From an optimization exercise on the open Yosys and OpenROAD flow, aimed at small area, a short achievable clock period and few clock cycles; shortcuts taken in it are not production practice.
Where RTL was checked, it was by simulation tests only, not by an equivalence proof against the original.
Not every run is shown, and edits may drop behaviour that the tests do not exercise.
Function not checked in runs 5, 6, 8 and 9: the RTL went through the layout flow alone.

`run.sh`:
```
#!/bin/bash
# synth_recipe.tcl (not shown) runs the flow's synth.tcl, then flattens the netlist and writes it again
# the make line also repeats each setting of config.mk as NAME=value (left out here)
make -C /OpenROAD-flow-scripts/flow DESIGN_CONFIG=/design/flow/config.mk WORK_HOME=/design/flow/orfs CLKGATE_MAP_FILE= SYNTH_SCRIPT=/design/flow/synth_recipe.tcl finish
```
`config.mk`:
```
export PLATFORM = sky130hd
export DESIGN_NAME = ATCONV
export DESIGN_NICKNAME = ATCONV
export VERILOG_FILES = /design/flow/design.v
export SDC_FILE = /design/flow/constraint.sdc
export NUM_CORES = 4
export LEC_CHECK = 0
export CAP_MARGIN = 20
export CORE_MARGIN = 2
export CORE_UTILIZATION = 40
export SLEW_MARGIN = 20
```
`constraint.sdc`:
```
create_clock -name core_clock -period 8.0 [get_ports {clk}]
set_input_delay 1.6000 -clock core_clock [delete_from_list [all_inputs] [get_ports {clk}]]
set_output_delay 1.6000 -clock core_clock [all_outputs]
set_load 0.01 [all_outputs]
```
`design.v`:
```
`timescale 1ns/10ps
module  ATCONV(
	input		clk,
	input		reset,
	output	reg	busy,	
	input		ready,	
	output reg	[11:0]	iaddr,
	input signed [12:0]	idata,
	output	reg 	cwr,
	output  reg	[11:0]	caddr_wr,
	output reg 	[12:0] 	cdata_wr,
	output	reg 	crd,
	output reg	[11:0] 	caddr_rd,
	input 	[12:0] 	cdata_rd,
	output reg 	csel
	);
localparam Padding = 0;
localparam Atrous_conv = 2;
localparam ReLU = 3;
localparam Readmem1 = 4;
localparam Stop = 5;
localparam Row_major = 6;
localparam Maxpooling = 7;
localparam Readmem2 = 8;
localparam Maxpooling_addr = 9;
localparam Writemem = 10;
localparam Max = 11;
localparam Writemem2 = 12;
reg [4:0] state;
reg [4:0] nextstate;
reg [6:0] i,j,i_begin,j_begin;
reg [6:0] ii,jj,k,right,down;
reg [12:0] temp,times,data,now,out1,out2,mem_addr,mem_addr2;
reg [12:0] kernel [8:0];
reg [12:0] bias;
reg [12:0] maxpooling_matrix [3:0];
reg [1:0] maxpooling_index,sel;
always @(*)begin
	nextstate = state;
	case(state)
		Padding:begin
			if(right == 2)
				nextstate = Padding;
			else
				nextstate = Row_major;
		end
		Row_major:begin
			nextstate = Readmem1;
		end
		Readmem1:begin
			nextstate = Atrous_conv;
		end
		Atrous_conv:begin
			if(k == 8)begin
				nextstate = ReLU;
			end
			else
				nextstate = Padding;
		end
		ReLU:begin
			nextstate = Writemem;
		end
		Writemem:begin
			if(times == 4095)
				nextstate = Maxpooling_addr;
			else
				nextstate = Padding;
		end
		Maxpooling_addr:begin
			nextstate = Readmem2;
		end
		Readmem2:begin
			if(maxpooling_index == 3) begin
				nextstate = Maxpooling;
			end
			else
				nextstate = Maxpooling_addr;
		end
		Maxpooling:begin
			nextstate = Max;
		end
		Max:begin
			nextstate = Writemem2;
		end
		Writemem2:begin
			if(now ==4030)
				nextstate = Stop;
			else
				nextstate = Maxpooling_addr;
		end
		default:begin
		end
	endcase
end
always @(posedge clk)begin
	if(reset)
		state <= Padding;
	else
		state <= nextstate;
end
always @(posedge clk)begin
	if(reset)begin
	kernel[0] <=13'h1FFF;
	kernel[1] <=13'h1FFE;
	kernel[2] <=13'h1FFF;
	kernel[3] <=13'h1FFC;
	kernel[4] <=13'h0010;
	kernel[5] <=13'h1FFC;
	kernel[6] <=13'h1FFF;
	kernel[7] <=13'h1FFE;
	kernel[8] <=13'h1FFF;
	bias <= 13'h1FF4;
	maxpooling_matrix[0] <= 0;
	maxpooling_matrix[1] <= 0;
	maxpooling_matrix[2] <= 0;
	maxpooling_matrix[3] <= 0;
	busy <= 0;
	i <= 0;
	j <= 0;
	k <= 0;
	ii <= 0;
	jj <= 0;
	temp <= 0;
	right <= 0;
	down <= 0;
	mem_addr <= 0;
	mem_addr2 <= 0;
	i_begin <= 0;
	j_begin <= 0;
	times <= 0;
	maxpooling_index <= 0;
	now <= 0;
	sel <= 0;
	cwr <= 0;
	crd <= 0;
	csel <= 0;
	iaddr <= 0;
	end
	else begin
		if(ready == 1)
			busy <= 1;
		case(state)
			Padding:begin
				cwr <= 0;
				csel <= 0;
				if(down < 3)begin
					if(right < 3)begin
						if (i < 2) 
							ii <= 0;
						else if (i-2 >= 63)
							ii <= 63;
						else
							ii <= i - 2;
						if (j < 2) 
							jj <= 0;
						else if (j-2 >= 63) 
							jj <= 63;
						else
							jj <= j-2;
						right <= right + 1;
						j <= j + 2;
					end
					else begin
						down <= down + 1;
						right <= 0;
						i <= i + 2;
						j <= j_begin;
					end
				end
				else begin
					right <= 0;
					down <= 0;
				end
			end
			Row_major:begin
				iaddr <= ii * 64 + jj;
			end
			Readmem1:begin
				data <= idata>>4;
			end
			Atrous_conv:begin
				if(k == 8) begin
					temp <= temp + data * kernel[k] + bias;
					k <= 0;
				end
				else begin
					temp <= temp + data * kernel[k];
					k <= k + 1;
				end
			end
			ReLU:begin
				if(j_begin == 63) begin
					i_begin <= i_begin + 1;
					j_begin <= 0;
					end
				else 
					j_begin <= j_begin + 1;
				caddr_wr <= mem_addr;
				mem_addr <= mem_addr + 1;
				down <= 0;
				right <= 0;
				if(temp >= 4096)
					cdata_wr <= 0;
				else
					cdata_wr <= temp;
			end
			Writemem:begin
				cwr <= 1;
				csel <= 0;
				i <= i_begin;
				j <= j_begin;
				if(times == 4095) begin
					times <= 0;
				end
				else begin
					times <= times+1;
					temp <= 0;
				end
			end
			Maxpooling_addr:begin
				cwr <= 0;
				csel <= 0;
				crd <= 1;
				times <= times+1;
				case(sel)
					0:caddr_rd <= now;
					1:caddr_rd <= now+1;
					2:caddr_rd <= now+64;
					3:caddr_rd <= now+65;
				endcase
				sel <= sel+1;
			end
			Readmem2:begin
				maxpooling_matrix[maxpooling_index] <= cdata_rd;
				maxpooling_index <= maxpooling_index + 1;
			end
			Maxpooling:begin
				if(maxpooling_matrix[maxpooling_index]<maxpooling_matrix[maxpooling_index+1])
					out1 <= maxpooling_matrix[maxpooling_index+1];
				else
					out1 <= maxpooling_matrix[maxpooling_index];
				if(maxpooling_matrix[maxpooling_index+2]<maxpooling_matrix[maxpooling_index+3])
					out2 <= maxpooling_matrix[maxpooling_index+3];
				else
					out2 <= maxpooling_matrix[maxpooling_index+2];	
				caddr_wr <=  mem_addr2;
				mem_addr2 <= mem_addr2 + 1;
			end
			Max:begin
				cwr <= 1;
				csel <= 1;
				if(out1<out2) begin
					if(out2<<9 >= 13'b0001000000000)begin
						cdata_wr <=((out2>>4)+1)<<4;
					end
					else begin
						cdata_wr <= (out2>>4)<<4;
					end
				end
				else begin
					if(out1<<9 >= 13'b0001000000000)begin
						cdata_wr <= ((out1>>4)+1)<<4;
					end
					else begin
						cdata_wr <= (out1>>4)<<4;
					end
				end
			end
			Writemem2:begin
				if(mem_addr2%32==0 && now!=0)
					now <= now + 66;
				else
					now <= now + 2;
			end
			Stop:begin
				busy <= 0;
			end
			default:begin
			end
		endcase
	end
end
endmodule
```
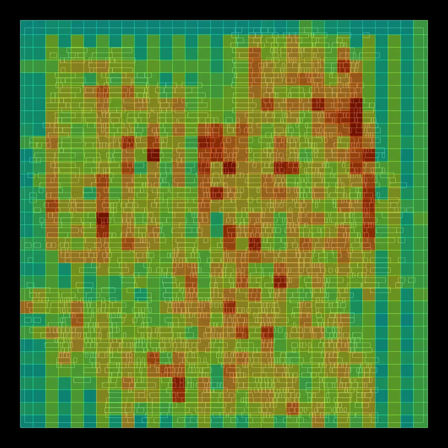
*Routing congestion map, run 1*
fin util: 0.456
met3 Track Usage GR: 0.0215
global-route usage over all layers: 0.169
global-route track usage on met1: 0.225
routed length per instance: 15.8 um

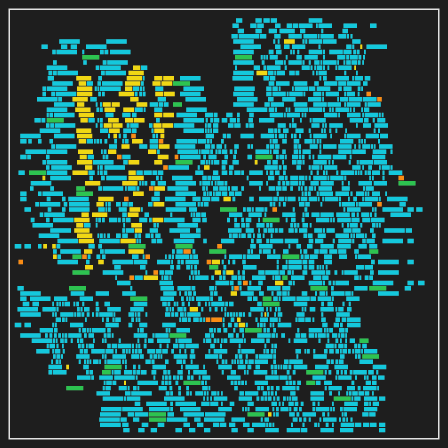
*Sizing map, run 1*
Key: orange = _3 and _4 cells [cells 24, share 1.2%, most used buf_4]; cyan = _0 and _1 cells [cells 1,851, share 91%, most used nand2_1]; yellow = _2 cells [cells 106, share 5.2%, most used mux4_2]; green = _6 and larger [cells 42, share 2.1%, most used clkbuf_16]

==> impl_metrics.tcl, run 1 <==
set metrics [dict create \
    xor_and_xnor_fraction_of_the_mapped_netlist_area 0.0572 \
    final_min_period_over_clock_period 0.814 \
    postRouteWirelength_um 41600 \
    clk_buf_instances 50 \
    critPathArrivalTime_ns 6.91 \
    biggest_area_contributors_in_the_synthesized_netlist "edfxtp_1, dfxtp_1, fa_1" \
    async_flop_share 0 \
    rr_startpoint "k[0]" \
    floorplan.die_area_um2 49100 \
    tightestPinTransition_ns 1.06 \
    postSynthNetCount 2215 \
    crit_type "flip-flop to flip-flop" \
    nNonClkBuffers 96 \
    design_area_um2 21300 \
    yosys.area_share.simple 0.157 \
    synthDominantAreaCellType "edfxtp_1" \
    synth_compound_gate_area_share 0.134 \
    max_reg_flops 52 \
    htree_num_levels 1 \
    fillCellCount 4455 \
    cap_viol_max_count 0 \
    post_cts_hold_buffer_count 0 \
    fraction_of_final_layout_cells_with_drive_strength_greater_than_1 0.0850 \
    cpPeakStageDelay_ns 0.73 \
    non_clock_buffer_area_share 0.0428 \
    synth-edff-count 124 \
    most_instantiated_library_cell_after_synthesis "nand2_1" \
    comb.multi_input.count 1403 \
    fin_crit_ns 6.51 \
    final_hold_viol_count 0 \
    iteration_0_drc_markers 683 \
    wl_met1_um 19300 \
    count_of_yosys_warnings_during_synthesis 2 \
    cts.repair_timing.setup_buffer_count 0 \
    critical_path.reg2reg.endpoint "temp[12]" \
    initial_core_util 0.406 \
    worstSetupStartpointType "flip-flop" \
    multi_input_comb_area_um2 11200 \
    critical_path_cell_count 22 \
    post-place-ws_ns 1.52 \
    gpl.final_weighted_congestion 0.827 \
    drtPass1Iterations 16 \
    antenna_violations_before_repair 0 \
    place_hpwl_um 31300 \
    multi_input_area_share 0.524 \
    die_h_um 222 \
    design.final.nets 2251 \
    die_w_um 222 \
    top_register "maxpooling_matrix" \
    final_cell_mix "nand2_1, inv_1, nor2_1" \
    synth_top_area_share 0.196 \
    worst_r2r_path_depth 22 \
    groute.layer.met2.usage 0.290 \
    floorplan.rows 79 \
    crit_chain "inv_1, ha_1, inv_1, o21ai_1, o21bai_1, and2_1, fa_1, ha_1, ha_1, inv_1, fa_1, inv_1, fa_1, fa_1, a21o_1, a21oi_1, o21ai_1, a31oi_1, o21ai_0, xnor2_1, a22oi_1, a21oi_1" \
    number_of_global_route_vias_before_repair 13700 \
    post-place-cells 2573 \
    critPathTopFamily "adder cells" \
    routed.top_layer "met4" \
    library_cells_used_by_synthesis 70 \
    layout_setup_ws_ns 1.49 \
    worst_setup_path_startpoint "k[0]" \
    maxSlewViolCount 0 \
    timing.final.setup_violations 0 \
    dr_total_vias 13700 \
    outcome "timing/DRC/antenna clean" \
    met3WireLength_um 1420 \
    growth_of_design_area_from_synthesis_to_finish_pct 12.3 \
    regArea_um2 6730 \
    detail-route-antenna-nets 0 \
]
Testbench counts for the RTL of run 1, summed over its fixed seeds: cycles 2,150,412.
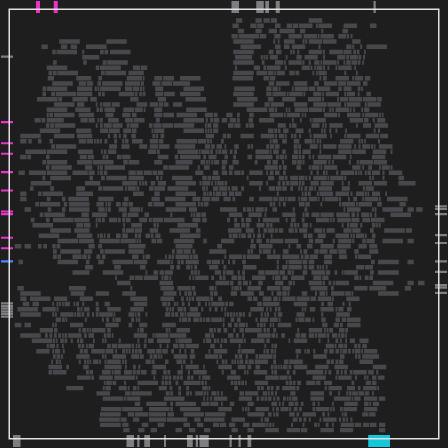
*Pin placement, run 1*
Pins as bars across the die edge, other pins in grey.
Key: blue = reset [pins 1, direction input, edge left]; magenta = cdata_rd [pins 13, direction input, edge 9 left, 4 top]; cyan = iaddr [pins 12, direction output, edge bottom]
All pins by edge: 38 bottom, 17 left, 17 top, 10 right.

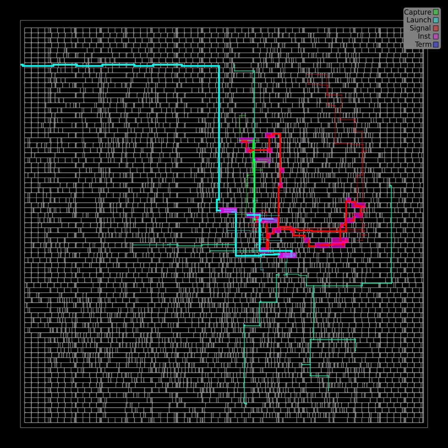
*The worst timing path, run 1*
Post-Layout Cell Count: 2,630
Setup TNS Final: 0 ns

## Run 2: what changed since run 1
==> design.v (replaced) <==
`timescale 1ns/10ps
module  ATCONV(
	input		clk,
	input		reset,
	output	reg	busy,
	input		ready,
	output reg	[11:0]	iaddr,
	input signed [12:0]	idata,
	output	reg 	cwr,
	output  	[11:0]	caddr_wr,
	output reg 	[12:0] 	cdata_wr,
	output	reg 	crd,
	output  	[11:0] 	caddr_rd,
	input 	[12:0] 	cdata_rd,
	output reg 	csel
	);
localparam [12:0] BIAS = 13'h1FF4;
reg [6:0] r;         
reg [1:0] ph;        
reg       half;      
reg       fin;
wire [5:0] x = iaddr[5:0];
reg [9:0]  A;        
reg [8:0]  M;        
reg        vld;      
reg        spA;      
reg [12:0] Xa, Xb;   
reg [5:0]  ro, xo;   
wire [8:0] d = idata[12:4];
reg [5:0] x_n;
reg       half_n;
reg [6:0] r_n;
always @(*) begin
	x_n = x; half_n = half; r_n = r;
	if (!half) begin
		if (x == 6'd62) begin x_n = 6'd63; half_n = 1'b1; end
		else x_n = x + 6'd2;
	end else if (x == 6'd1) x_n = 6'd0;
	else if (x == 6'd0) begin half_n = 1'b0; r_n = r + 7'd1; end
	else x_n = x - 6'd2;
end
wire [6:0] rt_n = (r_n < 7'd2) ? 7'd0 : r_n - 7'd2;
wire [6:0] rb   = (r > 7'd61) ? 7'd63 : r + 7'd2;
wire [12:0] P  = 13'd0 - {3'b0, A} - {2'b0, M, 2'b0};
wire [12:0] Q  = {M, 4'b0} - {2'b0, A, 1'b0};
wire [12:0] so = Xa + P;
wire [12:0] l0 = so[12] ? 13'd0 : so;
reg [5:0] xo_n, ro_n;
always @(*) begin
	xo_n = xo; ro_n = ro;
	if (!xo[0]) xo_n = (xo == 6'd62) ? 6'd63 : xo + 6'd2;
	else if (xo == 6'd1) begin xo_n = 6'd0; ro_n = ro + 6'd1; end
	else xo_n = xo - 6'd2;
end
wire [12:0] mx = (cdata_rd > cdata_wr) ? cdata_rd : cdata_wr;
wire [12:0] mr = (mx[3:0] == 4'd0) ? mx : {mx[12:4] + 9'd1, 4'd0};
assign caddr_wr = csel ? {2'b00, ro[5:1], xo[5:1]} : {ro, xo};
assign caddr_rd = csel ? {2'b00, ro[5:1], xo[5:1]} : {ro[5:1], 1'b0, xo};
always @(posedge clk) begin
	if (reset) begin
		busy <= 1'b0;
		fin <= 1'b0;
		r <= 7'd0;
		ph <= 2'd0;
		half <= 1'b0;
		iaddr <= 12'd0;
		vld <= 1'b0;
		ro <= 6'h3f;
		xo <= 6'd1;
		cwr <= 1'b0;
		crd <= 1'b0;
		csel <= 1'b0;
	end else if (!fin) begin
		if (ready) busy <= 1'b1;
		case (ph)
		2'd0: begin
			A <= {1'b0, d};
			iaddr[11:6] <= rb[5:0];
			ph <= 2'd1;
			Xa <= (spA ? P : Xb) + Q + BIAS;
			Xb <= P;
			if (vld) begin
				cdata_wr <= l0;
				cwr <= 1'b1;
				csel <= 1'b0;
				crd <= ro_n[0];
				ro <= ro_n;
				xo <= xo_n;
			end else begin
				cwr <= 1'b0;
				crd <= 1'b0;
			end
			if (r[6] && !half && x == 6'd2) begin
				busy <= 1'b0;
				fin <= 1'b1;
				cwr <= 1'b0;
			end
		end
		2'd1: begin
			A <= A + {1'b0, d};
			iaddr[11:6] <= r[5:0];
			ph <= 2'd2;
			if (crd) begin
				cdata_wr <= mx;
				csel <= 1'b1;
				cwr <= ~xo[0];
				crd <= xo[0];
			end else
				cwr <= 1'b0;
		end
		default: begin
			M <= d;
			iaddr <= {rt_n[5:0], x_n};
			half <= half_n;
			r <= r_n;
			ph <= 2'd0;
			vld <= !(x == 6'd0 && !half) && !r[6];
			spA <= (x == 6'd0 && !half) || (x == 6'd63 && half);
			if (crd) begin
				cdata_wr <= mr;
				cwr <= 1'b1;
			end else
				cwr <= 1'b0;
			crd <= 1'b0;
		end
		endcase
	end
end
endmodule
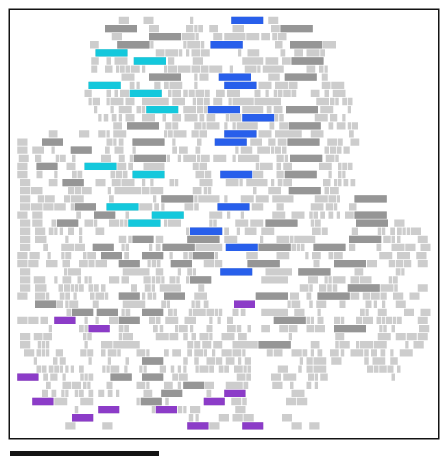
*Sequential cells coloured by netlist name, run 2*
Scale bar: 50 um. Other sequential cells in the stronger grey, the rest of the logic in the fainter grey.
Key: purple = iaddr [sequential cells 12]; cyan = A [sequential cells 10]; blue = Xb [sequential cells 13]
Another 64 sequential cells are not coloured.

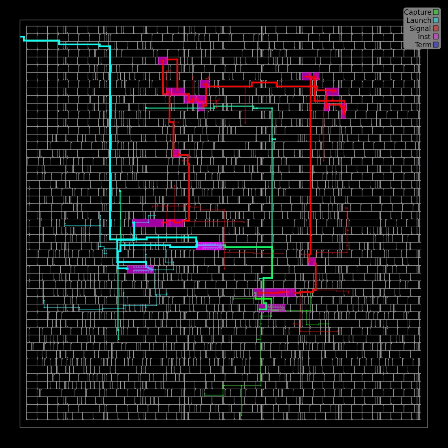
*The worst timing path, run 2*
shortest period the worst path allows: 4.93 ns
Post-Layout Cell Count: 1,195
fin util: 0.467
worst setup margin: 3.07 ns

==> run 2 against run 1 <==
Net effect: hold slack better by 0.027 ns; synthesized area is 59% lower; clock skew decreased by 0.0053 ns; register-to-register slack improved by 1.6 ns; count of clock-buffer cells in the layout shrank 40; die area shrank 58%; final area is 58% lower; synthesized cell count down 55%.
==> impl_metrics.tcl, run 2 <==
set metrics [dict create \
    comb.multi_input.count 661 \
    tritoncts "yes" \
    maximum_number_of_pins_on_one_net_before_global_route_repair 31 \
    wl_met2_um 8130 \
    number_of_global_route_vias_before_repair 5864 \
    crit_chain "inv_1, ha_1, nand3_1, nor3_1, xnor2_1, ha_1, o21ai_0, nand2b_1, o41ai_1, a31oi_1, xor2_1, ha_1, a21oi_1, nand2_1, o21ai_0, o21ai_0, xnor2_1, nand2b_1, o221ai_1" \
    design.seq.count 99 \
    rr_startpoint "A[0]" \
    synth.avg_cell_area_um2 8.85 \
    detail-route-antenna-nets 0 \
    synth.area.mux_share 0.0430 \
    postRouteWirelength_um 17500 \
    busiest_layer "met2" \
    multi_input_comb_area_um2 4740 \
    clock_insertion_delay_worst_skew_ns 0.35 \
    growth_of_design_area_from_synthesis_to_finish_pct 15.6 \
    biggest_area_contributors_in_the_synthesized_netlist "edfxtp_1, ha_1, dfxtp_1" \
    grt_use_met3 0.0310 \
    groute.layer.met2.usage 0.287 \
    post_cts_hold_buffer_count 0 \
    synth_compound_gate_area_share 0.149 \
    worst_r2r_path_depth 19 \
    critical_path_cell_count 19 \
    crit_type "flip-flop to flip-flop" \
    postSynthNetCount 1002 \
    detail_route.wl_per_cell_um 14.7 \
    fin_tns_setup_ns 0 \
    yosys-top-cells-count "nor2_1, nand2_1, ha_1" \
    crit_required_ns 8.05 \
    clk_buf_instances 10 \
    clock-root-buffer "clkbuf_16" \
    synth_fa_ha_area_frac 0.159 \
    synthDominantAreaCellType "edfxtp_1" \
    layout.clock.cell_area_share 0.0325 \
    grt_overflow_total 0 \
    critPathTopFamily "compound AO/OA/AOI/OAI gates" \
    design.final.nets 1046 \
    fillCellCount 1889 \
    die_h_um 144 \
    globalRouteMet1Util 0.236 \
    most_instantiated_library_cell_after_synthesis "nor2_1" \
    grt_use_total 0.174 \
    synth.cell_area_um2 7790 \
    cts.clk_slew.worst_paths_ns 0.08 \
    maxSlewViolCount 0 \
    htree_num_levels 3 \
    cp_slowest_cell "edfxtp_1" \
    antenna_violations_before_repair 0 \
    worst_clock_skew_ns 0.00790 \
    hold_path.startpoint "iaddr[7]" \
    non_clock_buffer_area_share 0.0889 \
    reg.largest.list "Xa (13), Xb (13), cdata_wr (13)" \
    cts.repair_timing.setup_buffer_count 0 \
    critical_path.reg2reg.endpoint "cdata_wr[9]" \
    synth.yosys.seq_area_share 0.330 \
    fraction_of_final_layout_cells_with_drive_strength_greater_than_1 0.0591 \
    postSynthRegisterBits 99 \
    path_max_fanout 10 \
    post-place-cells 1179 \
    worstSetupStartpointType "flip-flop" \
    portBuffers 77 \
    routed.top_layer "met4" \
    final_hold_viol_count 0 \
    iteration_0_drc_markers 314 \
    synth_top_flop_cell "edfxtp_1" \
    io_pins 82 \
    critPathArrivalTime_ns 4.98 \
    wl_met1_um 8440 \
    worst_setup_path_startpoint "A[0]" \
    cpPeakStageDelay_ns 0.50 \
    async_flop_share 0 \
    regArea_um2 2570 \
    worstSetupEndpoint "cdata_wr[9]" \
    drtPass1Iterations 5 \
    synth_top_family_by_area "simple AND/OR/NAND/NOR gates" \
    nNonClkBuffers 81 \
    floorplan.rows 51 \
    timing.final.setup_violations 0 \
    critPathCaptureType "flip-flop" \
    maxSlewHeadroom 0.331 \
    design_area_um2 9010 \
    gate_count_after_technology_mapping 881 \
    die_w_um 144 \
    insertedDiodeCount 0 \
    remaining_drc_errors 0 \
    post_dp_area_um2 8710 \
    met3WireLength_um 797 \
    numCtsBuffers 9 \
    synth-edff-count 59 \
    library_cells_used_by_synthesis 67 \
    tightestPinTransition_ns 1.00 \
    hold_depth 2 \
    xor_and_xnor_fraction_of_the_mapped_netlist_area 0.0808 \
    post-place-ws_ns 2.79 \
    floorplan.die_area_um2 20600 \
    final_cell_mix "nor2_1, nand2_1, ha_1" \
    synth_top_area_share 0.227 \
    final_min_period_over_clock_period 0.616 \
    final_common_cell "nor2_1" \
    dr_total_vias 6229 \
    count_of_yosys_warnings_during_synthesis 1 \
    area.share.sequential 0.286 \
    outcome "timing/DRC/antenna clean" \
    gpl.final_weighted_congestion 0.824 \
    placeableCoreArea_um2 19300 \
    multi_input_area_share 0.526 \
    viasPerCell 5.21 \
    max_clock_freq_mhz 203 \
    initial_core_util 0.404 \
    grt_first_pass_wirelength_um 28800 \
    cap_viol_max_count 0 \
    place_hpwl_um 13400 \
    yosys.area_share.simple 0.173 \
]
Testbench counts for the RTL of run 2, summed over its fixed seeds: cycles 149,808.
## Run 3: what changed since run 2
==> design.v (replaced) <==
`timescale 1ns/10ps
module  ATCONV(
	input		clk,
	input		reset,
	output	reg	busy,
	input		ready,
	output  	[11:0]	iaddr,
	input signed [12:0]	idata,
	output	reg 	cwr,
	output  	[11:0]	caddr_wr,
	output reg 	[12:0] 	cdata_wr,
	output	reg 	crd,
	output  	[11:0] 	caddr_rd,
	input 	[12:0] 	cdata_rd,
	output reg 	csel
	);
reg        fin;
reg [1:0]  ph;         
reg [6:0]  r;          
reg [6:0]  n;          
reg [5:0]  irow;       
reg [8:0]  D;          
reg [11:0] T;          
reg [12:0] U;          
reg [12:0] Xa;         
reg [11:0] Xb;         
reg        colv;       
reg        colsp;      
reg [11:0] pos;        
reg        pw;         
reg [12:0] RD;         
wire [5:0] x  = {n[4:0] ^ {5{n[5]}}, n[5]};
assign iaddr  = {irow, x};
wire [5:0] ro = pos[11:6];
wire [5:0] o  = pos[5:0];
wire [4:0] oc = o[4:0] ^ {5{o[5]}};           
assign caddr_wr = csel ? {2'b00, ro[5:1], oc} : {ro, oc, o[5]};
assign caddr_rd = csel ? {2'b00, ro[5:1], oc - 5'd1} : {ro[5:1], 1'b0, oc, o[5]};
wire       nlast = (n == 7'd64);
wire [6:0] r_n   = r + {6'd0, nlast};
wire [5:0] rtop  = (r < 7'd2) ? 6'd0 : r[5:0] - 6'd2;
wire [5:0] rbot  = (r > 7'd61) ? 6'd63 : r[5:0] + 6'd2;
wire [12:0] so  = Xa + ~{1'b0, T};
wire [12:0] l0  = so[12] ? 13'd0 : so;
wire [11:0] sel = colsp ? T : Xb;
wire [12:0] mx  = (RD > cdata_wr) ? RD : cdata_wr;
wire [12:0] mr  = (mx[3:0] == 4'd0) ? mx : {mx[12:4] + 9'd1, 4'd0};
always @(posedge clk) begin
	D  <= idata[12:4];
	RD <= cdata_rd;
	if (reset) begin
		busy <= 1'b0;
		fin <= 1'b0;
		ph <= 2'd0;
		r <= 7'd0;
		n <= 7'd0;
		irow <= 6'd0;
		colv <= 1'b0;
		pos <= 12'hfff;
		pw <= 1'b0;
		cwr <= 1'b0;
		crd <= 1'b0;
		csel <= 1'b0;
	end else if (!fin) begin
		if (ready) busy <= 1'b1;
		case (ph)
		2'd0: begin
			T <= T + {3'd0, D};
			U <= U + {4'b1111, ~D};
			irow <= rtop;
			ph <= 2'd1;
			if (pw) cdata_wr <= o[5] ? mr : mx;
			cwr <= pw;
			csel <= 1'b1;
			crd <= colv & ro[0] & o[5] & (o != 6'd63);
		end
		2'd1: begin
			T <= {1'b0, D, 2'b11};
			U <= {1'b0, D, 3'b000};
			irow <= rbot;
			ph <= 2'd2;
			Xa <= {U[11:0], 1'b0} + ~{1'b0, sel};
			Xb <= T;
			colv <= (n != 7'd0) && !r[6];
			colsp <= (n == 7'd0) || (n == 7'd32);
			if (colv & ro[0] & (o == 6'd31))
				RD <= cdata_wr;
			if (colv) begin
				cdata_wr <= l0;
				pos <= pos + 12'd1;
			end
			cwr <= colv;
			csel <= 1'b0;
			crd <= colv & (ro[0] ^ (o == 6'd63));
			pw <= colv & (ro[0] ^ (o == 6'd63));
			if (r[6] && n == 7'd1) begin
				busy <= 1'b0;
				fin <= 1'b1;
				cwr <= 1'b0;
				crd <= 1'b0;
			end
		end
		default: begin
			T <= T + {3'd0, D};
			U <= U + {4'b1111, ~D};
			irow <= r_n[5:0];
			r <= r_n;
			n <= nlast ? 7'd0 : n + 7'd1;
			ph <= 2'd0;
			if (pw & o[5]) cdata_wr <= mx;
			cwr <= 1'b0;
			crd <= 1'b0;
		end
		endcase
	end
end
endmodule
--- a/config.mk
+++ b/config.mk
@@ -5,7 +5,9 @@
 export SDC_FILE = /design/flow/constraint.sdc
 export NUM_CORES = 4
 export LEC_CHECK = 0
+export ABC_CLOCK_PERIOD_IN_PS = 2500
 export CAP_MARGIN = 20
 export CORE_MARGIN = 2
 export CORE_UTILIZATION = 40
+export SETUP_SLACK_MARGIN = 4.5
 export SLEW_MARGIN = 20
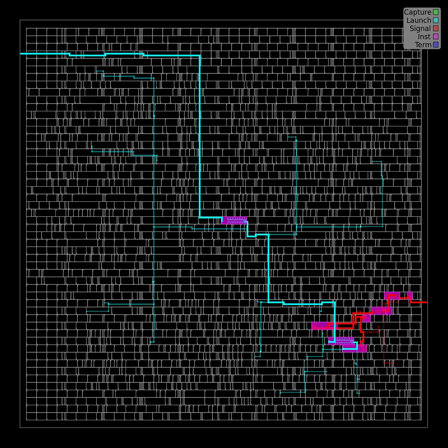
*The worst timing path, run 3*
Post-Layout Cell Count: 1,255
fin util: 0.498

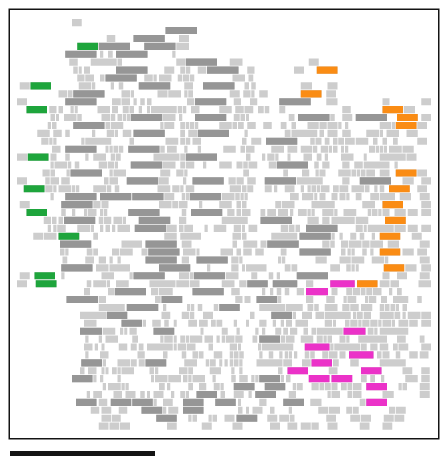
*Sequential cells coloured by netlist name, run 3*
Scale bar: 50 um. Other sequential cells in the stronger grey, the rest of the logic in the fainter grey.
sequential cell area share: 0.316
Sequential cell area: 3170 um2

==> run 3 against run 2 <==
Net effect: register-to-register slack improved by 1.6 ns; via count grew 3.3%; worst setup slack better by 1.4 ns; synthesized area rose by 5.2%; synthesized cell count increased by 1.2%; sequential cell count is 27 higher; core utilization rose by 3.1 points; clock skew rose by 0.0038 ns; final area increased by 12%; critical path type is now flip-flop to output port; highest routed layer unchanged.
==> impl_metrics.tcl, run 3 <==
set metrics [dict create \
    synth.cell_area_um2 8200 \
    maximum_number_of_pins_on_one_net_before_global_route_repair 41 \
    clock-root-buffer "clkbuf_16" \
    routed.top_layer "met4" \
    final_common_cell "nor2_1" \
    gpl.final_weighted_congestion 0.814 \
    post_dp_area_um2 9190 \
    library_cells_used_by_synthesis 64 \
    grt_overflow_total 0 \
    path_max_fanout 5 \
    die_h_um 147 \
    antenna_violations_before_repair 0 \
    clock_insertion_delay_worst_skew_ns 0.43 \
    synth_compound_gate_area_share 0.148 \
    post_cts_hold_buffer_count 0 \
    async_flop_share 0 \
    detail_route.wl_per_cell_um 14.2 \
    synth_top_flop_cell "edfxtp_1" \
    floorplan.rows 52 \
    fin_tns_setup_ns 0 \
    layout.clock.cell_area_share 0.0583 \
    comb.multi_input.count 664 \
    placeableCoreArea_um2 20200 \
    postSynthNetCount 995 \
    grt_first_pass_wirelength_um 29600 \
    synth.yosys.seq_area_share 0.385 \
    tightestPinTransition_ns 0.803 \
    critPathArrivalTime_ns 1.97 \
    final_min_period_over_clock_period 0.447 \
    crit_chain "clkinvlp_4, ha_4, nand2b_4, o22ai_1, a2111oi_2, buf_2" \
    non_clock_buffer_area_share 0.0965 \
    growth_of_design_area_from_synthesis_to_finish_pct 22.6 \
    synthDominantAreaCellType "edfxtp_1" \
    critPathCaptureType "output port" \
    fraction_of_final_layout_cells_with_drive_strength_greater_than_1 0.116 \
    dr_total_vias 6436 \
    crit_required_ns 6.40 \
    die_w_um 147 \
    final_hold_viol_count 0 \
    timing.final.setup_violations 0 \
    reg.largest.list "RD (13), Xa (13), cdata_wr (13)" \
    outcome "timing/DRC/antenna clean" \
    synth_top_family_by_area "simple AND/OR/NAND/NOR gates" \
    rr_startpoint "cdata_wr[3]" \
    floorplan.die_area_um2 21600 \
    xor_and_xnor_fraction_of_the_mapped_netlist_area 0.0780 \
    critical_path.reg2reg.endpoint "cdata_wr[10]" \
    groute.layer.met2.usage 0.271 \
    maxSlewHeadroom 0.464 \
    worst_r2r_path_depth 16 \
    fin_crit_ns 3.57 \
    multi_input_comb_area_um2 4760 \
    place_hpwl_um 12500 \
    initial_core_util 0.406 \
    drtPass1Iterations 4 \
    final_cell_mix "nor2_1, nand2_1, a21oi_1" \
    clk_buf_instances 23 \
    fillCellCount 1905 \
    cts.clk_slew.worst_paths_ns 0.05 \
    design.seq.count 126 \
    numCtsBuffers 17 \
    viasPerCell 5.13 \
    hold_depth 2 \
    worst_clock_skew_ns 0.0117 \
    wl_met1_um 8800 \
    count_of_yosys_warnings_during_synthesis 1 \
    maxSlewViolCount 0 \
    met3WireLength_um 578 \
    postRouteWirelength_um 17900 \
    busiest_layer "met2" \
    gate_count_after_technology_mapping 892 \
    io_pins 82 \
    number_of_global_route_vias_before_repair 6052 \
    globalRouteMet1Util 0.228 \
    yosys.area_share.simple 0.158 \
    insertedDiodeCount 0 \
    design.final.nets 1075 \
    iteration_0_drc_markers 330 \
    design_area_um2 10000 \
    biggest_area_contributors_in_the_synthesized_netlist "edfxtp_1, dfxtp_1, ha_1" \
    tritoncts "yes" \
    cts.repair_timing.setup_buffer_count 4 \
    synth.avg_cell_area_um2 9.19 \
    grt_use_total 0.169 \
    layout_setup_ws_ns 4.43 \
    synth_top_area_share 0.231 \
    detail-route-antenna-nets 0 \
    synth.area.mux_share 0.0632 \
    wl_met2_um 8240 \
    cp_slowest_cell "dfxtp_4" \
    synth_fa_ha_area_frac 0.117 \
    cpPeakStageDelay_ns 0.43 \
    critical_path_cell_count 6 \
    postSynthRegisterBits 126 \
]
Testbench counts for the RTL of run 3, summed over its fixed seeds: cycles 149,820.
## Run 4: what changed since run 3
--- a/config.mk
+++ b/config.mk
@@ -5,9 +5,7 @@
 export SDC_FILE = /design/flow/constraint.sdc
 export NUM_CORES = 4
 export LEC_CHECK = 0
-export ABC_CLOCK_PERIOD_IN_PS = 2500
 export CAP_MARGIN = 20
 export CORE_MARGIN = 2
 export CORE_UTILIZATION = 40
-export SETUP_SLACK_MARGIN = 4.5
 export SLEW_MARGIN = 20
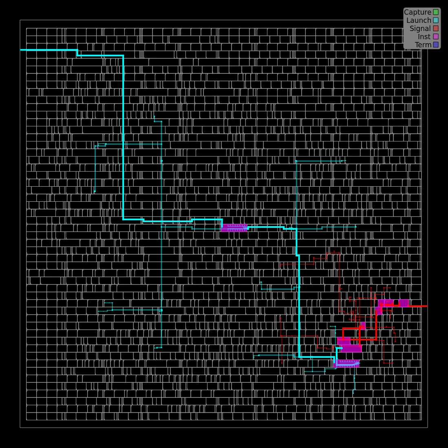
*The worst timing path, run 4*
fin util: 0.486
shortest period the worst path allows: 4.90 ns
Post-Layout Cell Count: 1,236
worst setup margin: 3.10 ns

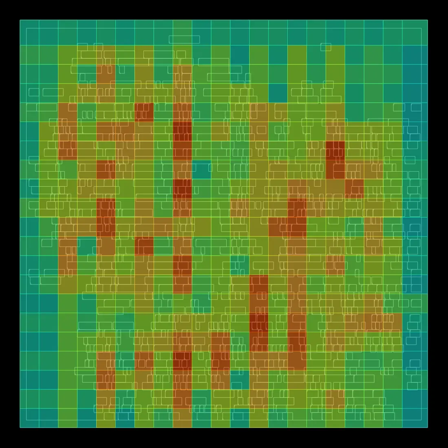
*Routing congestion map, run 4*
met2 capacity usage during global routing: 0.256
routed length per instance: 13.9 um
met3 Track Usage GR: 0.0348
global-route usage over all layers: 0.161

==> run 4 against run 3 <==
Net effect: worst setup slack worse by 1.3 ns; critical path depth stayed put; highest routed layer unchanged; cell count down 1.5%; global-route usage shrank 0.84 points; critical endpoint unchanged; count of clock-buffer cells in the layout is 3 lower; clock skew fell by 0.0013 ns; non-clock buffer count shrank 19; sequential cell count unchanged; first-iteration DRC count fell by 18%.
==> impl_metrics.tcl, run 4 <==
set metrics [dict create \
    outcome "timing/DRC/antenna clean" \
    timing.final.setup_violations 0 \
    post_dp_area_um2 9180 \
    tritoncts "yes" \
    reg2reg_slack_ns 4.42 \
    critPathTopFamily "flip-flops" \
    dr_total_vias 6327 \
    timing.critical_path.buf_inv 2 \
    iteration_0_drc_markers 269 \
    cap_viol_max_count 0 \
    multi_input_area_share 0.474 \
    max_clock_freq_mhz 204 \
    synth-edff-count 63 \
    area.share.sequential 0.322 \
    postSynthNetCount 995 \
    rsz0062_at_grt "false" \
    postSynthRegisterBits 126 \
    io_pins 82 \
    synthDominantAreaCellType "edfxtp_1" \
    hold_path_end "irow[4]" \
    maxSlewViolCount 0 \
    met3WireLength_um 612 \
    detail-route-antenna-nets 0 \
    synth.area.mux_share 0.0632 \
    final_min_period_over_clock_period 0.612 \
    xor_and_xnor_fraction_of_the_mapped_netlist_area 0.0780 \
    comb.multi_input.count 664 \
    final_cell_mix "nor2_1, clkdlybuf4s50_1, nand2_1" \
    final_hold_viol_count 0 \
    cts.repair_timing.setup_buffer_count 0 \
    htree_num_levels 4 \
    most_instantiated_library_cell_after_synthesis "nor2_1" \
    synth_fa_ha_area_frac 0.117 \
    critical_path_cell_count 6 \
    design.seq.count 126 \
    crit_chain "inv_1, ha_1, nand2b_1, o22ai_1, a2111oi_0, clkdlybuf4s50_1" \
    layout.clock.cell_area_share 0.0628 \
    synth_top_flop_cell "edfxtp_1" \
    clock_tree.buffer_depth 2 \
    critPathCaptureType "output port" \
    synth.yosys.seq_area_share 0.385 \
    synth_compound_gate_area_share 0.148 \
    yosys.area_share.simple 0.158 \
    grt_overflow_total 0 \
    routed.top_layer "met4" \
    floorplan.die_area_um2 21600 \
    worstSetupStartpointType "flip-flop" \
    critPathArrivalTime_ns 3.30 \
    library_cells_used_by_synthesis 64 \
    antenna_violations_before_repair 0 \
    maxSlewHeadroom 0.389 \
    die_h_um 147 \
    post_cts_hold_buffer_count 0 \
    gpl.final_weighted_congestion 0.816 \
    viasPerCell 5.12 \
    die_w_um 147 \
    growth_of_design_area_from_synthesis_to_finish_pct 19.6 \
    fin_tns_setup_ns 0 \
    numCtsBuffers 17 \
    crit_type "flip-flop to output port" \
    tap-cell-count 270 \
    nNonClkBuffers 85 \
    yosys-top-cells-count "nor2_1, nand2_1, a21oi_1, ha_1" \
    maximum_number_of_pins_on_one_net_before_global_route_repair 41 \
    clock_insertion_delay_worst_skew_ns 0.42 \
    clock-root-buffer "clkbuf_16" \
    insertedDiodeCount 0 \
    n_all_inverters 59 \
    wl_met1_um 8660 \
    design_area_um2 9800 \
    worstSetupEndpoint "caddr_rd[4]" \
    hold_path.startpoint "irow[4]" \
    remaining_drc_errors 0 \
    drtPass1Iterations 4 \
    synth.avg_cell_area_um2 9.19 \
    reg.largest.list "RD (13), Xa (13), cdata_wr (13)" \
    multi_input_comb_area_um2 4650 \
    place_hpwl_um 12400 \
    wl_met2_um 7690 \
    postRouteWirelength_um 17200 \
    synth_top_area_share 0.231 \
    cpPeakStageDelay_ns 0.92 \
    non_clock_buffer_area_share 0.0847 \
    synth.cell_area_um2 8200 \
    clk_buf_instances 20 \
    hold_depth 2 \
    gate_count_after_technology_mapping 892 \
    regArea_um2 3150 \
    class_of_the_most_critical_hold_timing_path "flip-flop to flip-flop" \
    design.final.nets 1056 \
    async_flop_share 0 \
    rr_startpoint "cdata_wr[3]" \
    cts.clk_slew.worst_paths_ns 0.06 \
    synth_top_family_by_area "simple AND/OR/NAND/NOR gates" \
    clock_sink_count 126 \
    portBuffers 77 \
    layout.area.top_class "multi-input combinational cells" \
    biggest_area_contributors_in_the_synthesized_netlist "edfxtp_1, dfxtp_1, ha_1" \
    initial_core_util 0.406 \
    critical_path.reg2reg.endpoint "cdata_wr[10]" \
    floorplan.rows 52 \
    crit_required_ns 6.40 \
    worst_setup_path_startpoint "pos[5]" \
    grt_first_pass_wirelength_um 28400 \
    post-place-cells 1204 \
    post_cts.resized_instances 0 \
    placeableCoreArea_um2 20200 \
    fraction_of_final_layout_cells_with_drive_strength_greater_than_1 0.0766 \
    worst_r2r_path_depth 15 \
    worst_hold_slack_across_all_endpoints_ns 0.462 \
    path_max_fanout 23 \
    count_of_yosys_warnings_during_synthesis 1 \
    post-place-ws_ns 3.56 \
    busiest_layer "met2" \
    worst_clock_skew_ns 0.0104 \
    tightestPinTransition_ns 0.915 \
    cp_slowest_cell "dfxtp_1" \
    globalRouteMet1Util 0.221 \
    fillCellCount 1923 \
    number_of_global_route_vias_before_repair 5806 \
]
## Run 5: what changed since run 4
==> design.v (replaced) <==
`timescale 1ns/10ps
module  ATCONV(
	input		clk,
	input		reset,
	output	reg	busy,
	input		ready,
	output reg	[11:0]	iaddr,
	input signed [12:0]	idata,
	output	reg 	cwr,
	output reg	[11:0]	caddr_wr,
	output reg 	[12:0] 	cdata_wr,
	output	reg 	crd,
	output reg	[11:0] 	caddr_rd,
	input 	[12:0] 	cdata_rd,
	output reg 	csel
	);
reg        fin;
reg [1:0]  ph;         
reg [6:0]  r;          
reg        ex;         
reg [8:0]  D;          
reg [11:0] T;          
reg [12:0] U;          
reg [12:0] Xa;         
reg [11:0] Xb;         
reg        colv;       
reg        colsp;      
reg [11:0] pos;        
reg        pw;         
reg [12:0] RD;         
wire [5:0] x  = iaddr[5:0];
wire [5:0] n  = {x[0], x[5:1] ^ {5{x[0]}}};
wire       n0 = (x == 6'd0) & ~ex;
wire [5:0] n1 = n + 6'd1;
wire       wrap = (x == 6'd1);           
wire [5:0] xn = ex ? 6'd0 : wrap ? 6'd0 : {n1[4:0] ^ {5{n1[5]}}, n1[5]};
wire [6:0] r_n = r + {6'd0, ex};
wire [5:0] rtop = (r < 7'd2) ? 6'd0 : r[5:0] - 6'd2;
wire [5:0] rbot = (r > 7'd61) ? 6'd63 : r[5:0] + 6'd2;
wire [5:0]  ro = pos[11:6];
wire [5:0]  o  = pos[5:0];
wire [11:0] pn = pos + 12'd1;
wire [4:0]  cn = pn[4:0] ^ {5{pn[5]}};
wire [4:0]  co = o[4:0] ^ {5{o[5]}};
wire [12:0] so  = Xa + ~{1'b0, T};
wire [12:0] l0  = so[12] ? 13'd0 : so;
wire [11:0] sel = colsp ? T : Xb;
wire        gt  = RD > cdata_wr;
wire [12:0] mx  = gt ? RD : cdata_wr;
wire [12:0] rr  = (RD[3:0] == 4'd0) ? RD : {RD[12:4] + 9'd1, 4'd0};
wire [12:0] rc  = (cdata_wr[3:0] == 4'd0) ? cdata_wr : {cdata_wr[12:4] + 9'd1, 4'd0};
wire [12:0] mr  = gt ? rr : rc;
always @(posedge clk) begin
	D  <= idata[12:4];
	RD <= cdata_rd;
	if (reset) begin
		busy <= 1'b0;
		fin <= 1'b0;
		ph <= 2'd0;
		r <= 7'd0;
		ex <= 1'b0;
		iaddr <= 12'd0;
		colv <= 1'b0;
		pos <= 12'hfff;
		pw <= 1'b0;
		cwr <= 1'b0;
		crd <= 1'b0;
		csel <= 1'b0;
	end else if (!fin) begin
		if (ready) busy <= 1'b1;
		case (ph)
		2'd0: begin
			T <= T + {3'd0, D};
			U <= U + {4'b1111, ~D};
			iaddr[11:6] <= rtop;
			ph <= 2'd1;
			if (pw) cdata_wr <= o[5] ? mr : mx;
			cwr <= pw;
			csel <= 1'b1;
			crd <= 1'b0;
			caddr_wr <= {2'b00, ro[5:1], co};
		end
		2'd1: begin
			T <= {1'b0, D, 2'b11};
			U <= {1'b0, D, 3'b000};
			iaddr[11:6] <= rbot;
			ph <= 2'd2;
			Xa <= {U[11:0], 1'b0} + ~{1'b0, sel};
			Xb <= T;
			colv <= !n0 && !r[6];
			colsp <= n0 || (x == 6'd63);
			if (colv & ro[0] & (o == 6'd31))
				RD <= cdata_wr;
			if (colv) begin
				cdata_wr <= l0;
				pos <= pn;
			end
			caddr_wr <= {pn[11:6], cn, pn[5]};
			caddr_rd <= {pn[11:7], 1'b0, cn, pn[5]};
			cwr <= colv;
			csel <= 1'b0;
			crd <= colv & pn[6];
			pw <= colv & pn[6];
			if (r[6] && !ex && x == 6'd2) begin
				busy <= 1'b0;
				fin <= 1'b1;
				cwr <= 1'b0;
				crd <= 1'b0;
			end
		end
		default: begin
			T <= T + {3'd0, D};
			U <= U + {4'b1111, ~D};
			iaddr <= {r_n[5:0], xn};
			ex <= wrap;
			r <= r_n;
			ph <= 2'd0;
			if (pw & o[5]) cdata_wr <= mx;
			cwr <= 1'b0;
			csel <= 1'b1;
			crd <= pw & o[5] & (o != 6'd63);
			caddr_rd <= {2'b00, ro[5:1], cn};
		end
		endcase
	end
end
endmodule
--- a/config.mk
+++ b/config.mk
@@ -5,7 +5,9 @@
 export SDC_FILE = /design/flow/constraint.sdc
 export NUM_CORES = 4
 export LEC_CHECK = 0
+export ABC_CLOCK_PERIOD_IN_PS = 2500
 export CAP_MARGIN = 20
 export CORE_MARGIN = 2
 export CORE_UTILIZATION = 40
+export SETUP_SLACK_MARGIN = 5
 export SLEW_MARGIN = 20
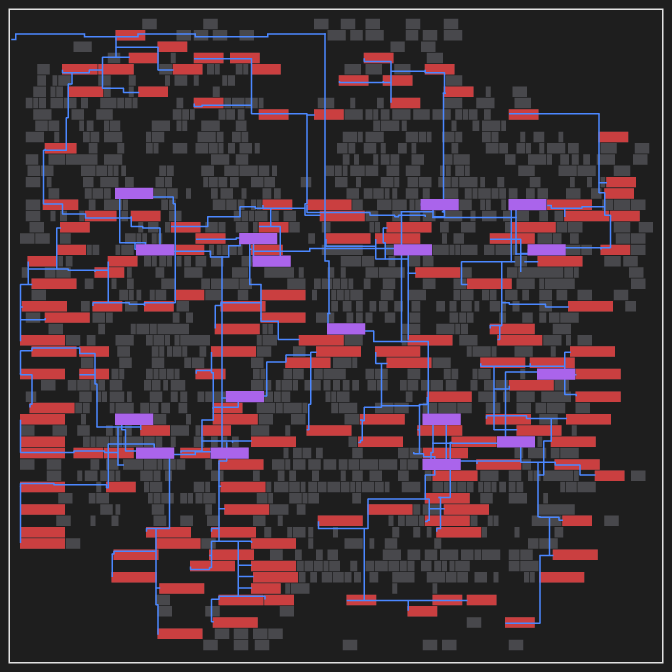
*Routed clock nets over the placement, run 5*
Key: blue = clock wires [length 2,210 um]; red = flip-flops [count 150]; purple = clock drivers [count 17]
There are 18 routed clock nets.

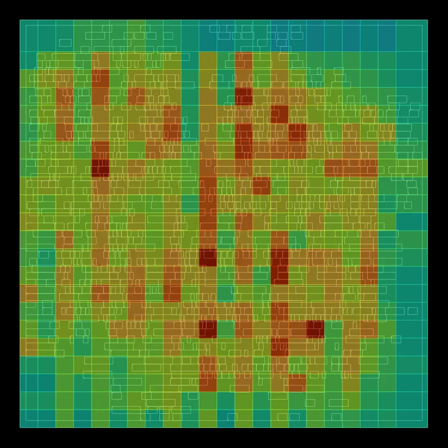
*Routing congestion map, run 5*
fin util: 0.484
GR peak layer: met2

==> run 5 against run 4 <==
Net effect: still clean on timing, DRC and antenna; final area rose by 15%; cell count rose by 12%; die area rose by 14%; core utilization fell by 0.20 points; critical endpoint is now cdata_wr[6].
==> impl_metrics.tcl, run 5 <==
set metrics [dict create \
    outcome "timing/DRC/antenna clean" \
    synth_compound_gate_area_share 0.168 \
    class_of_the_most_critical_hold_timing_path "flip-flop to flip-flop" \
    yosys-top-cells-count "edfxtp_1, nand2_1, a21oi_1" \
    remaining_drc_errors 0 \
    yosys.area_share.simple 0.153 \
    count_of_yosys_warnings_during_synthesis 1 \
    cap_viol_max_count 0 \
    clk_buf_instances 22 \
    wl_met2_um 10500 \
    hold_path_end "iaddr[8]" \
    maximum_number_of_pins_on_one_net_before_global_route_repair 52 \
    worst_setup_path_startpoint "cdata_wr[6]" \
    tightestPinTransition_ns 0.955 \
    synth_top_flop_cell "edfxtp_1" \
    worstSetupStartpointType "flip-flop" \
    regArea_um2 3890 \
    post-place-ws_ns 4.21 \
    worst_clock_skew_ns 0.0124 \
    routed.top_layer "met4" \
    critPathArrivalTime_ns 1.36 \
    worst_hold_slack_across_all_endpoints_ns 0.465 \
    place_hpwl_um 15400 \
    die_h_um 157 \
    portBuffers 77 \
    gate_count_after_technology_mapping 981 \
    fillCellCount 2233 \
    multi_input_comb_area_um2 5210 \
    clock_tree.buffer_depth 2 \
    io_pins 82 \
    post_cts.resized_instances 15 \
    floorplan.rows 56 \
    post_cts_hold_buffer_count 0 \
    cts.repair_timing.setup_buffer_count 14 \
    die_w_um 157 \
    globalRouteMet1Util 0.250 \
    timing.final.setup_violations 0 \
    grt_use_total 0.190 \
    tritoncts "yes" \
    detail_route.wl_per_cell_um 16.1 \
    growth_of_design_area_from_synthesis_to_finish_pct 20.2 \
    layout_setup_ws_ns 5.04 \
    iteration_0_drc_markers 344 \
    synth_top_family_by_area "compound AO/OA/AOI/OAI gates" \
    design.final.nets 1157 \
    synth_fa_ha_area_frac 0.101 \
    worst_r2r_path_depth 9 \
    reg2reg_slack_ns 5.18 \
    design_area_um2 11300 \
    gpl.final_weighted_congestion 0.845 \
    final_hold_viol_count 0 \
    timing.critical_path.buf_inv 1 \
    xor_and_xnor_fraction_of_the_mapped_netlist_area 0.0748 \
    reg.largest.list "RD (13), Xa (13), cdata_wr (13)" \
    nNonClkBuffers 98 \
    postSynthRegisterBits 150 \
    final_common_cell "edfxtp_1" \
    critPathCaptureType "output port" \
    tap-cell-count 319 \
    cp_slowest_cell "clkdlybuf4s50_1" \
    clock-root-buffer "clkbuf_16" \
    synth_top_area_share 0.279 \
    synth.avg_cell_area_um2 9.55 \
    detail-route-antenna-nets 0 \
    final_cell_mix "edfxtp_1, nand2_1, a21oi_1" \
    postRouteWirelength_um 22400 \
    rsz0062_at_grt "false" \
    synth-edff-count 87 \
    critical_path.reg2reg.endpoint "cdata_wr[0]" \
    post-place-cells 1338 \
    cpPeakStageDelay_ns 0.56 \
    critPathTopFamily "buffers and inverters" \
    fin_tns_setup_ns 0 \
    multi_input_area_share 0.462 \
    crit_required_ns 6.40 \
    floorplan.die_area_um2 24700 \
]
## Run 6: what changed since run 5
--- a/config.mk
+++ b/config.mk
@@ -5,7 +5,7 @@
 export SDC_FILE = /design/flow/constraint.sdc
 export NUM_CORES = 4
 export LEC_CHECK = 0
-export ABC_CLOCK_PERIOD_IN_PS = 2500
+export ABC_AREA = 1
 export CAP_MARGIN = 20
 export CORE_MARGIN = 2
 export CORE_UTILIZATION = 40
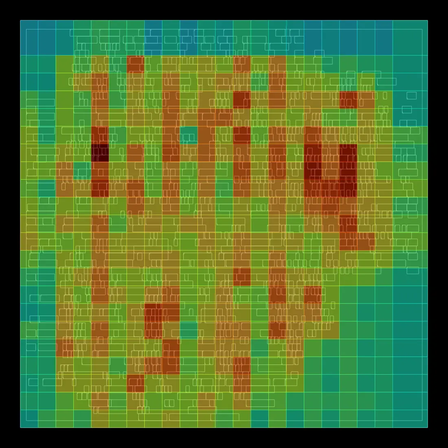
*Routing congestion map, run 6*
fin util: 0.490
met3 Track Usage GR: 0.0422
global-route usage over all layers: 0.201

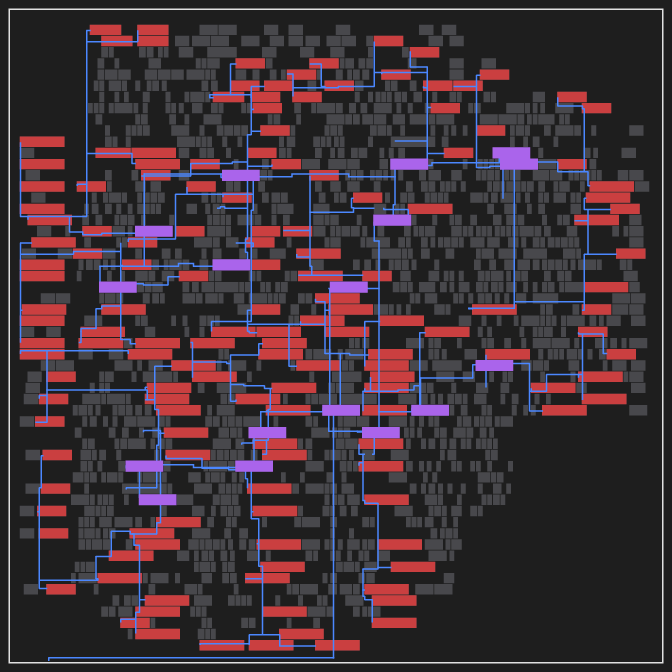
*Routed clock nets over the placement, run 6*
Key: red = flip-flops [count 150]; purple = clock drivers [count 17]; blue = clock wires [length 2,150 um]
Position of the flops: widely spread. There are 18 routed clock nets.

==> run 6 against run 5 <==
Net effect: still clean on timing, DRC and antenna; clock skew increased by 0.0028 ns; core utilization increased by 0.55 points; register-to-register slack about the same; wire length increased by 9.8%; critical path depth unchanged; via count increased by 12%; die area increased by 1.8%; highest routed layer unchanged.
==> impl_metrics.tcl, run 6 <==
set metrics [dict create \
    clock_insertion_delay_worst_skew_ns 0.43 \
    final_hold_viol_count 0 \
    floorplan.rows 56 \
    synth.yosys.seq_area_share 0.406 \
    tap-cell-count 319 \
    xor_and_xnor_fraction_of_the_mapped_netlist_area 0.0486 \
    hold_path_end "Xb[11]" \
    gpl.final_weighted_congestion 0.868 \
    post_cts.resized_instances 22 \
    grt_first_pass_wirelength_um 39300 \
    placeableCoreArea_um2 23500 \
    busiest_layer "met2" \
    tightestPinTransition_ns 0.910 \
    comb.multi_input.count 902 \
    biggest_area_contributors_in_the_synthesized_netlist "edfxtp_1, dfxtp_1, nand2_1" \
    crit_required_ns 6.40 \
    reg2reg_slack_ns 5.17 \
    worst_r2r_path_depth 15 \
    layout.cells.non_filler 1650 \
    postRouteWirelength_um 24600 \
    iteration_0_drc_markers 529 \
    met3WireLength_um 1300 \
    synth_top_area_share 0.274 \
    design_area_um2 11500 \
    post_cts_hold_buffer_count 0 \
    fin_tns_setup_ns 0 \
    outcome "timing/DRC/antenna clean" \
    synth.cell_area_um2 9550 \
    htree_num_levels 4 \
    clock_tree.buffer_depth 2 \
    layout.area.top_class "multi-input combinational cells" \
    numCtsBuffers 17 \
    insertedDiodeCount 0 \
    io_pins 82 \
    cpPeakStageDelay_ns 0.56 \
    design.final.nets 1420 \
    count_of_yosys_warnings_during_synthesis 1 \
    initial_core_util 0.407 \
    worst_clock_skew_ns 0.0152 \
    cp_slowest_cell "clkdlybuf4s50_1" \
    growth_of_design_area_from_synthesis_to_finish_pct 20.4 \
    max_clock_freq_mhz 336 \
    fraction_of_final_layout_cells_with_drive_strength_greater_than_1 0.0669 \
    yosys-top-cells-count "nand2_1, inv_1, nand3_1" \
    groute.layer.met2.usage 0.333 \
    postSynthRegisterBits 150 \
    wl_met2_um 11500 \
    postSynthNetCount 1336 \
    multi_input_area_share 0.441 \
    critical_path_cell_count 1 \
    final_cell_mix "nand2_1, inv_1, nand3_1" \
    crit_type "flip-flop to output port" \
    multi_input_comb_area_um2 5070 \
    post-place-ws_ns 3.77 \
    final_common_cell "nand2_1" \
    die_h_um 159 \
    non_clock_buffer_area_share 0.0858 \
    worst_setup_path_startpoint "cdata_wr[0]" \
    synth_top_flop_cell "edfxtp_1" \
    final_min_period_over_clock_period 0.372 \
    nNonClkBuffers 99 \
    cts.repair_timing.setup_buffer_count 11 \
    remaining_drc_errors 0 \
    synth_compound_gate_area_share 0.126 \
    worstSetupStartpointType "flip-flop" \
    grt_overflow_total 0 \
    dr_total_vias 8332 \
    drtPass1Iterations 6 \
    floorplan.die_area_um2 25100 \
    post-place-cells 1598 \
    area.share.sequential 0.338 \
    regArea_um2 3880 \
    worstSetupEndpoint "cdata_wr[0]" \
    die_w_um 159 \
    timing.critical_path.buf_inv 1 \
    critPathArrivalTime_ns 1.38 \
    maxSlewHeadroom 0.391 \
    maxSlewViolCount 0 \
    wl_met1_um 11500 \
    synth.area.mux_share 0.00223 \
    synthDominantAreaCellType "edfxtp_1" \
    fin_crit_ns 2.98 \
    number_of_global_route_vias_before_repair 7857 \
    fillCellCount 2310 \
    hold_path.startpoint "T[11]" \
    maximum_number_of_pins_on_one_net_before_global_route_repair 45 \
    worst_hold_slack_across_all_endpoints_ns 0.450 \
    clock_sink_count 150 \
    rr_startpoint "cdata_wr[4]" \
    detail_route.wl_per_cell_um 14.9 \
    tritoncts "yes" \
    clk_buf_instances 20 \
    cts.clk_slew.worst_paths_ns 0.06 \
    place_hpwl_um 17600 \
    critical_path.reg2reg.endpoint "cdata_wr[8]" \
    clock-root-buffer "clkbuf_16" \
    cap_viol_max_count 0 \
    viasPerCell 5.05 \
    antenna_violations_before_repair 0 \
    async_flop_share 0 \
    detail-route-antenna-nets 0 \
    critPathTopFamily "buffers and inverters" \
    reg.largest.list "RD (13), Xa (13), cdata_wr (13)" \
    layout.clock.cell_area_share 0.0520 \
    layout_setup_ws_ns 5.02 \
    path_max_fanout 2 \
]
## Run 7: what changed since run 6
--- a/design.v
+++ b/design.v
@@ -10,7 +10,7 @@
 	output reg	[11:0]	caddr_wr,
 	output reg 	[12:0] 	cdata_wr,
 	output	reg 	crd,
-	output reg	[11:0] 	caddr_rd,
+	output  	[11:0] 	caddr_rd,
 	input 	[12:0] 	cdata_rd,
 	output reg 	csel
 	);
@@ -28,6 +28,8 @@
 reg [11:0] pos;        
 reg        pw;         
 reg [12:0] RD;         
+reg        cr6;        
+assign caddr_rd = {caddr_wr[11:7], cr6, caddr_wr[5:0]};
 wire [5:0] x  = iaddr[5:0];
 wire [5:0] n  = {x[0], x[5:1] ^ {5{x[0]}}};
 wire       n0 = (x == 6'd0) & ~ex;
@@ -96,7 +98,7 @@
 				pos <= pn;
 			end
 			caddr_wr <= {pn[11:6], cn, pn[5]};
-			caddr_rd <= {pn[11:7], 1'b0, cn, pn[5]};
+			cr6 <= 1'b0;
 			cwr <= colv;
 			csel <= 1'b0;
 			crd <= colv & pn[6];
@@ -119,7 +121,8 @@
 			cwr <= 1'b0;
 			csel <= 1'b1;
 			crd <= pw & o[5] & (o != 6'd63);
-			caddr_rd <= {2'b00, ro[5:1], cn};
+			caddr_wr <= {2'b00, ro[5:1], cn};
+			cr6 <= ro[2];
 		end
 		endcase
 	end
--- a/config.mk
+++ b/config.mk
@@ -5,7 +5,7 @@
 export SDC_FILE = /design/flow/constraint.sdc
 export NUM_CORES = 4
 export LEC_CHECK = 0
-export ABC_AREA = 1
+export ABC_CLOCK_PERIOD_IN_PS = 2500
 export CAP_MARGIN = 20
 export CORE_MARGIN = 2
 export CORE_UTILIZATION = 40
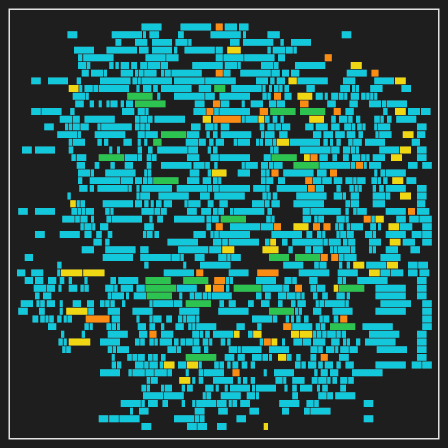
*Sizing map, run 7*
design area: 10,600 um2
worst setup margin: 5.03 ns
non-clock buffer instance count of the final layout: 104
growth of design area from synthesis to finish: 21.2%

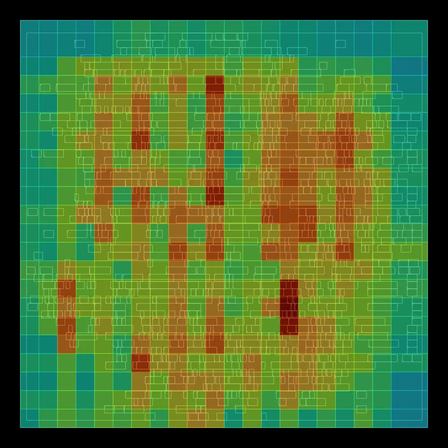
*Routing congestion map, run 7*
global-route usage over all layers: 0.181
routed length per instance: 15.7 um
global-route track usage on met1: 0.250

==> run 7 against run 6 <==
Net effect: worst setup slack better by 0.0090 ns; global-route usage decreased by 2.0 points; non-clock buffer count increased by 5; wire length fell by 18%; critical path type is now flip-flop to flip-flop; fmax is 0.30% higher; still clean; register-to-register slack worse by 0.14 ns; largest cell class unchanged.
==> impl_metrics.tcl, run 7 <==
set metrics [dict create \
    cts.clk_slew.worst_paths_ns 0.06 \
    comb.multi_input.count 681 \
    gpl.final_weighted_congestion 0.819 \
    io_pins 82 \
    synth_compound_gate_area_share 0.165 \
    post-place-ws_ns 4.61 \
    synthDominantAreaCellType "edfxtp_1" \
    fin_crit_ns 2.97 \
    final_util 0.498 \
    place_hpwl_um 14300 \
    clock_insertion_delay_worst_skew_ns 0.42 \
    met3WireLength_um 956 \
    regArea_um2 3550 \
    viasPerCell 5.30 \
    synth_top_flop_cell "edfxtp_1" \
    multi_input_comb_area_um2 4820 \
    placeableCoreArea_um2 21200 \
    worstSetupEndpoint "Xa[12]" \
    design.seq.count 139 \
    groute.layer.met2.usage 0.291 \
    outcome "timing/DRC/antenna clean" \
    worst_clock_skew_ns 0.00811 \
    class_of_the_most_critical_hold_timing_path "flip-flop to flip-flop" \
    wl_met2_um 9110 \
    rr_startpoint "colsp" \
    critPathCaptureType "flip-flop" \
    fraction_of_final_layout_cells_with_drive_strength_greater_than_1 0.104 \
    drtPass1Iterations 5 \
    crit_required_ns 8.16 \
    maxSlewViolCount 0 \
    hold_depth 2 \
    reg.largest.list "RD (13), Xa (13), cdata_wr (13)" \
    hold_path.startpoint "csel" \
    busiest_layer "met2" \
    clock-root-buffer "clkbuf_16" \
    non_clock_buffer_area_share 0.0964 \
    grt_first_pass_wirelength_um 32700 \
    wl_met1_um 9800 \
    max_clock_freq_mhz 337 \
    iteration_0_drc_markers 465 \
    dr_total_vias 6835 \
    clk_buf_instances 17 \
    cap_viol_max_count 0 \
    worst_r2r_path_depth 9 \
    timing.critical_path.buf_inv 0 \
    postSynthNetCount 1026 \
    post-place-cells 1234 \
    biggest_area_contributors_in_the_synthesized_netlist "edfxtp_1, dfxtp_1, ha_1" \
    final_hold_viol_count 0 \
    clock_tree.buffer_depth 2 \
    remaining_drc_errors 0 \
    count_of_yosys_warnings_during_synthesis 1 \
    yosys.area_share.simple 0.140 \
    grt_overflow_total 0 \
    detail-route-antenna-nets 0 \
    htree_num_levels 4 \
    post_cts.resized_instances 15 \
    async_flop_share 0 \
    post_dp_area_um2 9670 \
    numCtsBuffers 17 \
    final_cell_mix "nor2_1, a21oi_1, edfxtp_1" \
    layout.cells.non_filler 1290 \
    timing.final.setup_violations 0 \
]
Testbench counts for the RTL of run 7, summed over its fixed seeds: cycles 149,820.
## Run 8: what changed since run 7
==> design.v (replaced) <==
`timescale 1ns/10ps
module  ATCONV(
	input		clk,
	input		reset,
	output	reg	busy,
	input		ready,
	output reg	[11:0]	iaddr,
	input signed [12:0]	idata,
	output	reg 	cwr,
	output reg	[11:0]	caddr_wr,
	output reg 	[12:0] 	cdata_wr,
	output	reg 	crd,
	output  	[11:0] 	caddr_rd,
	input 	[12:0] 	cdata_rd,
	output reg 	csel
	);
reg        fin;
reg [2:0]  ph;         
reg [6:0]  r;          
reg        ex;         
reg        dup;        
reg [8:0]  D;          
reg [11:0] T;          
reg [12:0] V;          
reg [12:0] Xa;         
reg        colv;       
reg [11:0] pos;        
reg        ov;         
reg [12:0] RD;         
assign caddr_rd = caddr_wr;
wire ph0 = ph[0];
wire ph1 = ph[1];
wire ph2 = ph[2];
wire [5:0] x  = iaddr[5:0];
wire [5:0] n  = {x[0], x[5:1] ^ {5{x[0]}}};
wire       n0 = (x == 6'd0) & ~ex;
wire [5:0] n1 = n + 6'd1;
wire       wrap = (x == 6'd1) & ~dup;
wire [5:0] xn = (ex | wrap) ? 6'd0 : dup ? x : {n1[4:0] ^ {5{n1[5]}}, n1[5]};
wire       dupn = ex | ((x == 6'd62) & ~dup);
wire       cv = !n0 && !((x == 6'd63) && !dup) && !r[6];
wire [6:0] r_n = r + {6'd0, ex};
wire [5:0] rtop = (r < 7'd2) ? 6'd0 : r[5:0] - 6'd2;
wire [5:0] rbot = (r > 7'd61) ? 6'd63 : r[5:0] + 6'd2;
wire [5:0]  ro = pos[11:6];
wire [5:0]  o  = pos[5:0];
wire [11:0] pn = pos + 12'd1;
wire [4:0]  co = o[4:0] ^ {5{o[5]}};
wire [4:0]  cn = pn[4:0] ^ {5{pn[5]}};
wire        pool  = ro[0] | o[5];
wire        pooln = pn[6] | pn[5];
wire [11:0] T_n = (ph1 ? 12'd3 : T) + (ph1 ? {1'b0, D, 2'b00} : {3'd0, D});
wire [12:0] V_n = (ph1 ? ~{1'b0, T} : V) + (ph1 ? {D, 4'b0000} : {3'b111, ~D, 1'b0});
wire [12:0] so  = Xa + ~{1'b0, T};
wire [12:0] l0  = so[12] ? 13'd0 : so;
wire        gt  = RD > cdata_wr;
wire [12:0] mx  = gt ? RD : cdata_wr;
wire [12:0] rr  = (RD[3:0] == 4'd0) ? RD : {RD[12:4] + 9'd1, 4'd0};
wire [12:0] rc  = (cdata_wr[3:0] == 4'd0) ? cdata_wr : {cdata_wr[12:4] + 9'd1, 4'd0};
wire [12:0] mr  = gt ? rr : rc;
always @(posedge clk) begin
	D  <= idata[12:4];
	RD <= cdata_rd;
	T  <= T_n;
	V  <= V_n;
	if (ph1) Xa <= V;
	cdata_wr <= ph1 ? l0 : (ro[0] & o[5]) ? mr : mx;
	if (reset) begin
		busy <= 1'b0;
		fin <= 1'b0;
		ph <= 3'b001;
		r <= 7'd0;
		ex <= 1'b0;
		dup <= 1'b1;
		iaddr <= 12'd0;
		colv <= 1'b0;
		ov <= 1'b0;
		pos <= 12'hfff;
		cwr <= 1'b0;
		crd <= 1'b0;
		csel <= 1'b0;
	end else begin
		if (ready && !fin) busy <= 1'b1;
		ph <= {ph[1:0], ph[2]};
		case (1'b1)
		ph0: begin
			iaddr[11:6] <= rtop;
			cwr <= 1'b0;
			crd <= colv & pooln & ~fin;
			csel <= pn[6];
			caddr_wr <= pn[6] ? {2'b00, pn[11:7], cn} : {pn[11:6], cn, 1'b0};
			if (r[6] && n0 && !dup) begin
				busy <= 1'b0;
				fin <= 1'b1;
			end
		end
		ph1: begin
			iaddr[11:6] <= rbot;
			ov <= colv;
			if (colv) pos <= pn;
			cwr <= colv & ~fin;
			crd <= 1'b0;
			csel <= 1'b0;
			caddr_wr <= {pn[11:6], cn, pn[5]};
		end
		default: begin
			iaddr <= {r_n[5:0], xn};
			ex <= wrap;
			dup <= dupn;
			r <= r_n;
			colv <= cv;
			cwr <= ov & pool & ~fin;
			csel <= 1'b1;
			caddr_wr <= {2'b00, ro[5:1], co};
		end
		endcase
	end
end
endmodule
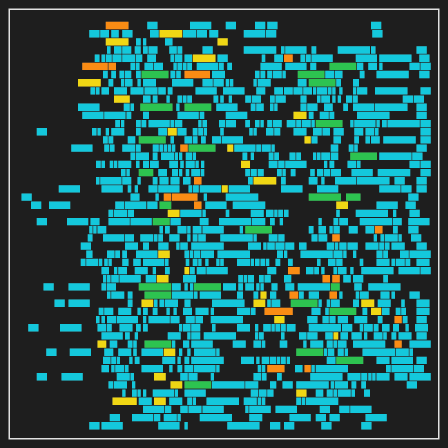
*Sizing map, run 8*
worst setup margin: 5.05 ns
design area: 9280 um2
growth of design area from synthesis to finish: 20.9%
non-clock buffer instance count of the final layout: 90

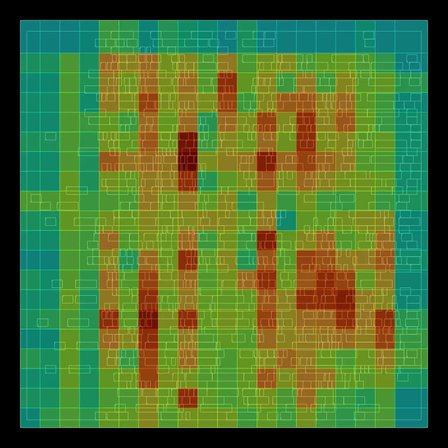
*Routing congestion map, run 8*
met3 Track Usage GR: 0.0353
met2 capacity usage during global routing: 0.276
global-route track usage on met1: 0.246

==> run 8 against run 7 <==
Net effect: cell count fell by 9.8%; via count fell by 9.5%; register-to-register slack improved by 0.09 ns; final area down 12%; fmax rose by 0.59%; critical path depth fell by 8; hold slack worse by 0.075 ns; still clean; highest routed layer unchanged; clock skew about the same; non-clock buffer count is 14 lower; sequential share of layout area down 1.6 points.
==> impl_metrics.tcl, run 8 <==
set metrics [dict create \
    tap-cell-count 234 \
    xor_and_xnor_fraction_of_the_mapped_netlist_area 0.0833 \
    maxSlewViolCount 0 \
    post-place-ws_ns 3.23 \
    hold_path.startpoint "ph[2]" \
    dr_total_vias 6184 \
    detail-route-antenna-nets 0 \
    crit_type "flip-flop to output port" \
    io_pins 82 \
    worst_clock_skew_ns 0.00857 \
    critPathCaptureType "output port" \
    rsz0062_at_grt "false" \
    wl_met2_um 7660 \
    synth_top_family_by_area "compound AO/OA/AOI/OAI gates" \
    regArea_um2 2970 \
    post_cts.resized_instances 19 \
    yosys.area_share.simple 0.169 \
    worstSetupStartpointType "flip-flop" \
    tritoncts "yes" \
    antenna_violations_before_repair 0 \
    timing.critical_path.buf_inv 1 \
    critical_path_cell_count 1 \
    busiest_layer "met2" \
    met3WireLength_um 618 \
    postRouteWirelength_um 17100 \
    layout.cells.non_filler 1164 \
    fin_crit_ns 2.95 \
    iteration_0_drc_markers 411 \
    maximum_number_of_pins_on_one_net_before_global_route_repair 49 \
    die_h_um 143 \
    place_hpwl_um 12200 \
    async_flop_share 0 \
    htree_num_levels 4 \
    synth.avg_cell_area_um2 8.97 \
    post_cts_hold_buffer_count 0 \
    worst_hold_slack_across_all_endpoints_ns 0.405 \
    routed.top_layer "met4" \
    synth.yosys.seq_area_share 0.385 \
    synth.cell_area_um2 7680 \
    outcome "timing/DRC/antenna clean" \
    portBuffers 77 \
    multi_input_comb_area_um2 4320 \
    drtPass1Iterations 4 \
    grt_overflow_total 0 \
    wl_met1_um 8620 \
    final_cell_mix "nand2_1, dfxtp_1, nor2_1" \
    reg2reg_slack_ns 5.12 \
    rr_startpoint "ph[1]" \
    fraction_of_final_layout_cells_with_drive_strength_greater_than_1 0.0860 \
    max_clock_freq_mhz 339 \
    timing.final.setup_violations 0 \
    tightestPinTransition_ns 0.759 \
    synth_top_flop_cell "dfxtp_1" \
    multi_input_area_share 0.465 \
    fin_tns_setup_ns 0 \
    critPathArrivalTime_ns 1.35 \
    postSynthNetCount 947 \
    number_of_global_route_vias_before_repair 5939 \
    final_util 0.495 \
    synth_compound_gate_area_share 0.177 \
    hold_depth 1 \
    clock_sink_count 128 \
    gpl.final_weighted_congestion 0.860 \
    grt_use_total 0.177 \
    post_dp_area_um2 8520 \
    count_of_yosys_warnings_during_synthesis 1 \
    detail_route.wl_per_cell_um 14.7 \
    fillCellCount 1750 \
    hold_path_end "ph[0]" \
    worst_r2r_path_depth 10 \
    final_hold_viol_count 0 \
    maxSlewHeadroom 0.492 \
    cts.clk_slew.worst_paths_ns 0.06 \
    cpPeakStageDelay_ns 0.55 \
    layout.clock.cell_area_share 0.0664 \
    gate_count_after_technology_mapping 856 \
    non_clock_buffer_area_share 0.0951 \
    design.final.nets 1008 \
    path_max_fanout 3 \
    placeableCoreArea_um2 18800 \
    comb.multi_input.count 631 \
    synth-edff-count 39 \
    synthDominantAreaCellType "dfxtp_1" \
    crit_chain "clkdlybuf4s50_1" \
    class_of_the_most_critical_hold_timing_path "flip-flop to flip-flop" \
    clock-root-buffer "clkbuf_16" \
    worstSetupEndpoint "cdata_wr[3]" \
    biggest_area_contributors_in_the_synthesized_netlist "dfxtp_1, edfxtp_1, ha_1" \
    critical_path.reg2reg.endpoint "V[11]" \
    critPathTopFamily "buffers and inverters" \
    floorplan.die_area_um2 20300 \
    worst_setup_path_startpoint "cdata_wr[3]" \
    insertedDiodeCount 0 \
    n_all_inverters 49 \
    initial_core_util 0.409 \
    area.share.sequential 0.320 \
    clock_tree.buffer_depth 2 \
    remaining_drc_errors 0 \
    clk_buf_instances 24 \
    clock_insertion_delay_worst_skew_ns 0.42 \
    synth_top_area_share 0.232 \
    yosys-top-cells-count "dfxtp_1, nand2_1, nor2_1" \
    crit_required_ns 6.40 \
    design.seq.count 128 \
    most_instantiated_library_cell_after_synthesis "dfxtp_1" \
    numCtsBuffers 17 \
    cap_viol_max_count 0 \
    synth_fa_ha_area_frac 0.104 \
    postSynthRegisterBits 128 \
    layout.area.top_class "multi-input combinational cells" \
    cp_slowest_cell "clkdlybuf4s50_1" \
    post-place-cells 1122 \
    cts.repair_timing.setup_buffer_count 7 \
    viasPerCell 5.31 \
    final_min_period_over_clock_period 0.369 \
    grt_first_pass_wirelength_um 28800 \
    final_common_cell "nand2_1" \
    die_w_um 143 \
    floorplan.rows 50 \
    library_cells_used_by_synthesis 74 \
    synth.area.mux_share 0.0262 \
]
==> run 9: a larger rewrite; changed files in full <==
==> design.v <==
`timescale 1ns/10ps
module  ATCONV(
	input		clk,
	input		reset,
	output	reg	busy,
	input		ready,
	output reg	[11:0]	iaddr,
	input signed [12:0]	idata,
	output	reg 	cwr,
	output reg	[11:0]	caddr_wr,
	output reg 	[12:0] 	cdata_wr,
	output	reg 	crd,
	output reg	[11:0] 	caddr_rd,
	input 	[12:0] 	cdata_rd,
	output reg 	csel
	);
reg        fin;
reg [1:0]  ph;         
reg [5:0]  B;          
reg        ex;         
reg        dup;        
reg [8:0]  D;          
reg [11:0] Ta, Tb;     
reg [12:0] Va, Vb;     
reg [12:0] Xa, Xb;     
reg        colv;       
reg [10:0] pos;        
reg        ov;         
reg [12:0] RD;         
wire ph0 = (ph == 2'd0);
wire ph1 = (ph == 2'd1);
wire ph2 = (ph == 2'd2);
wire ph3 = (ph == 2'd3);
wire [5:0] x  = iaddr[5:0];
wire [5:0] n  = {x[0], x[5:1] ^ {5{x[0]}}};
wire       n0 = (x == 6'd0) & ~ex;
wire [5:0] n1 = n + 6'd1;
wire       wrap = (x == 6'd1) & ~dup;
wire [5:0] xn = (ex | wrap) ? 6'd0 : dup ? x : {n1[4:0] ^ {5{n1[5]}}, n1[5]};
wire       dupn = ex | ((x == 6'd62) & ~dup);
wire       cv = !n0 && !((x == 6'd63) && !dup) && !B[5];
wire [5:0] B_n = B + {5'd0, ex};
wire [3:0] q   = B[4:1];
wire       p   = B[0];
wire [3:0] qn  = B_n[4:1];
wire [5:0] rtopn = (qn == 4'd0) ? 6'd0 : {qn - 4'd1, 1'b1, B_n[0]};
wire [5:0] rbot  = (q == 4'd15) ? 6'd63 : {q + 4'd1, 1'b0, p};
wire [4:0]  pq = pos[10:7];
wire        pp = pos[6];
wire [5:0]  o  = pos[5:0];
wire [10:0] pn = pos + 11'd1;
wire [4:0]  co = o[4:0] ^ {5{o[5]}};
wire [4:0]  cn = pn[4:0] ^ {5{pn[5]}};
wire        pool = pp | o[5];
wire [11:0] tw = {3'd0, D};
wire [11:0] t4 = {1'b0, D, 2'b00};
wire [12:0] vw = {3'b111, ~D, 1'b0};
wire [12:0] v8 = {D, 4'b0000};
wire [11:0] Ta_n = (ph1 ? 12'd3 : Ta) + (ph2 ? t4 : tw);
wire [12:0] Va_n = (ph1 ? ~{1'b0, Ta} : Va) + (ph2 ? v8 : vw);
wire [11:0] Tb_n = (ph2 ? 12'd3 : Tb) + (ph3 ? t4 : tw);
wire [12:0] Vb_n = (ph2 ? ~{1'b0, Tb} : Vb) + (ph3 ? v8 : vw);
wire [12:0] so  = ph0 ? Xa + ~{1'b0, Ta} : Xb + ~{1'b0, Tb};
wire [12:0] l0  = so[12] ? 13'd0 : so;
wire        gt  = RD > cdata_wr;
wire [12:0] mx  = gt ? RD : cdata_wr;
wire [12:0] rr  = (RD[3:0] == 4'd0) ? RD : {RD[12:4] + 9'd1, 4'd0};
wire [12:0] rc  = (cdata_wr[3:0] == 4'd0) ? cdata_wr : {cdata_wr[12:4] + 9'd1, 4'd0};
wire [12:0] mr  = gt ? rr : rc;
wire [12:0] mg  = (pp & o[5]) ? mr : mx;
always @(posedge clk) begin
	D  <= idata[12:4];
	RD <= cdata_rd;
	if (!ph0) Ta <= Ta_n;
	Va <= Va_n;
	if (!ph1) begin
		Tb <= Tb_n;
		Vb <= Vb_n;
	end
	if (ph0) Xa <= Va;
	if (ph2) Xb <= Vb;
	if (reset) begin
		busy <= 1'b0;
		fin <= 1'b0;
		ph <= 2'd0;
		B <= 6'd0;
		ex <= 1'b0;
		dup <= 1'b1;
		iaddr <= 12'd0;
		colv <= 1'b0;
		ov <= 1'b0;
		pos <= 11'h7ff;
		cwr <= 1'b0;
		crd <= 1'b0;
		csel <= 1'b0;
	end else if (!fin) begin
		if (ready) busy <= 1'b1;
		ph <= ph + 2'd1;
		case (ph)
		2'd0: begin
			iaddr[11:6] <= {q, 1'b0, p};
			ov <= colv;
			if (colv) begin
				cdata_wr <= l0;
				pos <= pn;
			end
			cwr <= colv;
			csel <= 1'b0;
			caddr_wr <= {pn[10:7], 1'b0, pn[6], cn, pn[5]};
			crd <= colv & ~pn[6] & pn[5];
			caddr_rd <= {pn[10:7], 1'b1, pn[6], cn, 1'b0};
			if (B[5] && n0 && !dup) begin
				busy <= 1'b0;
				fin <= 1'b1;
				cwr <= 1'b0;
				crd <= 1'b0;
			end
		end
		2'd1: begin
			iaddr[11:6] <= {q, 1'b1, p};
			if (ov & pool) cdata_wr <= mg;
			cwr <= ov & pool;
			csel <= 1'b1;
			caddr_wr <= {2'b00, pq, 1'b0, co};
			crd <= ov & pp;
			caddr_rd <= {2'b00, pq, 1'b1, co};
		end
		2'd2: begin
			colv <= cv;
			iaddr[11:6] <= rbot;
			if (ov) cdata_wr <= l0;
			cwr <= ov;
			csel <= 1'b0;
			caddr_wr <= {pq, 1'b1, pp, co, o[5]};
			crd <= cv & ~pn[6] & pn[5];
			caddr_rd <= {pn[10:7], 1'b0, pn[6], cn, 1'b0};
		end
		default: begin
			iaddr <= {rtopn, xn};
			ex <= wrap;
			dup <= dupn;
			B <= B_n;
			if (ov & pool) cdata_wr <= mg;
			cwr <= ov & pool;
			csel <= 1'b1;
			caddr_wr <= {2'b00, pq, 1'b1, co};
			crd <= cv & pn[6];
			caddr_rd <= {2'b00, pn[10:7], 1'b0, cn};
		end
		endcase
	end
end
endmodule
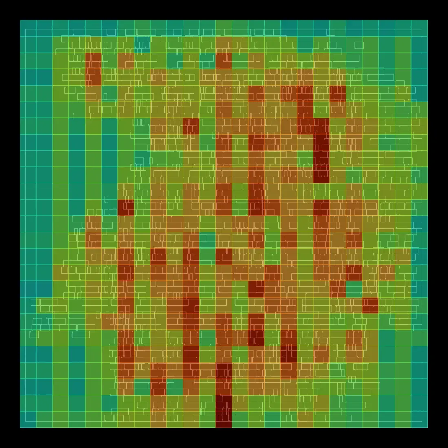
*Routing congestion map, run 9*
global-route usage over all layers: 0.204
met3 Track Usage GR: 0.0358
met2 capacity usage during global routing: 0.311
fin util: 0.506

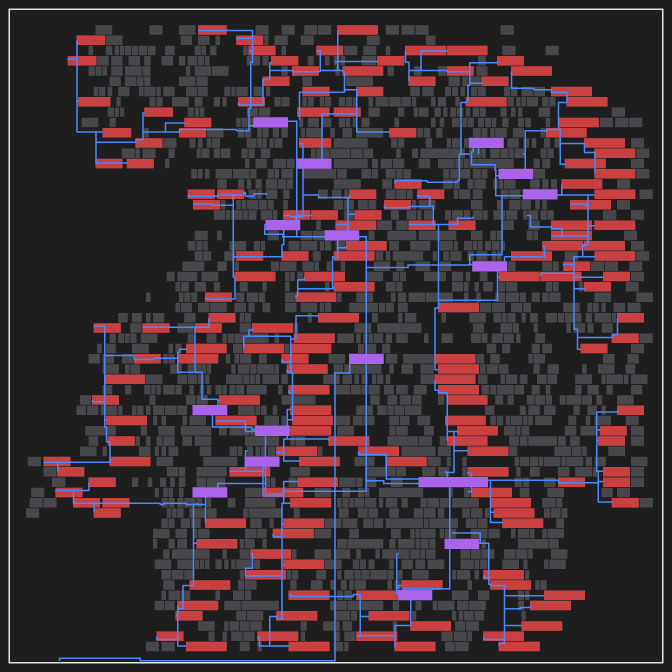
*Routed clock nets over the placement, run 9*
clock network latency to the later pin of the worst-skew pair: 0.44 ns
worst clock skew: 0.0104 ns

==> run 9 against run 8 <==
Net effect: register-to-register slack got worse by 0.21 ns; count of clock-buffer cells in the layout fell by 5; synthesized area rose by 48%; critical path depth rose by 12; fmax fell by 4.6%; worst setup slack got worse by 0.14 ns; cell count rose by 49%; core utilization rose by 1.1 points; critical path type is now flip-flop to flip-flop; first-iteration DRC count rose by 110%; critical endpoint is now Vb[12]; hold slack improved by 0.015 ns.
==> impl_metrics.tcl, run 9 <==
set metrics [dict create \
    outcome "timing/DRC/antenna clean" \
    synth_fa_ha_area_frac 0.118 \
    synth.avg_cell_area_um2 9.16 \
    regArea_um2 4530 \
    area.share.sequential 0.322 \
    cts.clk_slew.worst_paths_ns 0.07 \
    worst_r2r_path_depth 13 \
    postSynthRegisterBits 175 \
    n_all_inverters 82 \
    worst_hold_slack_across_all_endpoints_ns 0.421 \
    layout_setup_ws_ns 4.91 \
    growth_of_design_area_from_synthesis_to_finish_pct 24.0 \
    rsz0062_at_grt "true" \
    fillCellCount 2545 \
    crit_chain "inv_2, ha_4, buf_16, nor2_1, a21oi_2, ha_1, a21o_1, a21o_1, a2111oi_4, o311ai_4, a21o_1, a21oi_2, xnor2_1" \
    most_instantiated_library_cell_after_synthesis "nor2_1" \
    die_h_um 173 \
    comb.multi_input.count 932 \
    yosys.area_share.simple 0.152 \
    worst_setup_path_startpoint "ph[0]" \
    maxSlewHeadroom 0.382 \
    fraction_of_final_layout_cells_with_drive_strength_greater_than_1 0.133 \
    io_pins 82 \
    synth-edff-count 101 \
    critical-path-top-cell-by-count "a21o_1" \
    insertedDiodeCount 0 \
    synth.area.mux_share 0.0109 \
    post_cts.resized_instances 62 \
    synthDominantAreaCellType "edfxtp_1" \
    multi_input_comb_area_um2 6770 \
    gpl.final_weighted_congestion 0.838 \
    viasPerCell 5.53 \
    hold_path.startpoint "Va[0]" \
    post-place-cells 1648 \
    synth_top_flop_cell "edfxtp_1" \
    path_max_fanout 19 \
    timing.final.setup_violations 0 \
    drtPass1Iterations 5 \
    gate_count_after_technology_mapping 1241 \
    placeableCoreArea_um2 27900 \
    design.seq.count 175 \
    floorplan.rows 61 \
    reg2reg_slack_ns 4.91 \
    final_hold_viol_count 0 \
    postSynthNetCount 1374 \
    grt_first_pass_wirelength_um 48800 \
    htree_num_levels 4 \
    maximum_number_of_pins_on_one_net_before_global_route_repair 43 \
    clock-root-buffer "clkbuf_16" \
    synth_top_area_share 0.267 \
    numCtsBuffers 17 \
    final_cell_mix "nor2_1, edfxtp_1, a21oi_1" \
    xor_and_xnor_fraction_of_the_mapped_netlist_area 0.0748 \
    hold_path_end "Xa[0]" \
    library_cells_used_by_synthesis 69 \
    critical_path.reg2reg.endpoint "Vb[12]" \
    multi_input_area_share 0.480 \
    class_of_the_most_critical_hold_timing_path "flip-flop to flip-flop" \
    post-place-ws_ns 4.03 \
    cp_slowest_cell "a2111oi_4" \
    clk_buf_instances 19 \
    met3WireLength_um 1860 \
    tightestPinTransition_ns 0.925 \
    wl_met2_um 13500 \
    layout.area.top_class "multi-input combinational cells" \
    nNonClkBuffers 140 \
    iteration_0_drc_markers 864 \
    postRouteWirelength_um 31100 \
    cpPeakStageDelay_ns 0.50 \
    clock_sink_count 175 \
    floorplan.die_area_um2 29800 \
    cts.repair_timing.setup_buffer_count 32 \
    final_common_cell "nor2_1" \
    async_flop_share 0 \
    tritoncts "yes" \
    detail-route-antenna-nets 0 \
    busiest_layer "met2" \
    critPathCaptureType "flip-flop" \
    initial_core_util 0.408 \
    hold_depth 0 \
    synth_top_family_by_area "compound AO/OA/AOI/OAI gates" \
    fin_tns_setup_ns 0 \
    critPathArrivalTime_ns 3.28 \
    place_hpwl_um 20000 \
    final_min_period_over_clock_period 0.386 \
    crit_required_ns 8.19 \
    synth.yosys.seq_area_share 0.397 \
    globalRouteMet1Util 0.298 \
    fin_crit_ns 3.09 \
    post_dp_area_um2 12600 \
    dr_total_vias 9612 \
    critical_path_cell_count 13 \
    post_cts_hold_buffer_count 0 \
    synth.cell_area_um2 11400 \
    yosys-top-cells-count "nor2_1, a21oi_1, edfxtp_1" \
    design.final.nets 1481 \
    die_w_um 173 \
    antenna_violations_before_repair 0 \
    design_area_um2 14100 \
    portBuffers 77 \
    crit_type "flip-flop to flip-flop" \
    layout.clock.cell_area_share 0.0371 \
    remaining_drc_errors 0 \
    worstSetupStartpointType "flip-flop" \
    non_clock_buffer_area_share 0.105 \
    synth_compound_gate_area_share 0.201 \
    wl_met1_um 15200 \
    critPathTopFamily "compound AO/OA/AOI/OAI gates" \
    clock_tree.buffer_depth 2 \
    cap_viol_max_count 0 \
    tap-cell-count 378 \
    worstSetupEndpoint "Vb[12]" \
    count_of_yosys_warnings_during_synthesis 1 \
    routed.top_layer "met4" \
    detail_route.wl_per_cell_um 17.9 \
    biggest_area_contributors_in_the_synthesized_netlist "edfxtp_1, dfxtp_1, ha_1" \
    grt_overflow_total 0 \
    timing.critical_path.buf_inv 2 \
    rr_startpoint "ph[0]" \
    number_of_global_route_vias_before_repair 8991 \
    max_clock_freq_mhz 323 \
    layout.cells.non_filler 1739 \
    maxSlewViolCount 0 \
]
## Run 10: what changed since run 9
--- a/design.v
+++ b/design.v
@@ -15,7 +15,7 @@
 	output reg 	csel
 	);
 reg        fin;
-reg [1:0]  ph;         
+reg [3:0]  ph;         
 reg [5:0]  B;          
 reg        ex;         
 reg        dup;        
@@ -27,10 +27,10 @@
 reg [10:0] pos;        
 reg        ov;         
 reg [12:0] RD;         
-wire ph0 = (ph == 2'd0);
-wire ph1 = (ph == 2'd1);
-wire ph2 = (ph == 2'd2);
-wire ph3 = (ph == 2'd3);
+wire ph0 = ph[0];
+wire ph1 = ph[1];
+wire ph2 = ph[2];
+wire ph3 = ph[3];
 wire [5:0] x  = iaddr[5:0];
 wire [5:0] n  = {x[0], x[5:1] ^ {5{x[0]}}};
 wire       n0 = (x == 6'd0) & ~ex;
@@ -57,7 +57,7 @@
 wire [12:0] vw = {3'b111, ~D, 1'b0};
 wire [12:0] v8 = {D, 4'b0000};
 wire [11:0] Ta_n = (ph1 ? 12'd3 : Ta) + (ph2 ? t4 : tw);
-wire [12:0] Va_n = (ph1 ? ~{1'b0, Ta} : Va) + (ph2 ? v8 : vw);
+wire [12:0] Va_n = (ph0 ? ~{1'b0, Ta} : Va) + (ph0 ? 13'd0 : ph2 ? v8 : vw);
 wire [11:0] Tb_n = (ph2 ? 12'd3 : Tb) + (ph3 ? t4 : tw);
 wire [12:0] Vb_n = (ph2 ? ~{1'b0, Tb} : Vb) + (ph3 ? v8 : vw);
 wire [12:0] so  = ph0 ? Xa + ~{1'b0, Ta} : Xb + ~{1'b0, Tb};
@@ -71,7 +71,7 @@
 always @(posedge clk) begin
 	D  <= idata[12:4];
 	RD <= cdata_rd;
-	if (!ph0) Ta <= Ta_n;
+	Ta <= Ta_n;
 	Va <= Va_n;
 	if (!ph1) begin
 		Tb <= Tb_n;
@@ -79,10 +79,11 @@
 	end
 	if (ph0) Xa <= Va;
 	if (ph2) Xb <= Vb;
+	cdata_wr <= (ph0 | ph2) ? l0 : mg;
 	if (reset) begin
 		busy <= 1'b0;
 		fin <= 1'b0;
-		ph <= 2'd0;
+		ph <= 4'b0001;
 		B <= 6'd0;
 		ex <= 1'b0;
 		dup <= 1'b1;
@@ -93,18 +94,15 @@
 		cwr <= 1'b0;
 		crd <= 1'b0;
 		csel <= 1'b0;
-	end else if (!fin) begin
-		if (ready) busy <= 1'b1;
-		ph <= ph + 2'd1;
-		case (ph)
-		2'd0: begin
+	end else begin
+		if (ready && !fin) busy <= 1'b1;
+		ph <= {ph[2:0], ph[3]};
+		case (1'b1)
+		ph0: begin
 			iaddr[11:6] <= {q, 1'b0, p};
 			ov <= colv;
-			if (colv) begin
-				cdata_wr <= l0;
-				pos <= pn;
-			end
-			cwr <= colv;
+			if (colv) pos <= pn;
+			cwr <= colv & ~fin;
 			csel <= 1'b0;
 			caddr_wr <= {pn[10:7], 1'b0, pn[6], cn, pn[5]};
 			crd <= colv & ~pn[6] & pn[5];
@@ -116,20 +114,18 @@
 				crd <= 1'b0;
 			end
 		end
-		2'd1: begin
+		ph1: begin
 			iaddr[11:6] <= {q, 1'b1, p};
-			if (ov & pool) cdata_wr <= mg;
-			cwr <= ov & pool;
+			cwr <= ov & pool & ~fin;
 			csel <= 1'b1;
 			caddr_wr <= {2'b00, pq, 1'b0, co};
 			crd <= ov & pp;
 			caddr_rd <= {2'b00, pq, 1'b1, co};
 		end
-		2'd2: begin
+		ph2: begin
 			colv <= cv;
 			iaddr[11:6] <= rbot;
-			if (ov) cdata_wr <= l0;
-			cwr <= ov;
+			cwr <= ov & ~fin;
 			csel <= 1'b0;
 			caddr_wr <= {pq, 1'b1, pp, co, o[5]};
 			crd <= cv & ~pn[6] & pn[5];
@@ -140,8 +136,7 @@
 			ex <= wrap;
 			dup <= dupn;
 			B <= B_n;
-			if (ov & pool) cdata_wr <= mg;
-			cwr <= ov & pool;
+			cwr <= ov & pool & ~fin;
 			csel <= 1'b1;
 			caddr_wr <= {2'b00, pq, 1'b1, co};
 			crd <= cv & pn[6];
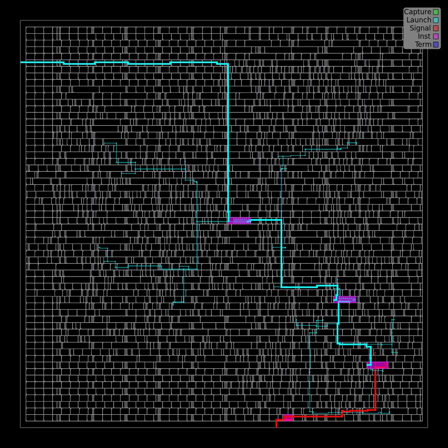
*The worst timing path, run 10*
Post-Layout Cell Count: 1,630
worst setup margin: 5.04 ns
fin util: 0.479
shortest period the worst path allows: 2.96 ns

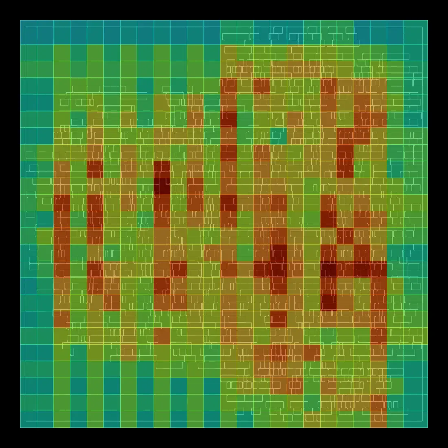
*Routing congestion map, run 10*
global-route usage over all layers: 0.198
routed length per instance: 17.1 um
met2 capacity usage during global routing: 0.323

==> run 10 against run 9 <==
Net effect: sequential cell count up 2; still clean on timing, DRC and antenna; cell count down 6.3%; highest routed layer is now met5; wire length down 10%; worst setup slack better by 0.13 ns; die area down 4.5%; critical path depth down 12.
==> impl_metrics.tcl, run 10 <==
set metrics [dict create \
    worst_setup_path_startpoint "iaddr[0]" \
    crit_type "flip-flop to output port" \
    multi_input_area_share 0.473 \
    busiest_layer "met2" \
    design.seq.count 177 \
    tritoncts "yes" \
    crit_required_ns 6.40 \
    synth.area.mux_share 0.0128 \
    design.final.nets 1404 \
    cts.repair_timing.setup_buffer_count 14 \
    hold_path.startpoint "Va[0]" \
    async_flop_share 0 \
    library_cells_used_by_synthesis 73 \
    met3WireLength_um 1900 \
    class_of_the_most_critical_hold_timing_path "flip-flop to flip-flop" \
    dr_total_vias 8914 \
    critPathTopFamily "buffers and inverters" \
    post_dp_area_um2 11900 \
    synth_top_area_share 0.246 \
    worst_r2r_path_depth 14 \
    rsz0062_at_grt "true" \
    biggest_area_contributors_in_the_synthesized_netlist "edfxtp_1, dfxtp_1, ha_1" \
    layout.area.top_class "multi-input combinational cells" \
    detail-route-antenna-nets 0 \
    initial_core_util 0.405 \
    area.share.sequential 0.347 \
    design_area_um2 12800 \
    synth_top_family_by_area "compound AO/OA/AOI/OAI gates" \
    final_min_period_over_clock_period 0.370 \
    portBuffers 77 \
    worst_hold_slack_across_all_endpoints_ns 0.425 \
    post_cts_hold_buffer_count 0 \
    numCtsBuffers 17 \
    synth.cell_area_um2 10800 \
    floorplan.die_area_um2 28400 \
    critPathCaptureType "output port" \
    multi_input_comb_area_um2 6070 \
    clk_buf_instances 17 \
    drtPass1Iterations 5 \
    place_hpwl_um 18800 \
    cp_slowest_cell "clkdlybuf4s50_1" \
    cpPeakStageDelay_ns 0.54 \
    yosys-top-cells-count "a21oi_1, nor2_1, nand2_1" \
    gpl.final_weighted_congestion 0.854 \
    synth_compound_gate_area_share 0.175 \
    cap_viol_max_count 0 \
    antenna_violations_before_repair 1 \
    crit_chain "clkdlybuf4s50_1" \
    clock_sink_count 177 \
    placeableCoreArea_um2 26800 \
    hold_path_end "Xa[0]" \
    synth-edff-count 89 \
    reg2reg_slack_ns 5.05 \
    critPathArrivalTime_ns 1.36 \
    synth_fa_ha_area_frac 0.118 \
    max_clock_freq_mhz 338 \
    path_max_fanout 3 \
    io_pins 82 \
    outcome "timing/DRC/antenna clean" \
    final_common_cell "nor2_1" \
    comb.multi_input.count 908 \
    clock_tree.buffer_depth 2 \
    growth_of_design_area_from_synthesis_to_finish_pct 18.4 \
    grt_first_pass_wirelength_um 44500 \
    die_w_um 169 \
    remaining_drc_errors 0 \
    postRouteWirelength_um 27900 \
    wl_met1_um 12700 \
    nNonClkBuffers 103 \
    post_cts.resized_instances 37 \
    regArea_um2 4460 \
    grt_overflow_total 0 \
    number_of_global_route_vias_before_repair 8566 \
    wl_met2_um 12700 \
    rr_startpoint "ph[0]" \
    xor_and_xnor_fraction_of_the_mapped_netlist_area 0.0816 \
    fraction_of_final_layout_cells_with_drive_strength_greater_than_1 0.0861 \
    fin_tns_setup_ns 0 \
    n_all_inverters 69 \
    layout.clock.cell_area_share 0.0445 \
    tightestPinTransition_ns 0.672 \
    die_h_um 169 \
    fillCellCount 2548 \
    iteration_0_drc_markers 638 \
    viasPerCell 5.47 \
    maximum_number_of_pins_on_one_net_before_global_route_repair 37 \
    postSynthRegisterBits 177 \
    clock-root-buffer "clkbuf_16" \
    post-place-cells 1577 \
    critical_path.reg2reg.endpoint "Va[11]" \
    timing.critical_path.buf_inv 1 \
    routed.top_layer "met5" \
    maxSlewHeadroom 0.549 \
    most_instantiated_library_cell_after_synthesis "a21oi_1" \
    insertedDiodeCount 0 \
    clock_insertion_delay_worst_skew_ns 0.44 \
    gate_count_after_technology_mapping 1199 \
    maxSlewViolCount 0 \
    post-place-ws_ns 3.93 \
    worstSetupEndpoint "iaddr[0]" \
    synthDominantAreaCellType "edfxtp_1" \
    worstSetupStartpointType "flip-flop" \
    cts.clk_slew.worst_paths_ns 0.08 \
    grt_use_met3 0.0449 \
    timing.final.setup_violations 0 \
    final_cell_mix "nor2_1, a21oi_1, nand2_1" \
    synth.yosys.seq_area_share 0.409 \
    critical_path_cell_count 1 \
    htree_num_levels 4 \
    non_clock_buffer_area_share 0.0809 \
    hold_depth 0 \
    count_of_yosys_warnings_during_synthesis 1 \
    final_hold_viol_count 0 \
    globalRouteMet1Util 0.261 \
]
Testbench counts for the RTL of run 10, summed over its fixed seeds: cycles 102,972.
## Run 11: what changed since run 10
--- a/design.v
+++ b/design.v
@@ -64,9 +64,7 @@
 wire [12:0] l0  = so[12] ? 13'd0 : so;
 wire        gt  = RD > cdata_wr;
 wire [12:0] mx  = gt ? RD : cdata_wr;
-wire [12:0] rr  = (RD[3:0] == 4'd0) ? RD : {RD[12:4] + 9'd1, 4'd0};
-wire [12:0] rc  = (cdata_wr[3:0] == 4'd0) ? cdata_wr : {cdata_wr[12:4] + 9'd1, 4'd0};
-wire [12:0] mr  = gt ? rr : rc;
+wire [12:0] mr  = (mx[3:0] == 4'd0) ? mx : {mx[12:4] + 9'd1, 4'd0};
 wire [12:0] mg  = (pp & o[5]) ? mr : mx;
 always @(posedge clk) begin
 	D  <= idata[12:4];
@@ -93,7 +91,6 @@
 		pos <= 11'h7ff;
 		cwr <= 1'b0;
 		crd <= 1'b0;
-		csel <= 1'b0;
 	end else begin
 		if (ready && !fin) busy <= 1'b1;
 		ph <= {ph[2:0], ph[3]};
@@ -103,10 +100,7 @@
 			ov <= colv;
 			if (colv) pos <= pn;
 			cwr <= colv & ~fin;
-			csel <= 1'b0;
-			caddr_wr <= {pn[10:7], 1'b0, pn[6], cn, pn[5]};
 			crd <= colv & ~pn[6] & pn[5];
-			caddr_rd <= {pn[10:7], 1'b1, pn[6], cn, 1'b0};
 			if (B[5] && n0 && !dup) begin
 				busy <= 1'b0;
 				fin <= 1'b1;
@@ -117,19 +111,13 @@
 		ph1: begin
 			iaddr[11:6] <= {q, 1'b1, p};
 			cwr <= ov & pool & ~fin;
-			csel <= 1'b1;
-			caddr_wr <= {2'b00, pq, 1'b0, co};
 			crd <= ov & pp;
-			caddr_rd <= {2'b00, pq, 1'b1, co};
 		end
 		ph2: begin
 			colv <= cv;
 			iaddr[11:6] <= rbot;
 			cwr <= ov & ~fin;
-			csel <= 1'b0;
-			caddr_wr <= {pq, 1'b1, pp, co, o[5]};
 			crd <= cv & ~pn[6] & pn[5];
-			caddr_rd <= {pn[10:7], 1'b0, pn[6], cn, 1'b0};
 		end
 		default: begin
 			iaddr <= {rtopn, xn};
@@ -137,12 +125,33 @@
 			dup <= dupn;
 			B <= B_n;
 			cwr <= ov & pool & ~fin;
-			csel <= 1'b1;
-			caddr_wr <= {2'b00, pq, 1'b1, co};
 			crd <= cv & pn[6];
-			caddr_rd <= {2'b00, pn[10:7], 1'b0, cn};
 		end
 		endcase
 	end
 end
+always @(posedge clk) begin
+	case (1'b1)
+	ph0: begin
+		csel <= 1'b0;
+		caddr_wr <= {pn[10:7], 1'b0, pn[6], cn, pn[5]};
+		caddr_rd <= {pn[10:7], 1'b1, pn[6], cn, 1'b0};
+	end
+	ph1: begin
+		csel <= 1'b1;
+		caddr_wr <= {2'b00, pq, 1'b0, co};
+		caddr_rd <= {2'b00, pq, 1'b1, co};
+	end
+	ph2: begin
+		csel <= 1'b0;
+		caddr_wr <= {pq, 1'b1, pp, co, o[5]};
+		caddr_rd <= {pn[10:7], 1'b0, pn[6], cn, 1'b0};
+	end
+	default: begin
+		csel <= 1'b1;
+		caddr_wr <= {2'b00, pq, 1'b1, co};
+		caddr_rd <= {2'b00, pn[10:7], 1'b0, cn};
+	end
+	endcase
+end
 endmodule
==> flow/run.sh (new file) <==
#!/bin/bash
# The standard layout, with plain buf_1 cells as the port buffers
# (buffer_ports otherwise picks a delay buffer of twice the area).
set -euo pipefail
export BUFFER_PORTS_ARGS="-buffer_cell sky130_fd_sc_hd__buf_1"
bash standard.sh "$@" > standard.log 2>&1
==> standard.sh (new file) <==
#!/bin/bash
# synth_recipe.tcl (not shown) runs the flow's synth.tcl, then flattens the netlist and writes it again
# the make line also repeats each setting of config.mk as NAME=value (left out here)
make -C /OpenROAD-flow-scripts/flow DESIGN_CONFIG=/design/flow/config.mk WORK_HOME=/design/flow/orfs CLKGATE_MAP_FILE= SYNTH_SCRIPT=/design/flow/synth_recipe.tcl "${@:-finish}"
--- a/config.mk
+++ b/config.mk
@@ -9,5 +9,6 @@
 export CAP_MARGIN = 20
 export CORE_MARGIN = 2
 export CORE_UTILIZATION = 40
+export CTS_BUF_LIST = sky130_fd_sc_hd__clkbuf_8
 export SETUP_SLACK_MARGIN = 5
 export SLEW_MARGIN = 20
removed: run.sh
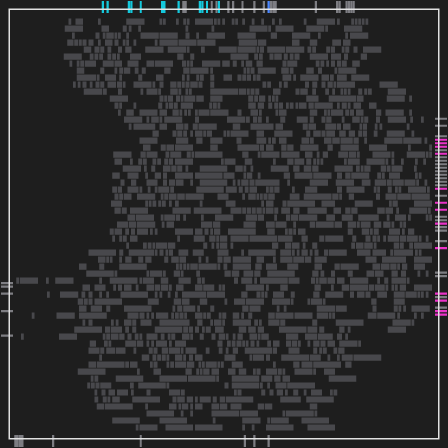
*Pin placement, run 11*
Pins as bars across the die edge, other pins in grey.
Key: blue = reset [pins 1, direction input, edge top]; magenta = cdata_rd [pins 13, direction input, edge right]; cyan = iaddr [pins 12, direction output, edge top]

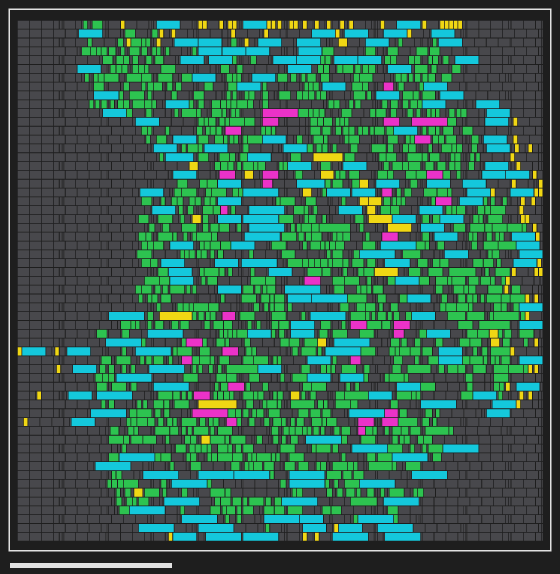
*Cells coloured by class, run 11*
Scale bar: 50 um. Fill, decap, tap and diode cells in grey.
Key: cyan = flops [cells 177, share of their area 35%]; green = combinational and other logic [cells 984, share of their area 56%]; magenta = clock drivers and dummy loads [cells 32, share of their area 3.8%]; yellow = other buffers and delay cells [cells 99, share of their area 4.9%]

==> run 11 against run 10 <==
Net effect: global-route usage down 0.83 points; still clean; hold slack better by 0.0056 ns; synthesized area down 2.7%; via count down 2.4%.
==> impl_metrics.tcl, run 11 <==
set metrics [dict create \
    met3WireLength_um 1160 \
    final_cell_mix "nor2_1, dfxtp_1, a21oi_1" \
    routed.top_layer "met4" \
    async_flop_share 0 \
    crit_type "flip-flop to flip-flop" \
    post_cts_hold_buffer_count 0 \
    layout_setup_ws_ns 5.11 \
    maxSlewHeadroom 0.412 \
    die_h_um 166 \
    post-place-ws_ns 4.45 \
    io_pins 82 \
    worst_hold_slack_across_all_endpoints_ns 0.431 \
    tightestPinTransition_ns 0.860 \
    critical_path_cell_count 11 \
    die_w_um 166 \
    reg2reg_slack_ns 5.11 \
    detail-route-antenna-nets 0 \
    synth_top_flop_cell "dfxtp_1" \
    layout.area.top_class "multi-input combinational cells" \
    non_clock_buffer_area_share 0.0470 \
    viasPerCell 5.35 \
    synth_top_family_by_area "compound AO/OA/AOI/OAI gates" \
    comb.multi_input.count 912 \
    post_cts.resized_instances 30 \
    nNonClkBuffers 99 \
    class_of_the_most_critical_hold_timing_path "flip-flop to flip-flop" \
    cpPeakStageDelay_ns 0.40 \
    design.final.nets 1406 \
    yosys-top-cells-count "nor2_1, a21oi_1, dfxtp_1" \
    synth-edff-count 52 \
    hold_depth 0 \
    growth_of_design_area_from_synthesis_to_finish_pct 13.3 \
    grt_use_total 0.190 \
    yosys.area_share.simple 0.174 \
    timing.critical_path.buf_inv 2 \
    regArea_um2 4070 \
    fin_tns_setup_ns 0 \
    synth.area.mux_share 0.0166 \
    cap_viol_max_count 0 \
    tritoncts "yes" \
    worst_r2r_path_depth 11 \
    worstSetupEndpoint "cdata_wr[8]" \
    maximum_number_of_pins_on_one_net_before_global_route_repair 69 \
    drtPass1Iterations 5 \
    portBuffers 77 \
    synth_top_area_share 0.237 \
    synth_fa_ha_area_frac 0.121 \
    synth.yosys.seq_area_share 0.385 \
    clock_tree.buffer_depth 2 \
    worst_setup_path_startpoint "cdata_wr[4]" \
    clock_sink_count 177 \
    htree_num_levels 4 \
    rr_startpoint "cdata_wr[4]" \
    postSynthRegisterBits 177 \
    critPathCaptureType "flip-flop" \
    globalRouteMet1Util 0.255 \
    multi_input_area_share 0.518 \
    timing.final.setup_violations 0 \
    insertedDiodeCount 0 \
    wl_met2_um 12200 \
    antenna_violations_before_repair 0 \
    numCtsBuffers 17 \
    post_dp_area_um2 11100 \
    post-place-cells 1580 \
    path_max_fanout 9 \
    clock-root-buffer "clkbuf_8" \
    tap-cell-count 335 \
    clk_buf_instances 18 \
    detail_route.wl_per_cell_um 16.3 \
    synth_compound_gate_area_share 0.178 \
    cts.repair_timing.setup_buffer_count 8 \
    gpl.final_weighted_congestion 0.868 \
    wl_met1_um 12700 \
    remaining_drc_errors 0 \
    synth.avg_cell_area_um2 8.74 \
    most_instantiated_library_cell_after_synthesis "nor2_1" \
    critPathArrivalTime_ns 3.28 \
    outcome "timing/DRC/antenna clean" \
    grt_overflow_total 0 \
    place_hpwl_um 18300 \
    placeableCoreArea_um2 26000 \
    critPathTopFamily "compound AO/OA/AOI/OAI gates" \
    layout.cells.non_filler 1627 \
    dr_total_vias 8698 \
    initial_core_util 0.406 \
    postSynthNetCount 1334 \
    max_clock_freq_mhz 346 \
    layout.clock.cell_area_share 0.0363 \
    biggest_area_contributors_in_the_synthesized_netlist "dfxtp_1, edfxtp_1, ha_1" \
    crit_required_ns 8.39 \
    critical_path.reg2reg.endpoint "cdata_wr[8]" \
    final_common_cell "nor2_1" \
    busiest_layer "met2" \
    area.share.sequential 0.341 \
    count_of_yosys_warnings_during_synthesis 1 \
    design.seq.count 177 \
    postRouteWirelength_um 26500 \
    iteration_0_drc_markers 625 \
    design_area_um2 12000 \
    cts.clk_slew.worst_paths_ns 0.10 \
    library_cells_used_by_synthesis 76 \
    grt_use_met3 0.0336 \
    fin_crit_ns 2.89 \
    multi_input_comb_area_um2 6190 \
    final_util 0.460 \
    synthDominantAreaCellType "dfxtp_1" \
    maxSlewViolCount 0 \
    final_hold_viol_count 0 \
    worst_clock_skew_ns 0.0319 \
    xor_and_xnor_fraction_of_the_mapped_netlist_area 0.0814 \
    clock_insertion_delay_worst_skew_ns 0.48 \
    grt_first_pass_wirelength_um 42600 \
    worstSetupStartpointType "flip-flop" \
    hold_path.startpoint "Vb[0]" \
    hold_path_end "Xb[0]" \
    n_all_inverters 72 \
    fraction_of_final_layout_cells_with_drive_strength_greater_than_1 0.0921 \
    number_of_global_route_vias_before_repair 8413 \
    final_min_period_over_clock_period 0.362 \
    floorplan.rows 59 \
    fillCellCount 2598 \
    crit_chain "inv_1, ha_1, nand4_1, o221ai_2, a221oi_4, a21oi_4, buf_4, mux2i_1, nor3b_2, a2111o_1, o31ai_1" \
    floorplan.die_area_um2 27700 \
    groute.layer.met2.usage 0.310 \
    synth.cell_area_um2 10500 \
    rsz0062_at_grt "false" \
    gate_count_after_technology_mapping 1207 \
    cp_slowest_cell "dfxtp_1" \
]
Testbench counts for the RTL of run 11, summed over its fixed seeds: cycles 102,972.
## Run 12: what changed since run 11
--- a/config.mk
+++ b/config.mk
@@ -9,6 +9,5 @@
 export CAP_MARGIN = 20
 export CORE_MARGIN = 2
 export CORE_UTILIZATION = 40
-export CTS_BUF_LIST = sky130_fd_sc_hd__clkbuf_8
 export SETUP_SLACK_MARGIN = 5
 export SLEW_MARGIN = 20
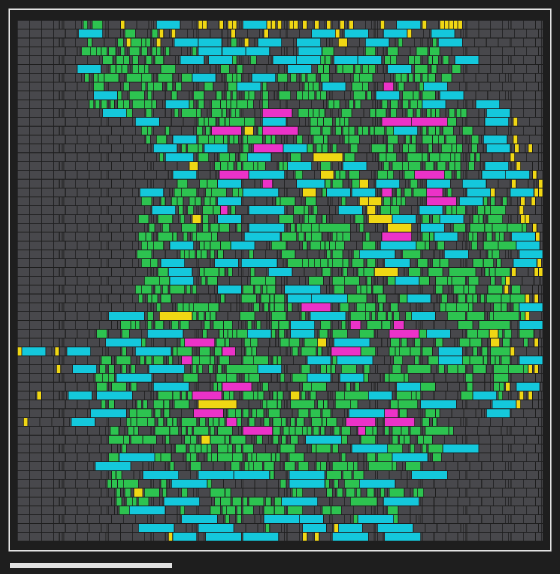
*Cells coloured by class, run 12*
Scale bar: 50 um. Fill, decap, tap and diode cells in grey.
fin util: 0.467
floorplan core area: 26,000 um2
total number of placement rows: 59
design area: 12,100 um2

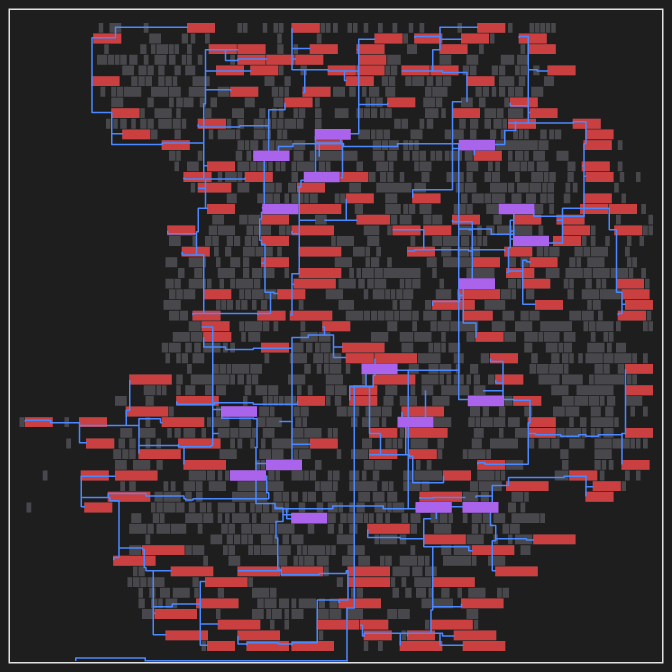
*Routed clock nets over the placement, run 12*
Key: purple = clock drivers [count 17]; blue = clock wires [length 2,350 um]; red = flip-flops [count 177]
There are 18 routed clock nets.

==> run 12 against run 11 <==
Net effect: non-clock buffer count is the same; clock skew shrank 0.013 ns; count of clock-buffer cells in the layout grew 1; die area is the same; wire length grew 0.14%; worst setup slack gained 0.0060 ns; sequential cell count is the same; final area grew 1.6%; via count grew 0.46%; largest cell class unchanged; still clean on timing, DRC and antenna.
==> impl_metrics.tcl, run 12 <==
set metrics [dict create \
    critPathTopFamily "compound AO/OA/AOI/OAI gates" \
    detail-route-antenna-nets 0 \
    gate_count_after_technology_mapping 1207 \
    insertedDiodeCount 0 \
    synth-edff-count 52 \
    cts.clk_slew.worst_paths_ns 0.07 \
    cap_viol_max_count 0 \
    layout_setup_ws_ns 5.11 \
    htree_num_levels 4 \
    critical_path.reg2reg.endpoint "cdata_wr[8]" \
    synth_top_area_share 0.237 \
    grt_first_pass_wirelength_um 42900 \
    layout.cells.non_filler 1627 \
    layout.clock.cell_area_share 0.0511 \
    reg2reg_slack_ns 5.11 \
    die_w_um 166 \
    postSynthRegisterBits 177 \
    non_clock_buffer_area_share 0.0466 \
    maxSlewHeadroom 0.390 \
    path_max_fanout 9 \
    clock-root-buffer "clkbuf_16" \
    fraction_of_final_layout_cells_with_drive_strength_greater_than_1 0.0913 \
    antenna_violations_before_repair 0 \
    synthDominantAreaCellType "dfxtp_1" \
    cts.repair_timing.setup_buffer_count 8 \
    xor_and_xnor_fraction_of_the_mapped_netlist_area 0.0814 \
    io_pins 82 \
    number_of_global_route_vias_before_repair 8424 \
    worst_r2r_path_depth 11 \
    postSynthNetCount 1334 \
    worst_setup_path_startpoint "cdata_wr[4]" \
    met3WireLength_um 1200 \
    grt_use_met3 0.0315 \
    crit_type "flip-flop to flip-flop" \
    crit_required_ns 8.35 \
    count_of_yosys_warnings_during_synthesis 1 \
    rsz0062_at_grt "false" \
    portBuffers 77 \
    synth.avg_cell_area_um2 8.74 \
    place_hpwl_um 18300 \
    multi_input_comb_area_um2 6190 \
    maxSlewViolCount 0 \
    grt_use_total 0.190 \
    critPathCaptureType "flip-flop" \
    postRouteWirelength_um 26500 \
    post-place-ws_ns 4.45 \
    synth_fa_ha_area_frac 0.121 \
    final_hold_viol_count 0 \
    max_clock_freq_mhz 346 \
    regArea_um2 4070 \
    fillCellCount 2567 \
    area.share.sequential 0.336 \
    hold_depth 0 \
    nNonClkBuffers 99 \
    tritoncts "yes" \
    biggest_area_contributors_in_the_synthesized_netlist "dfxtp_1, edfxtp_1, ha_1" \
    numCtsBuffers 17 \
    timing.critical_path.buf_inv 2 \
    floorplan.die_area_um2 27700 \
    wl_met1_um 12700 \
    tap-cell-count 335 \
    outcome "timing/DRC/antenna clean" \
    design.final.nets 1406 \
    synth_top_family_by_area "compound AO/OA/AOI/OAI gates" \
    crit_chain "inv_1, ha_1, nand4_1, o221ai_2, a221oi_4, a21oi_4, buf_4, mux2i_1, nor3b_2, a2111o_1, o31ai_1" \
]

==> gallery <==
Cells coloured by class.
Scale bar: 50 um. Fill, decap, tap and diode cells in grey.
(a)
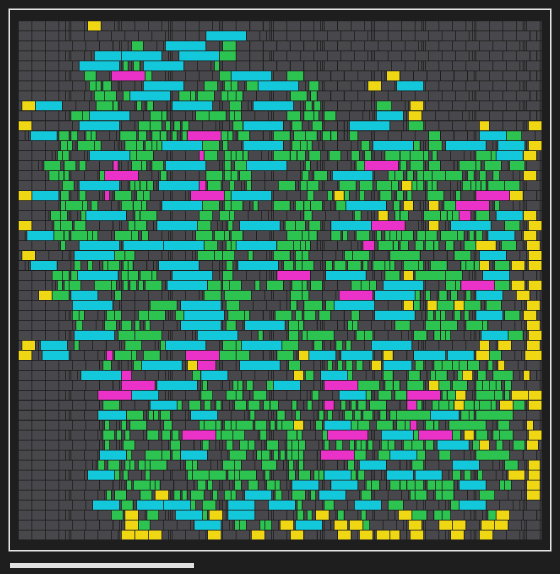
(b)
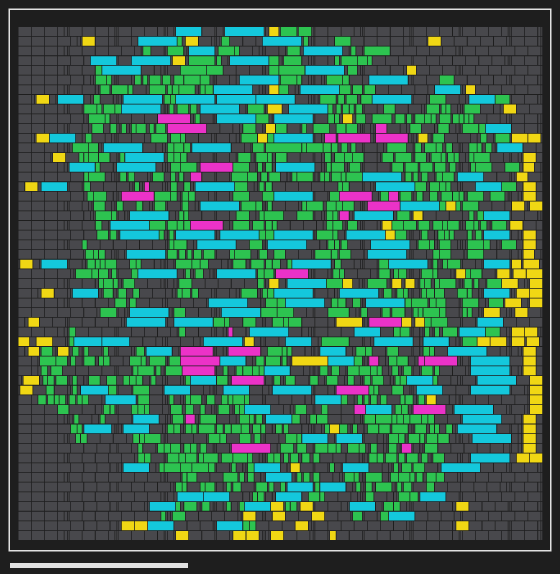
(c)
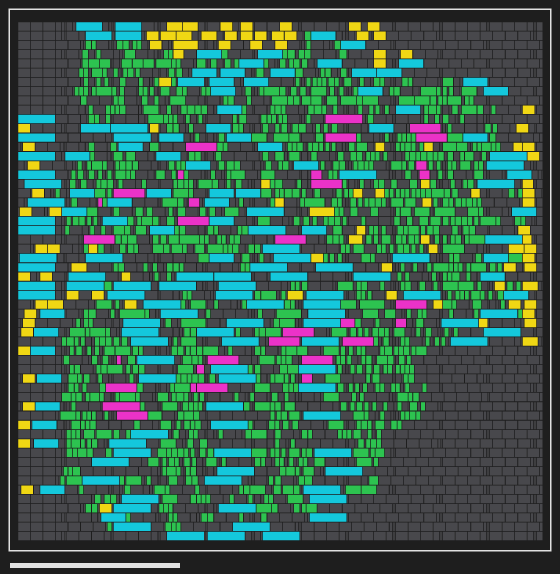
(d)
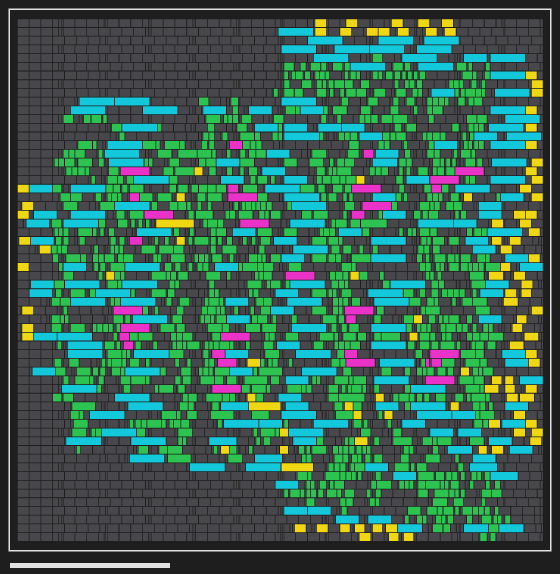
(e)
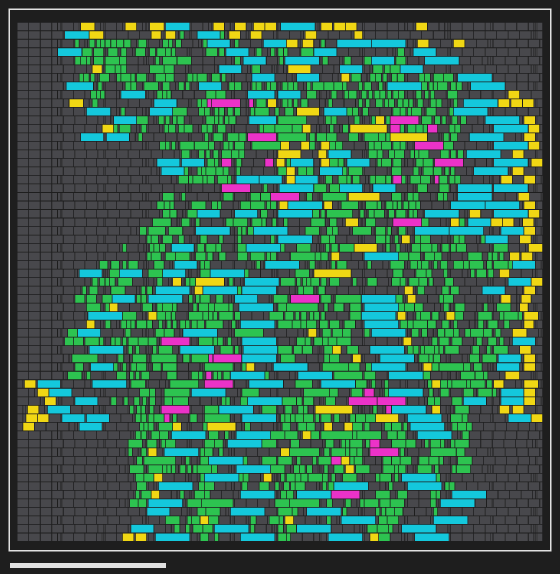
(f)
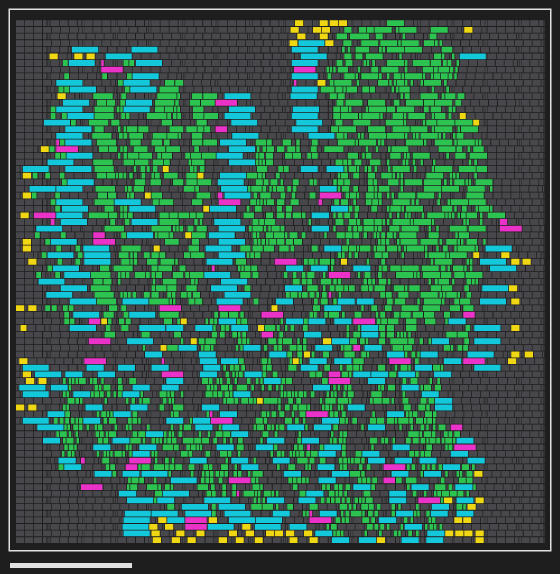
(e) -> run 9
(d) -> run 10
(b) -> run 7
(f) -> run 1
(a) -> run 3
(c) -> run 6
The one with the largest die is (f).
The one with the most sequential cells is (f).


==> notes/layouts.md <==
Pictures saved along the way, in no particular order.

Routed clock nets over the placement.
picture 1
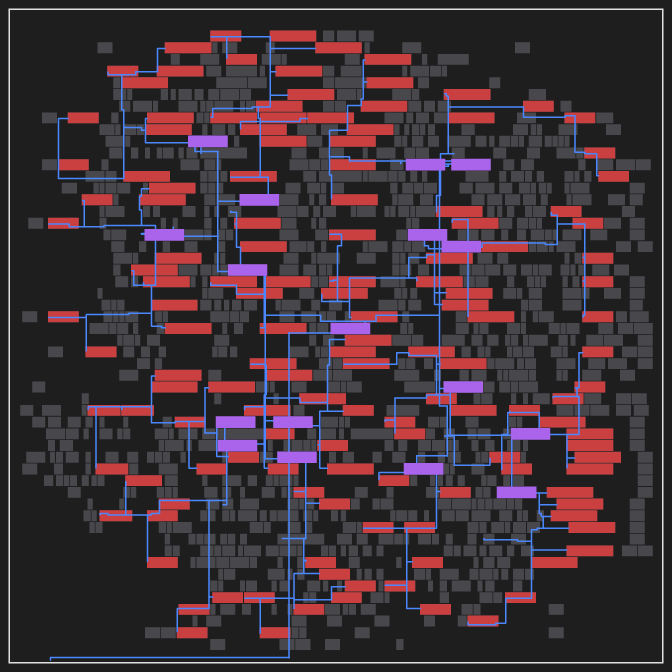
picture 2
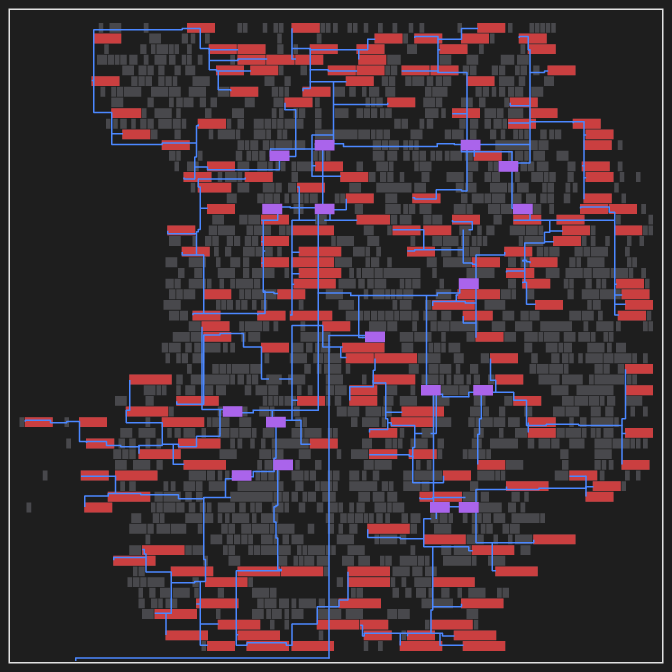
picture 3
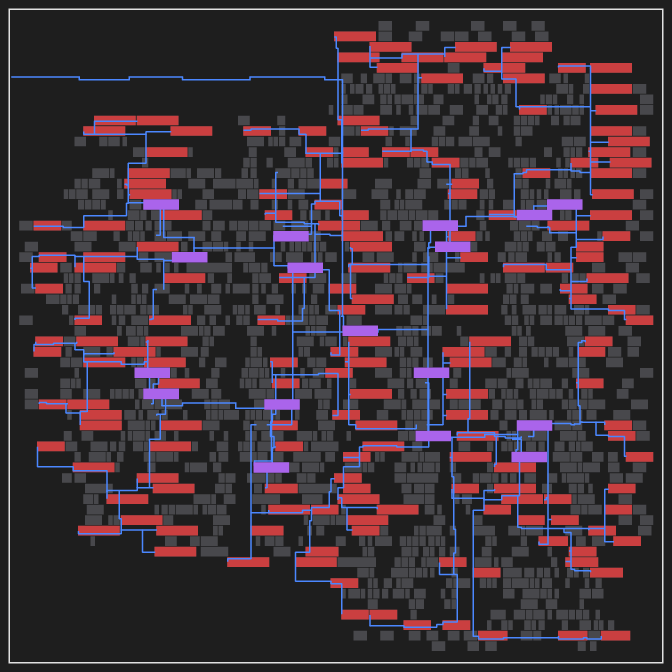
| from | picture |
|---|---|
| run 7 | picture 1 |
| run 10 | picture 3 |
| run 11 | picture 2 |
The one with the fewest sequential cells is picture 1.

Key to picture 1:
Key: purple = clock drivers [count 17]; blue = clock wires [length 1,910 um]; red = flip-flops [count 139]
There are 18 routed clock nets. Position of the flops: widely spread.

## port drivers added, routing unchanged
No port has a modelled driver above. Below, the same layouts with a new extraction and two added sets of constraints.
Step 1, drivers: a clkbuf_16 drives clk and a buf_2 each remaining input, both assumed.
Step 2 moves the port delays by t, midway between the first and last clock arrival at a register: inputs arrive t later, outputs are due t later. That takes back most of the time a late clock gives input paths.
Slacks: ideal ports / drivers / drivers and shift; pairs: ideal ports / drivers.
run	t, ns	setup slack, ns	worst hold slack (ns)	worst setup path at the end	worst data-port slew with drivers (ns)
run 1	0.619	1.492 / 1.492 / 1.492	0.449 / 0.449 / 0.449	register to register	0.05
run 2	0.394	3.073 / 3.073 / 2.755	0.476 / 0.476 / 0.476	input to register	0.05
run 3	0.470	4.427 / 4.384 / 4.634	0.459 / 0.459 / 0.459	input to register	0.04
run 4	0.462	3.102 / 3.057 / 3.519	0.462 / 0.462 / 0.462	register to output	0.04
run 5	0.468	5.044 / 4.998 / 4.861	0.465 / 0.465 / 0.465	input to register	0.03
run 6	0.471	5.025 / 4.978 / 4.627	0.450 / 0.450 / 0.450	input to register	0.04
run 7	0.460	5.034 / 4.990 / 4.826	0.481 / 0.481 / 0.481	input to register	0.04
run 8	0.455	5.051 / 5.012 / 4.775	0.405 / 0.405 / 0.405	input to register	0.04
run 9	0.480	4.909 / 4.909 / 4.747	0.421 / 0.421 / 0.421	input to register	0.04
run 10	0.478	5.042 / 4.995 / 4.753	0.425 / 0.425 / 0.425	input to register	0.04
run 11	0.506	5.107 / 5.107 / 5.107	0.431 / 0.431 / 0.431	register to register	0.03
run 12	0.477	5.113 / 5.098 / 5.113	0.424 / 0.424 / 0.424	register to register	0.03
After both steps every run listed still meets setup and hold. For run 6, which loses most, drivers alone change the setup slack by -0.047 ns; drivers and shift together by -0.398 ns.
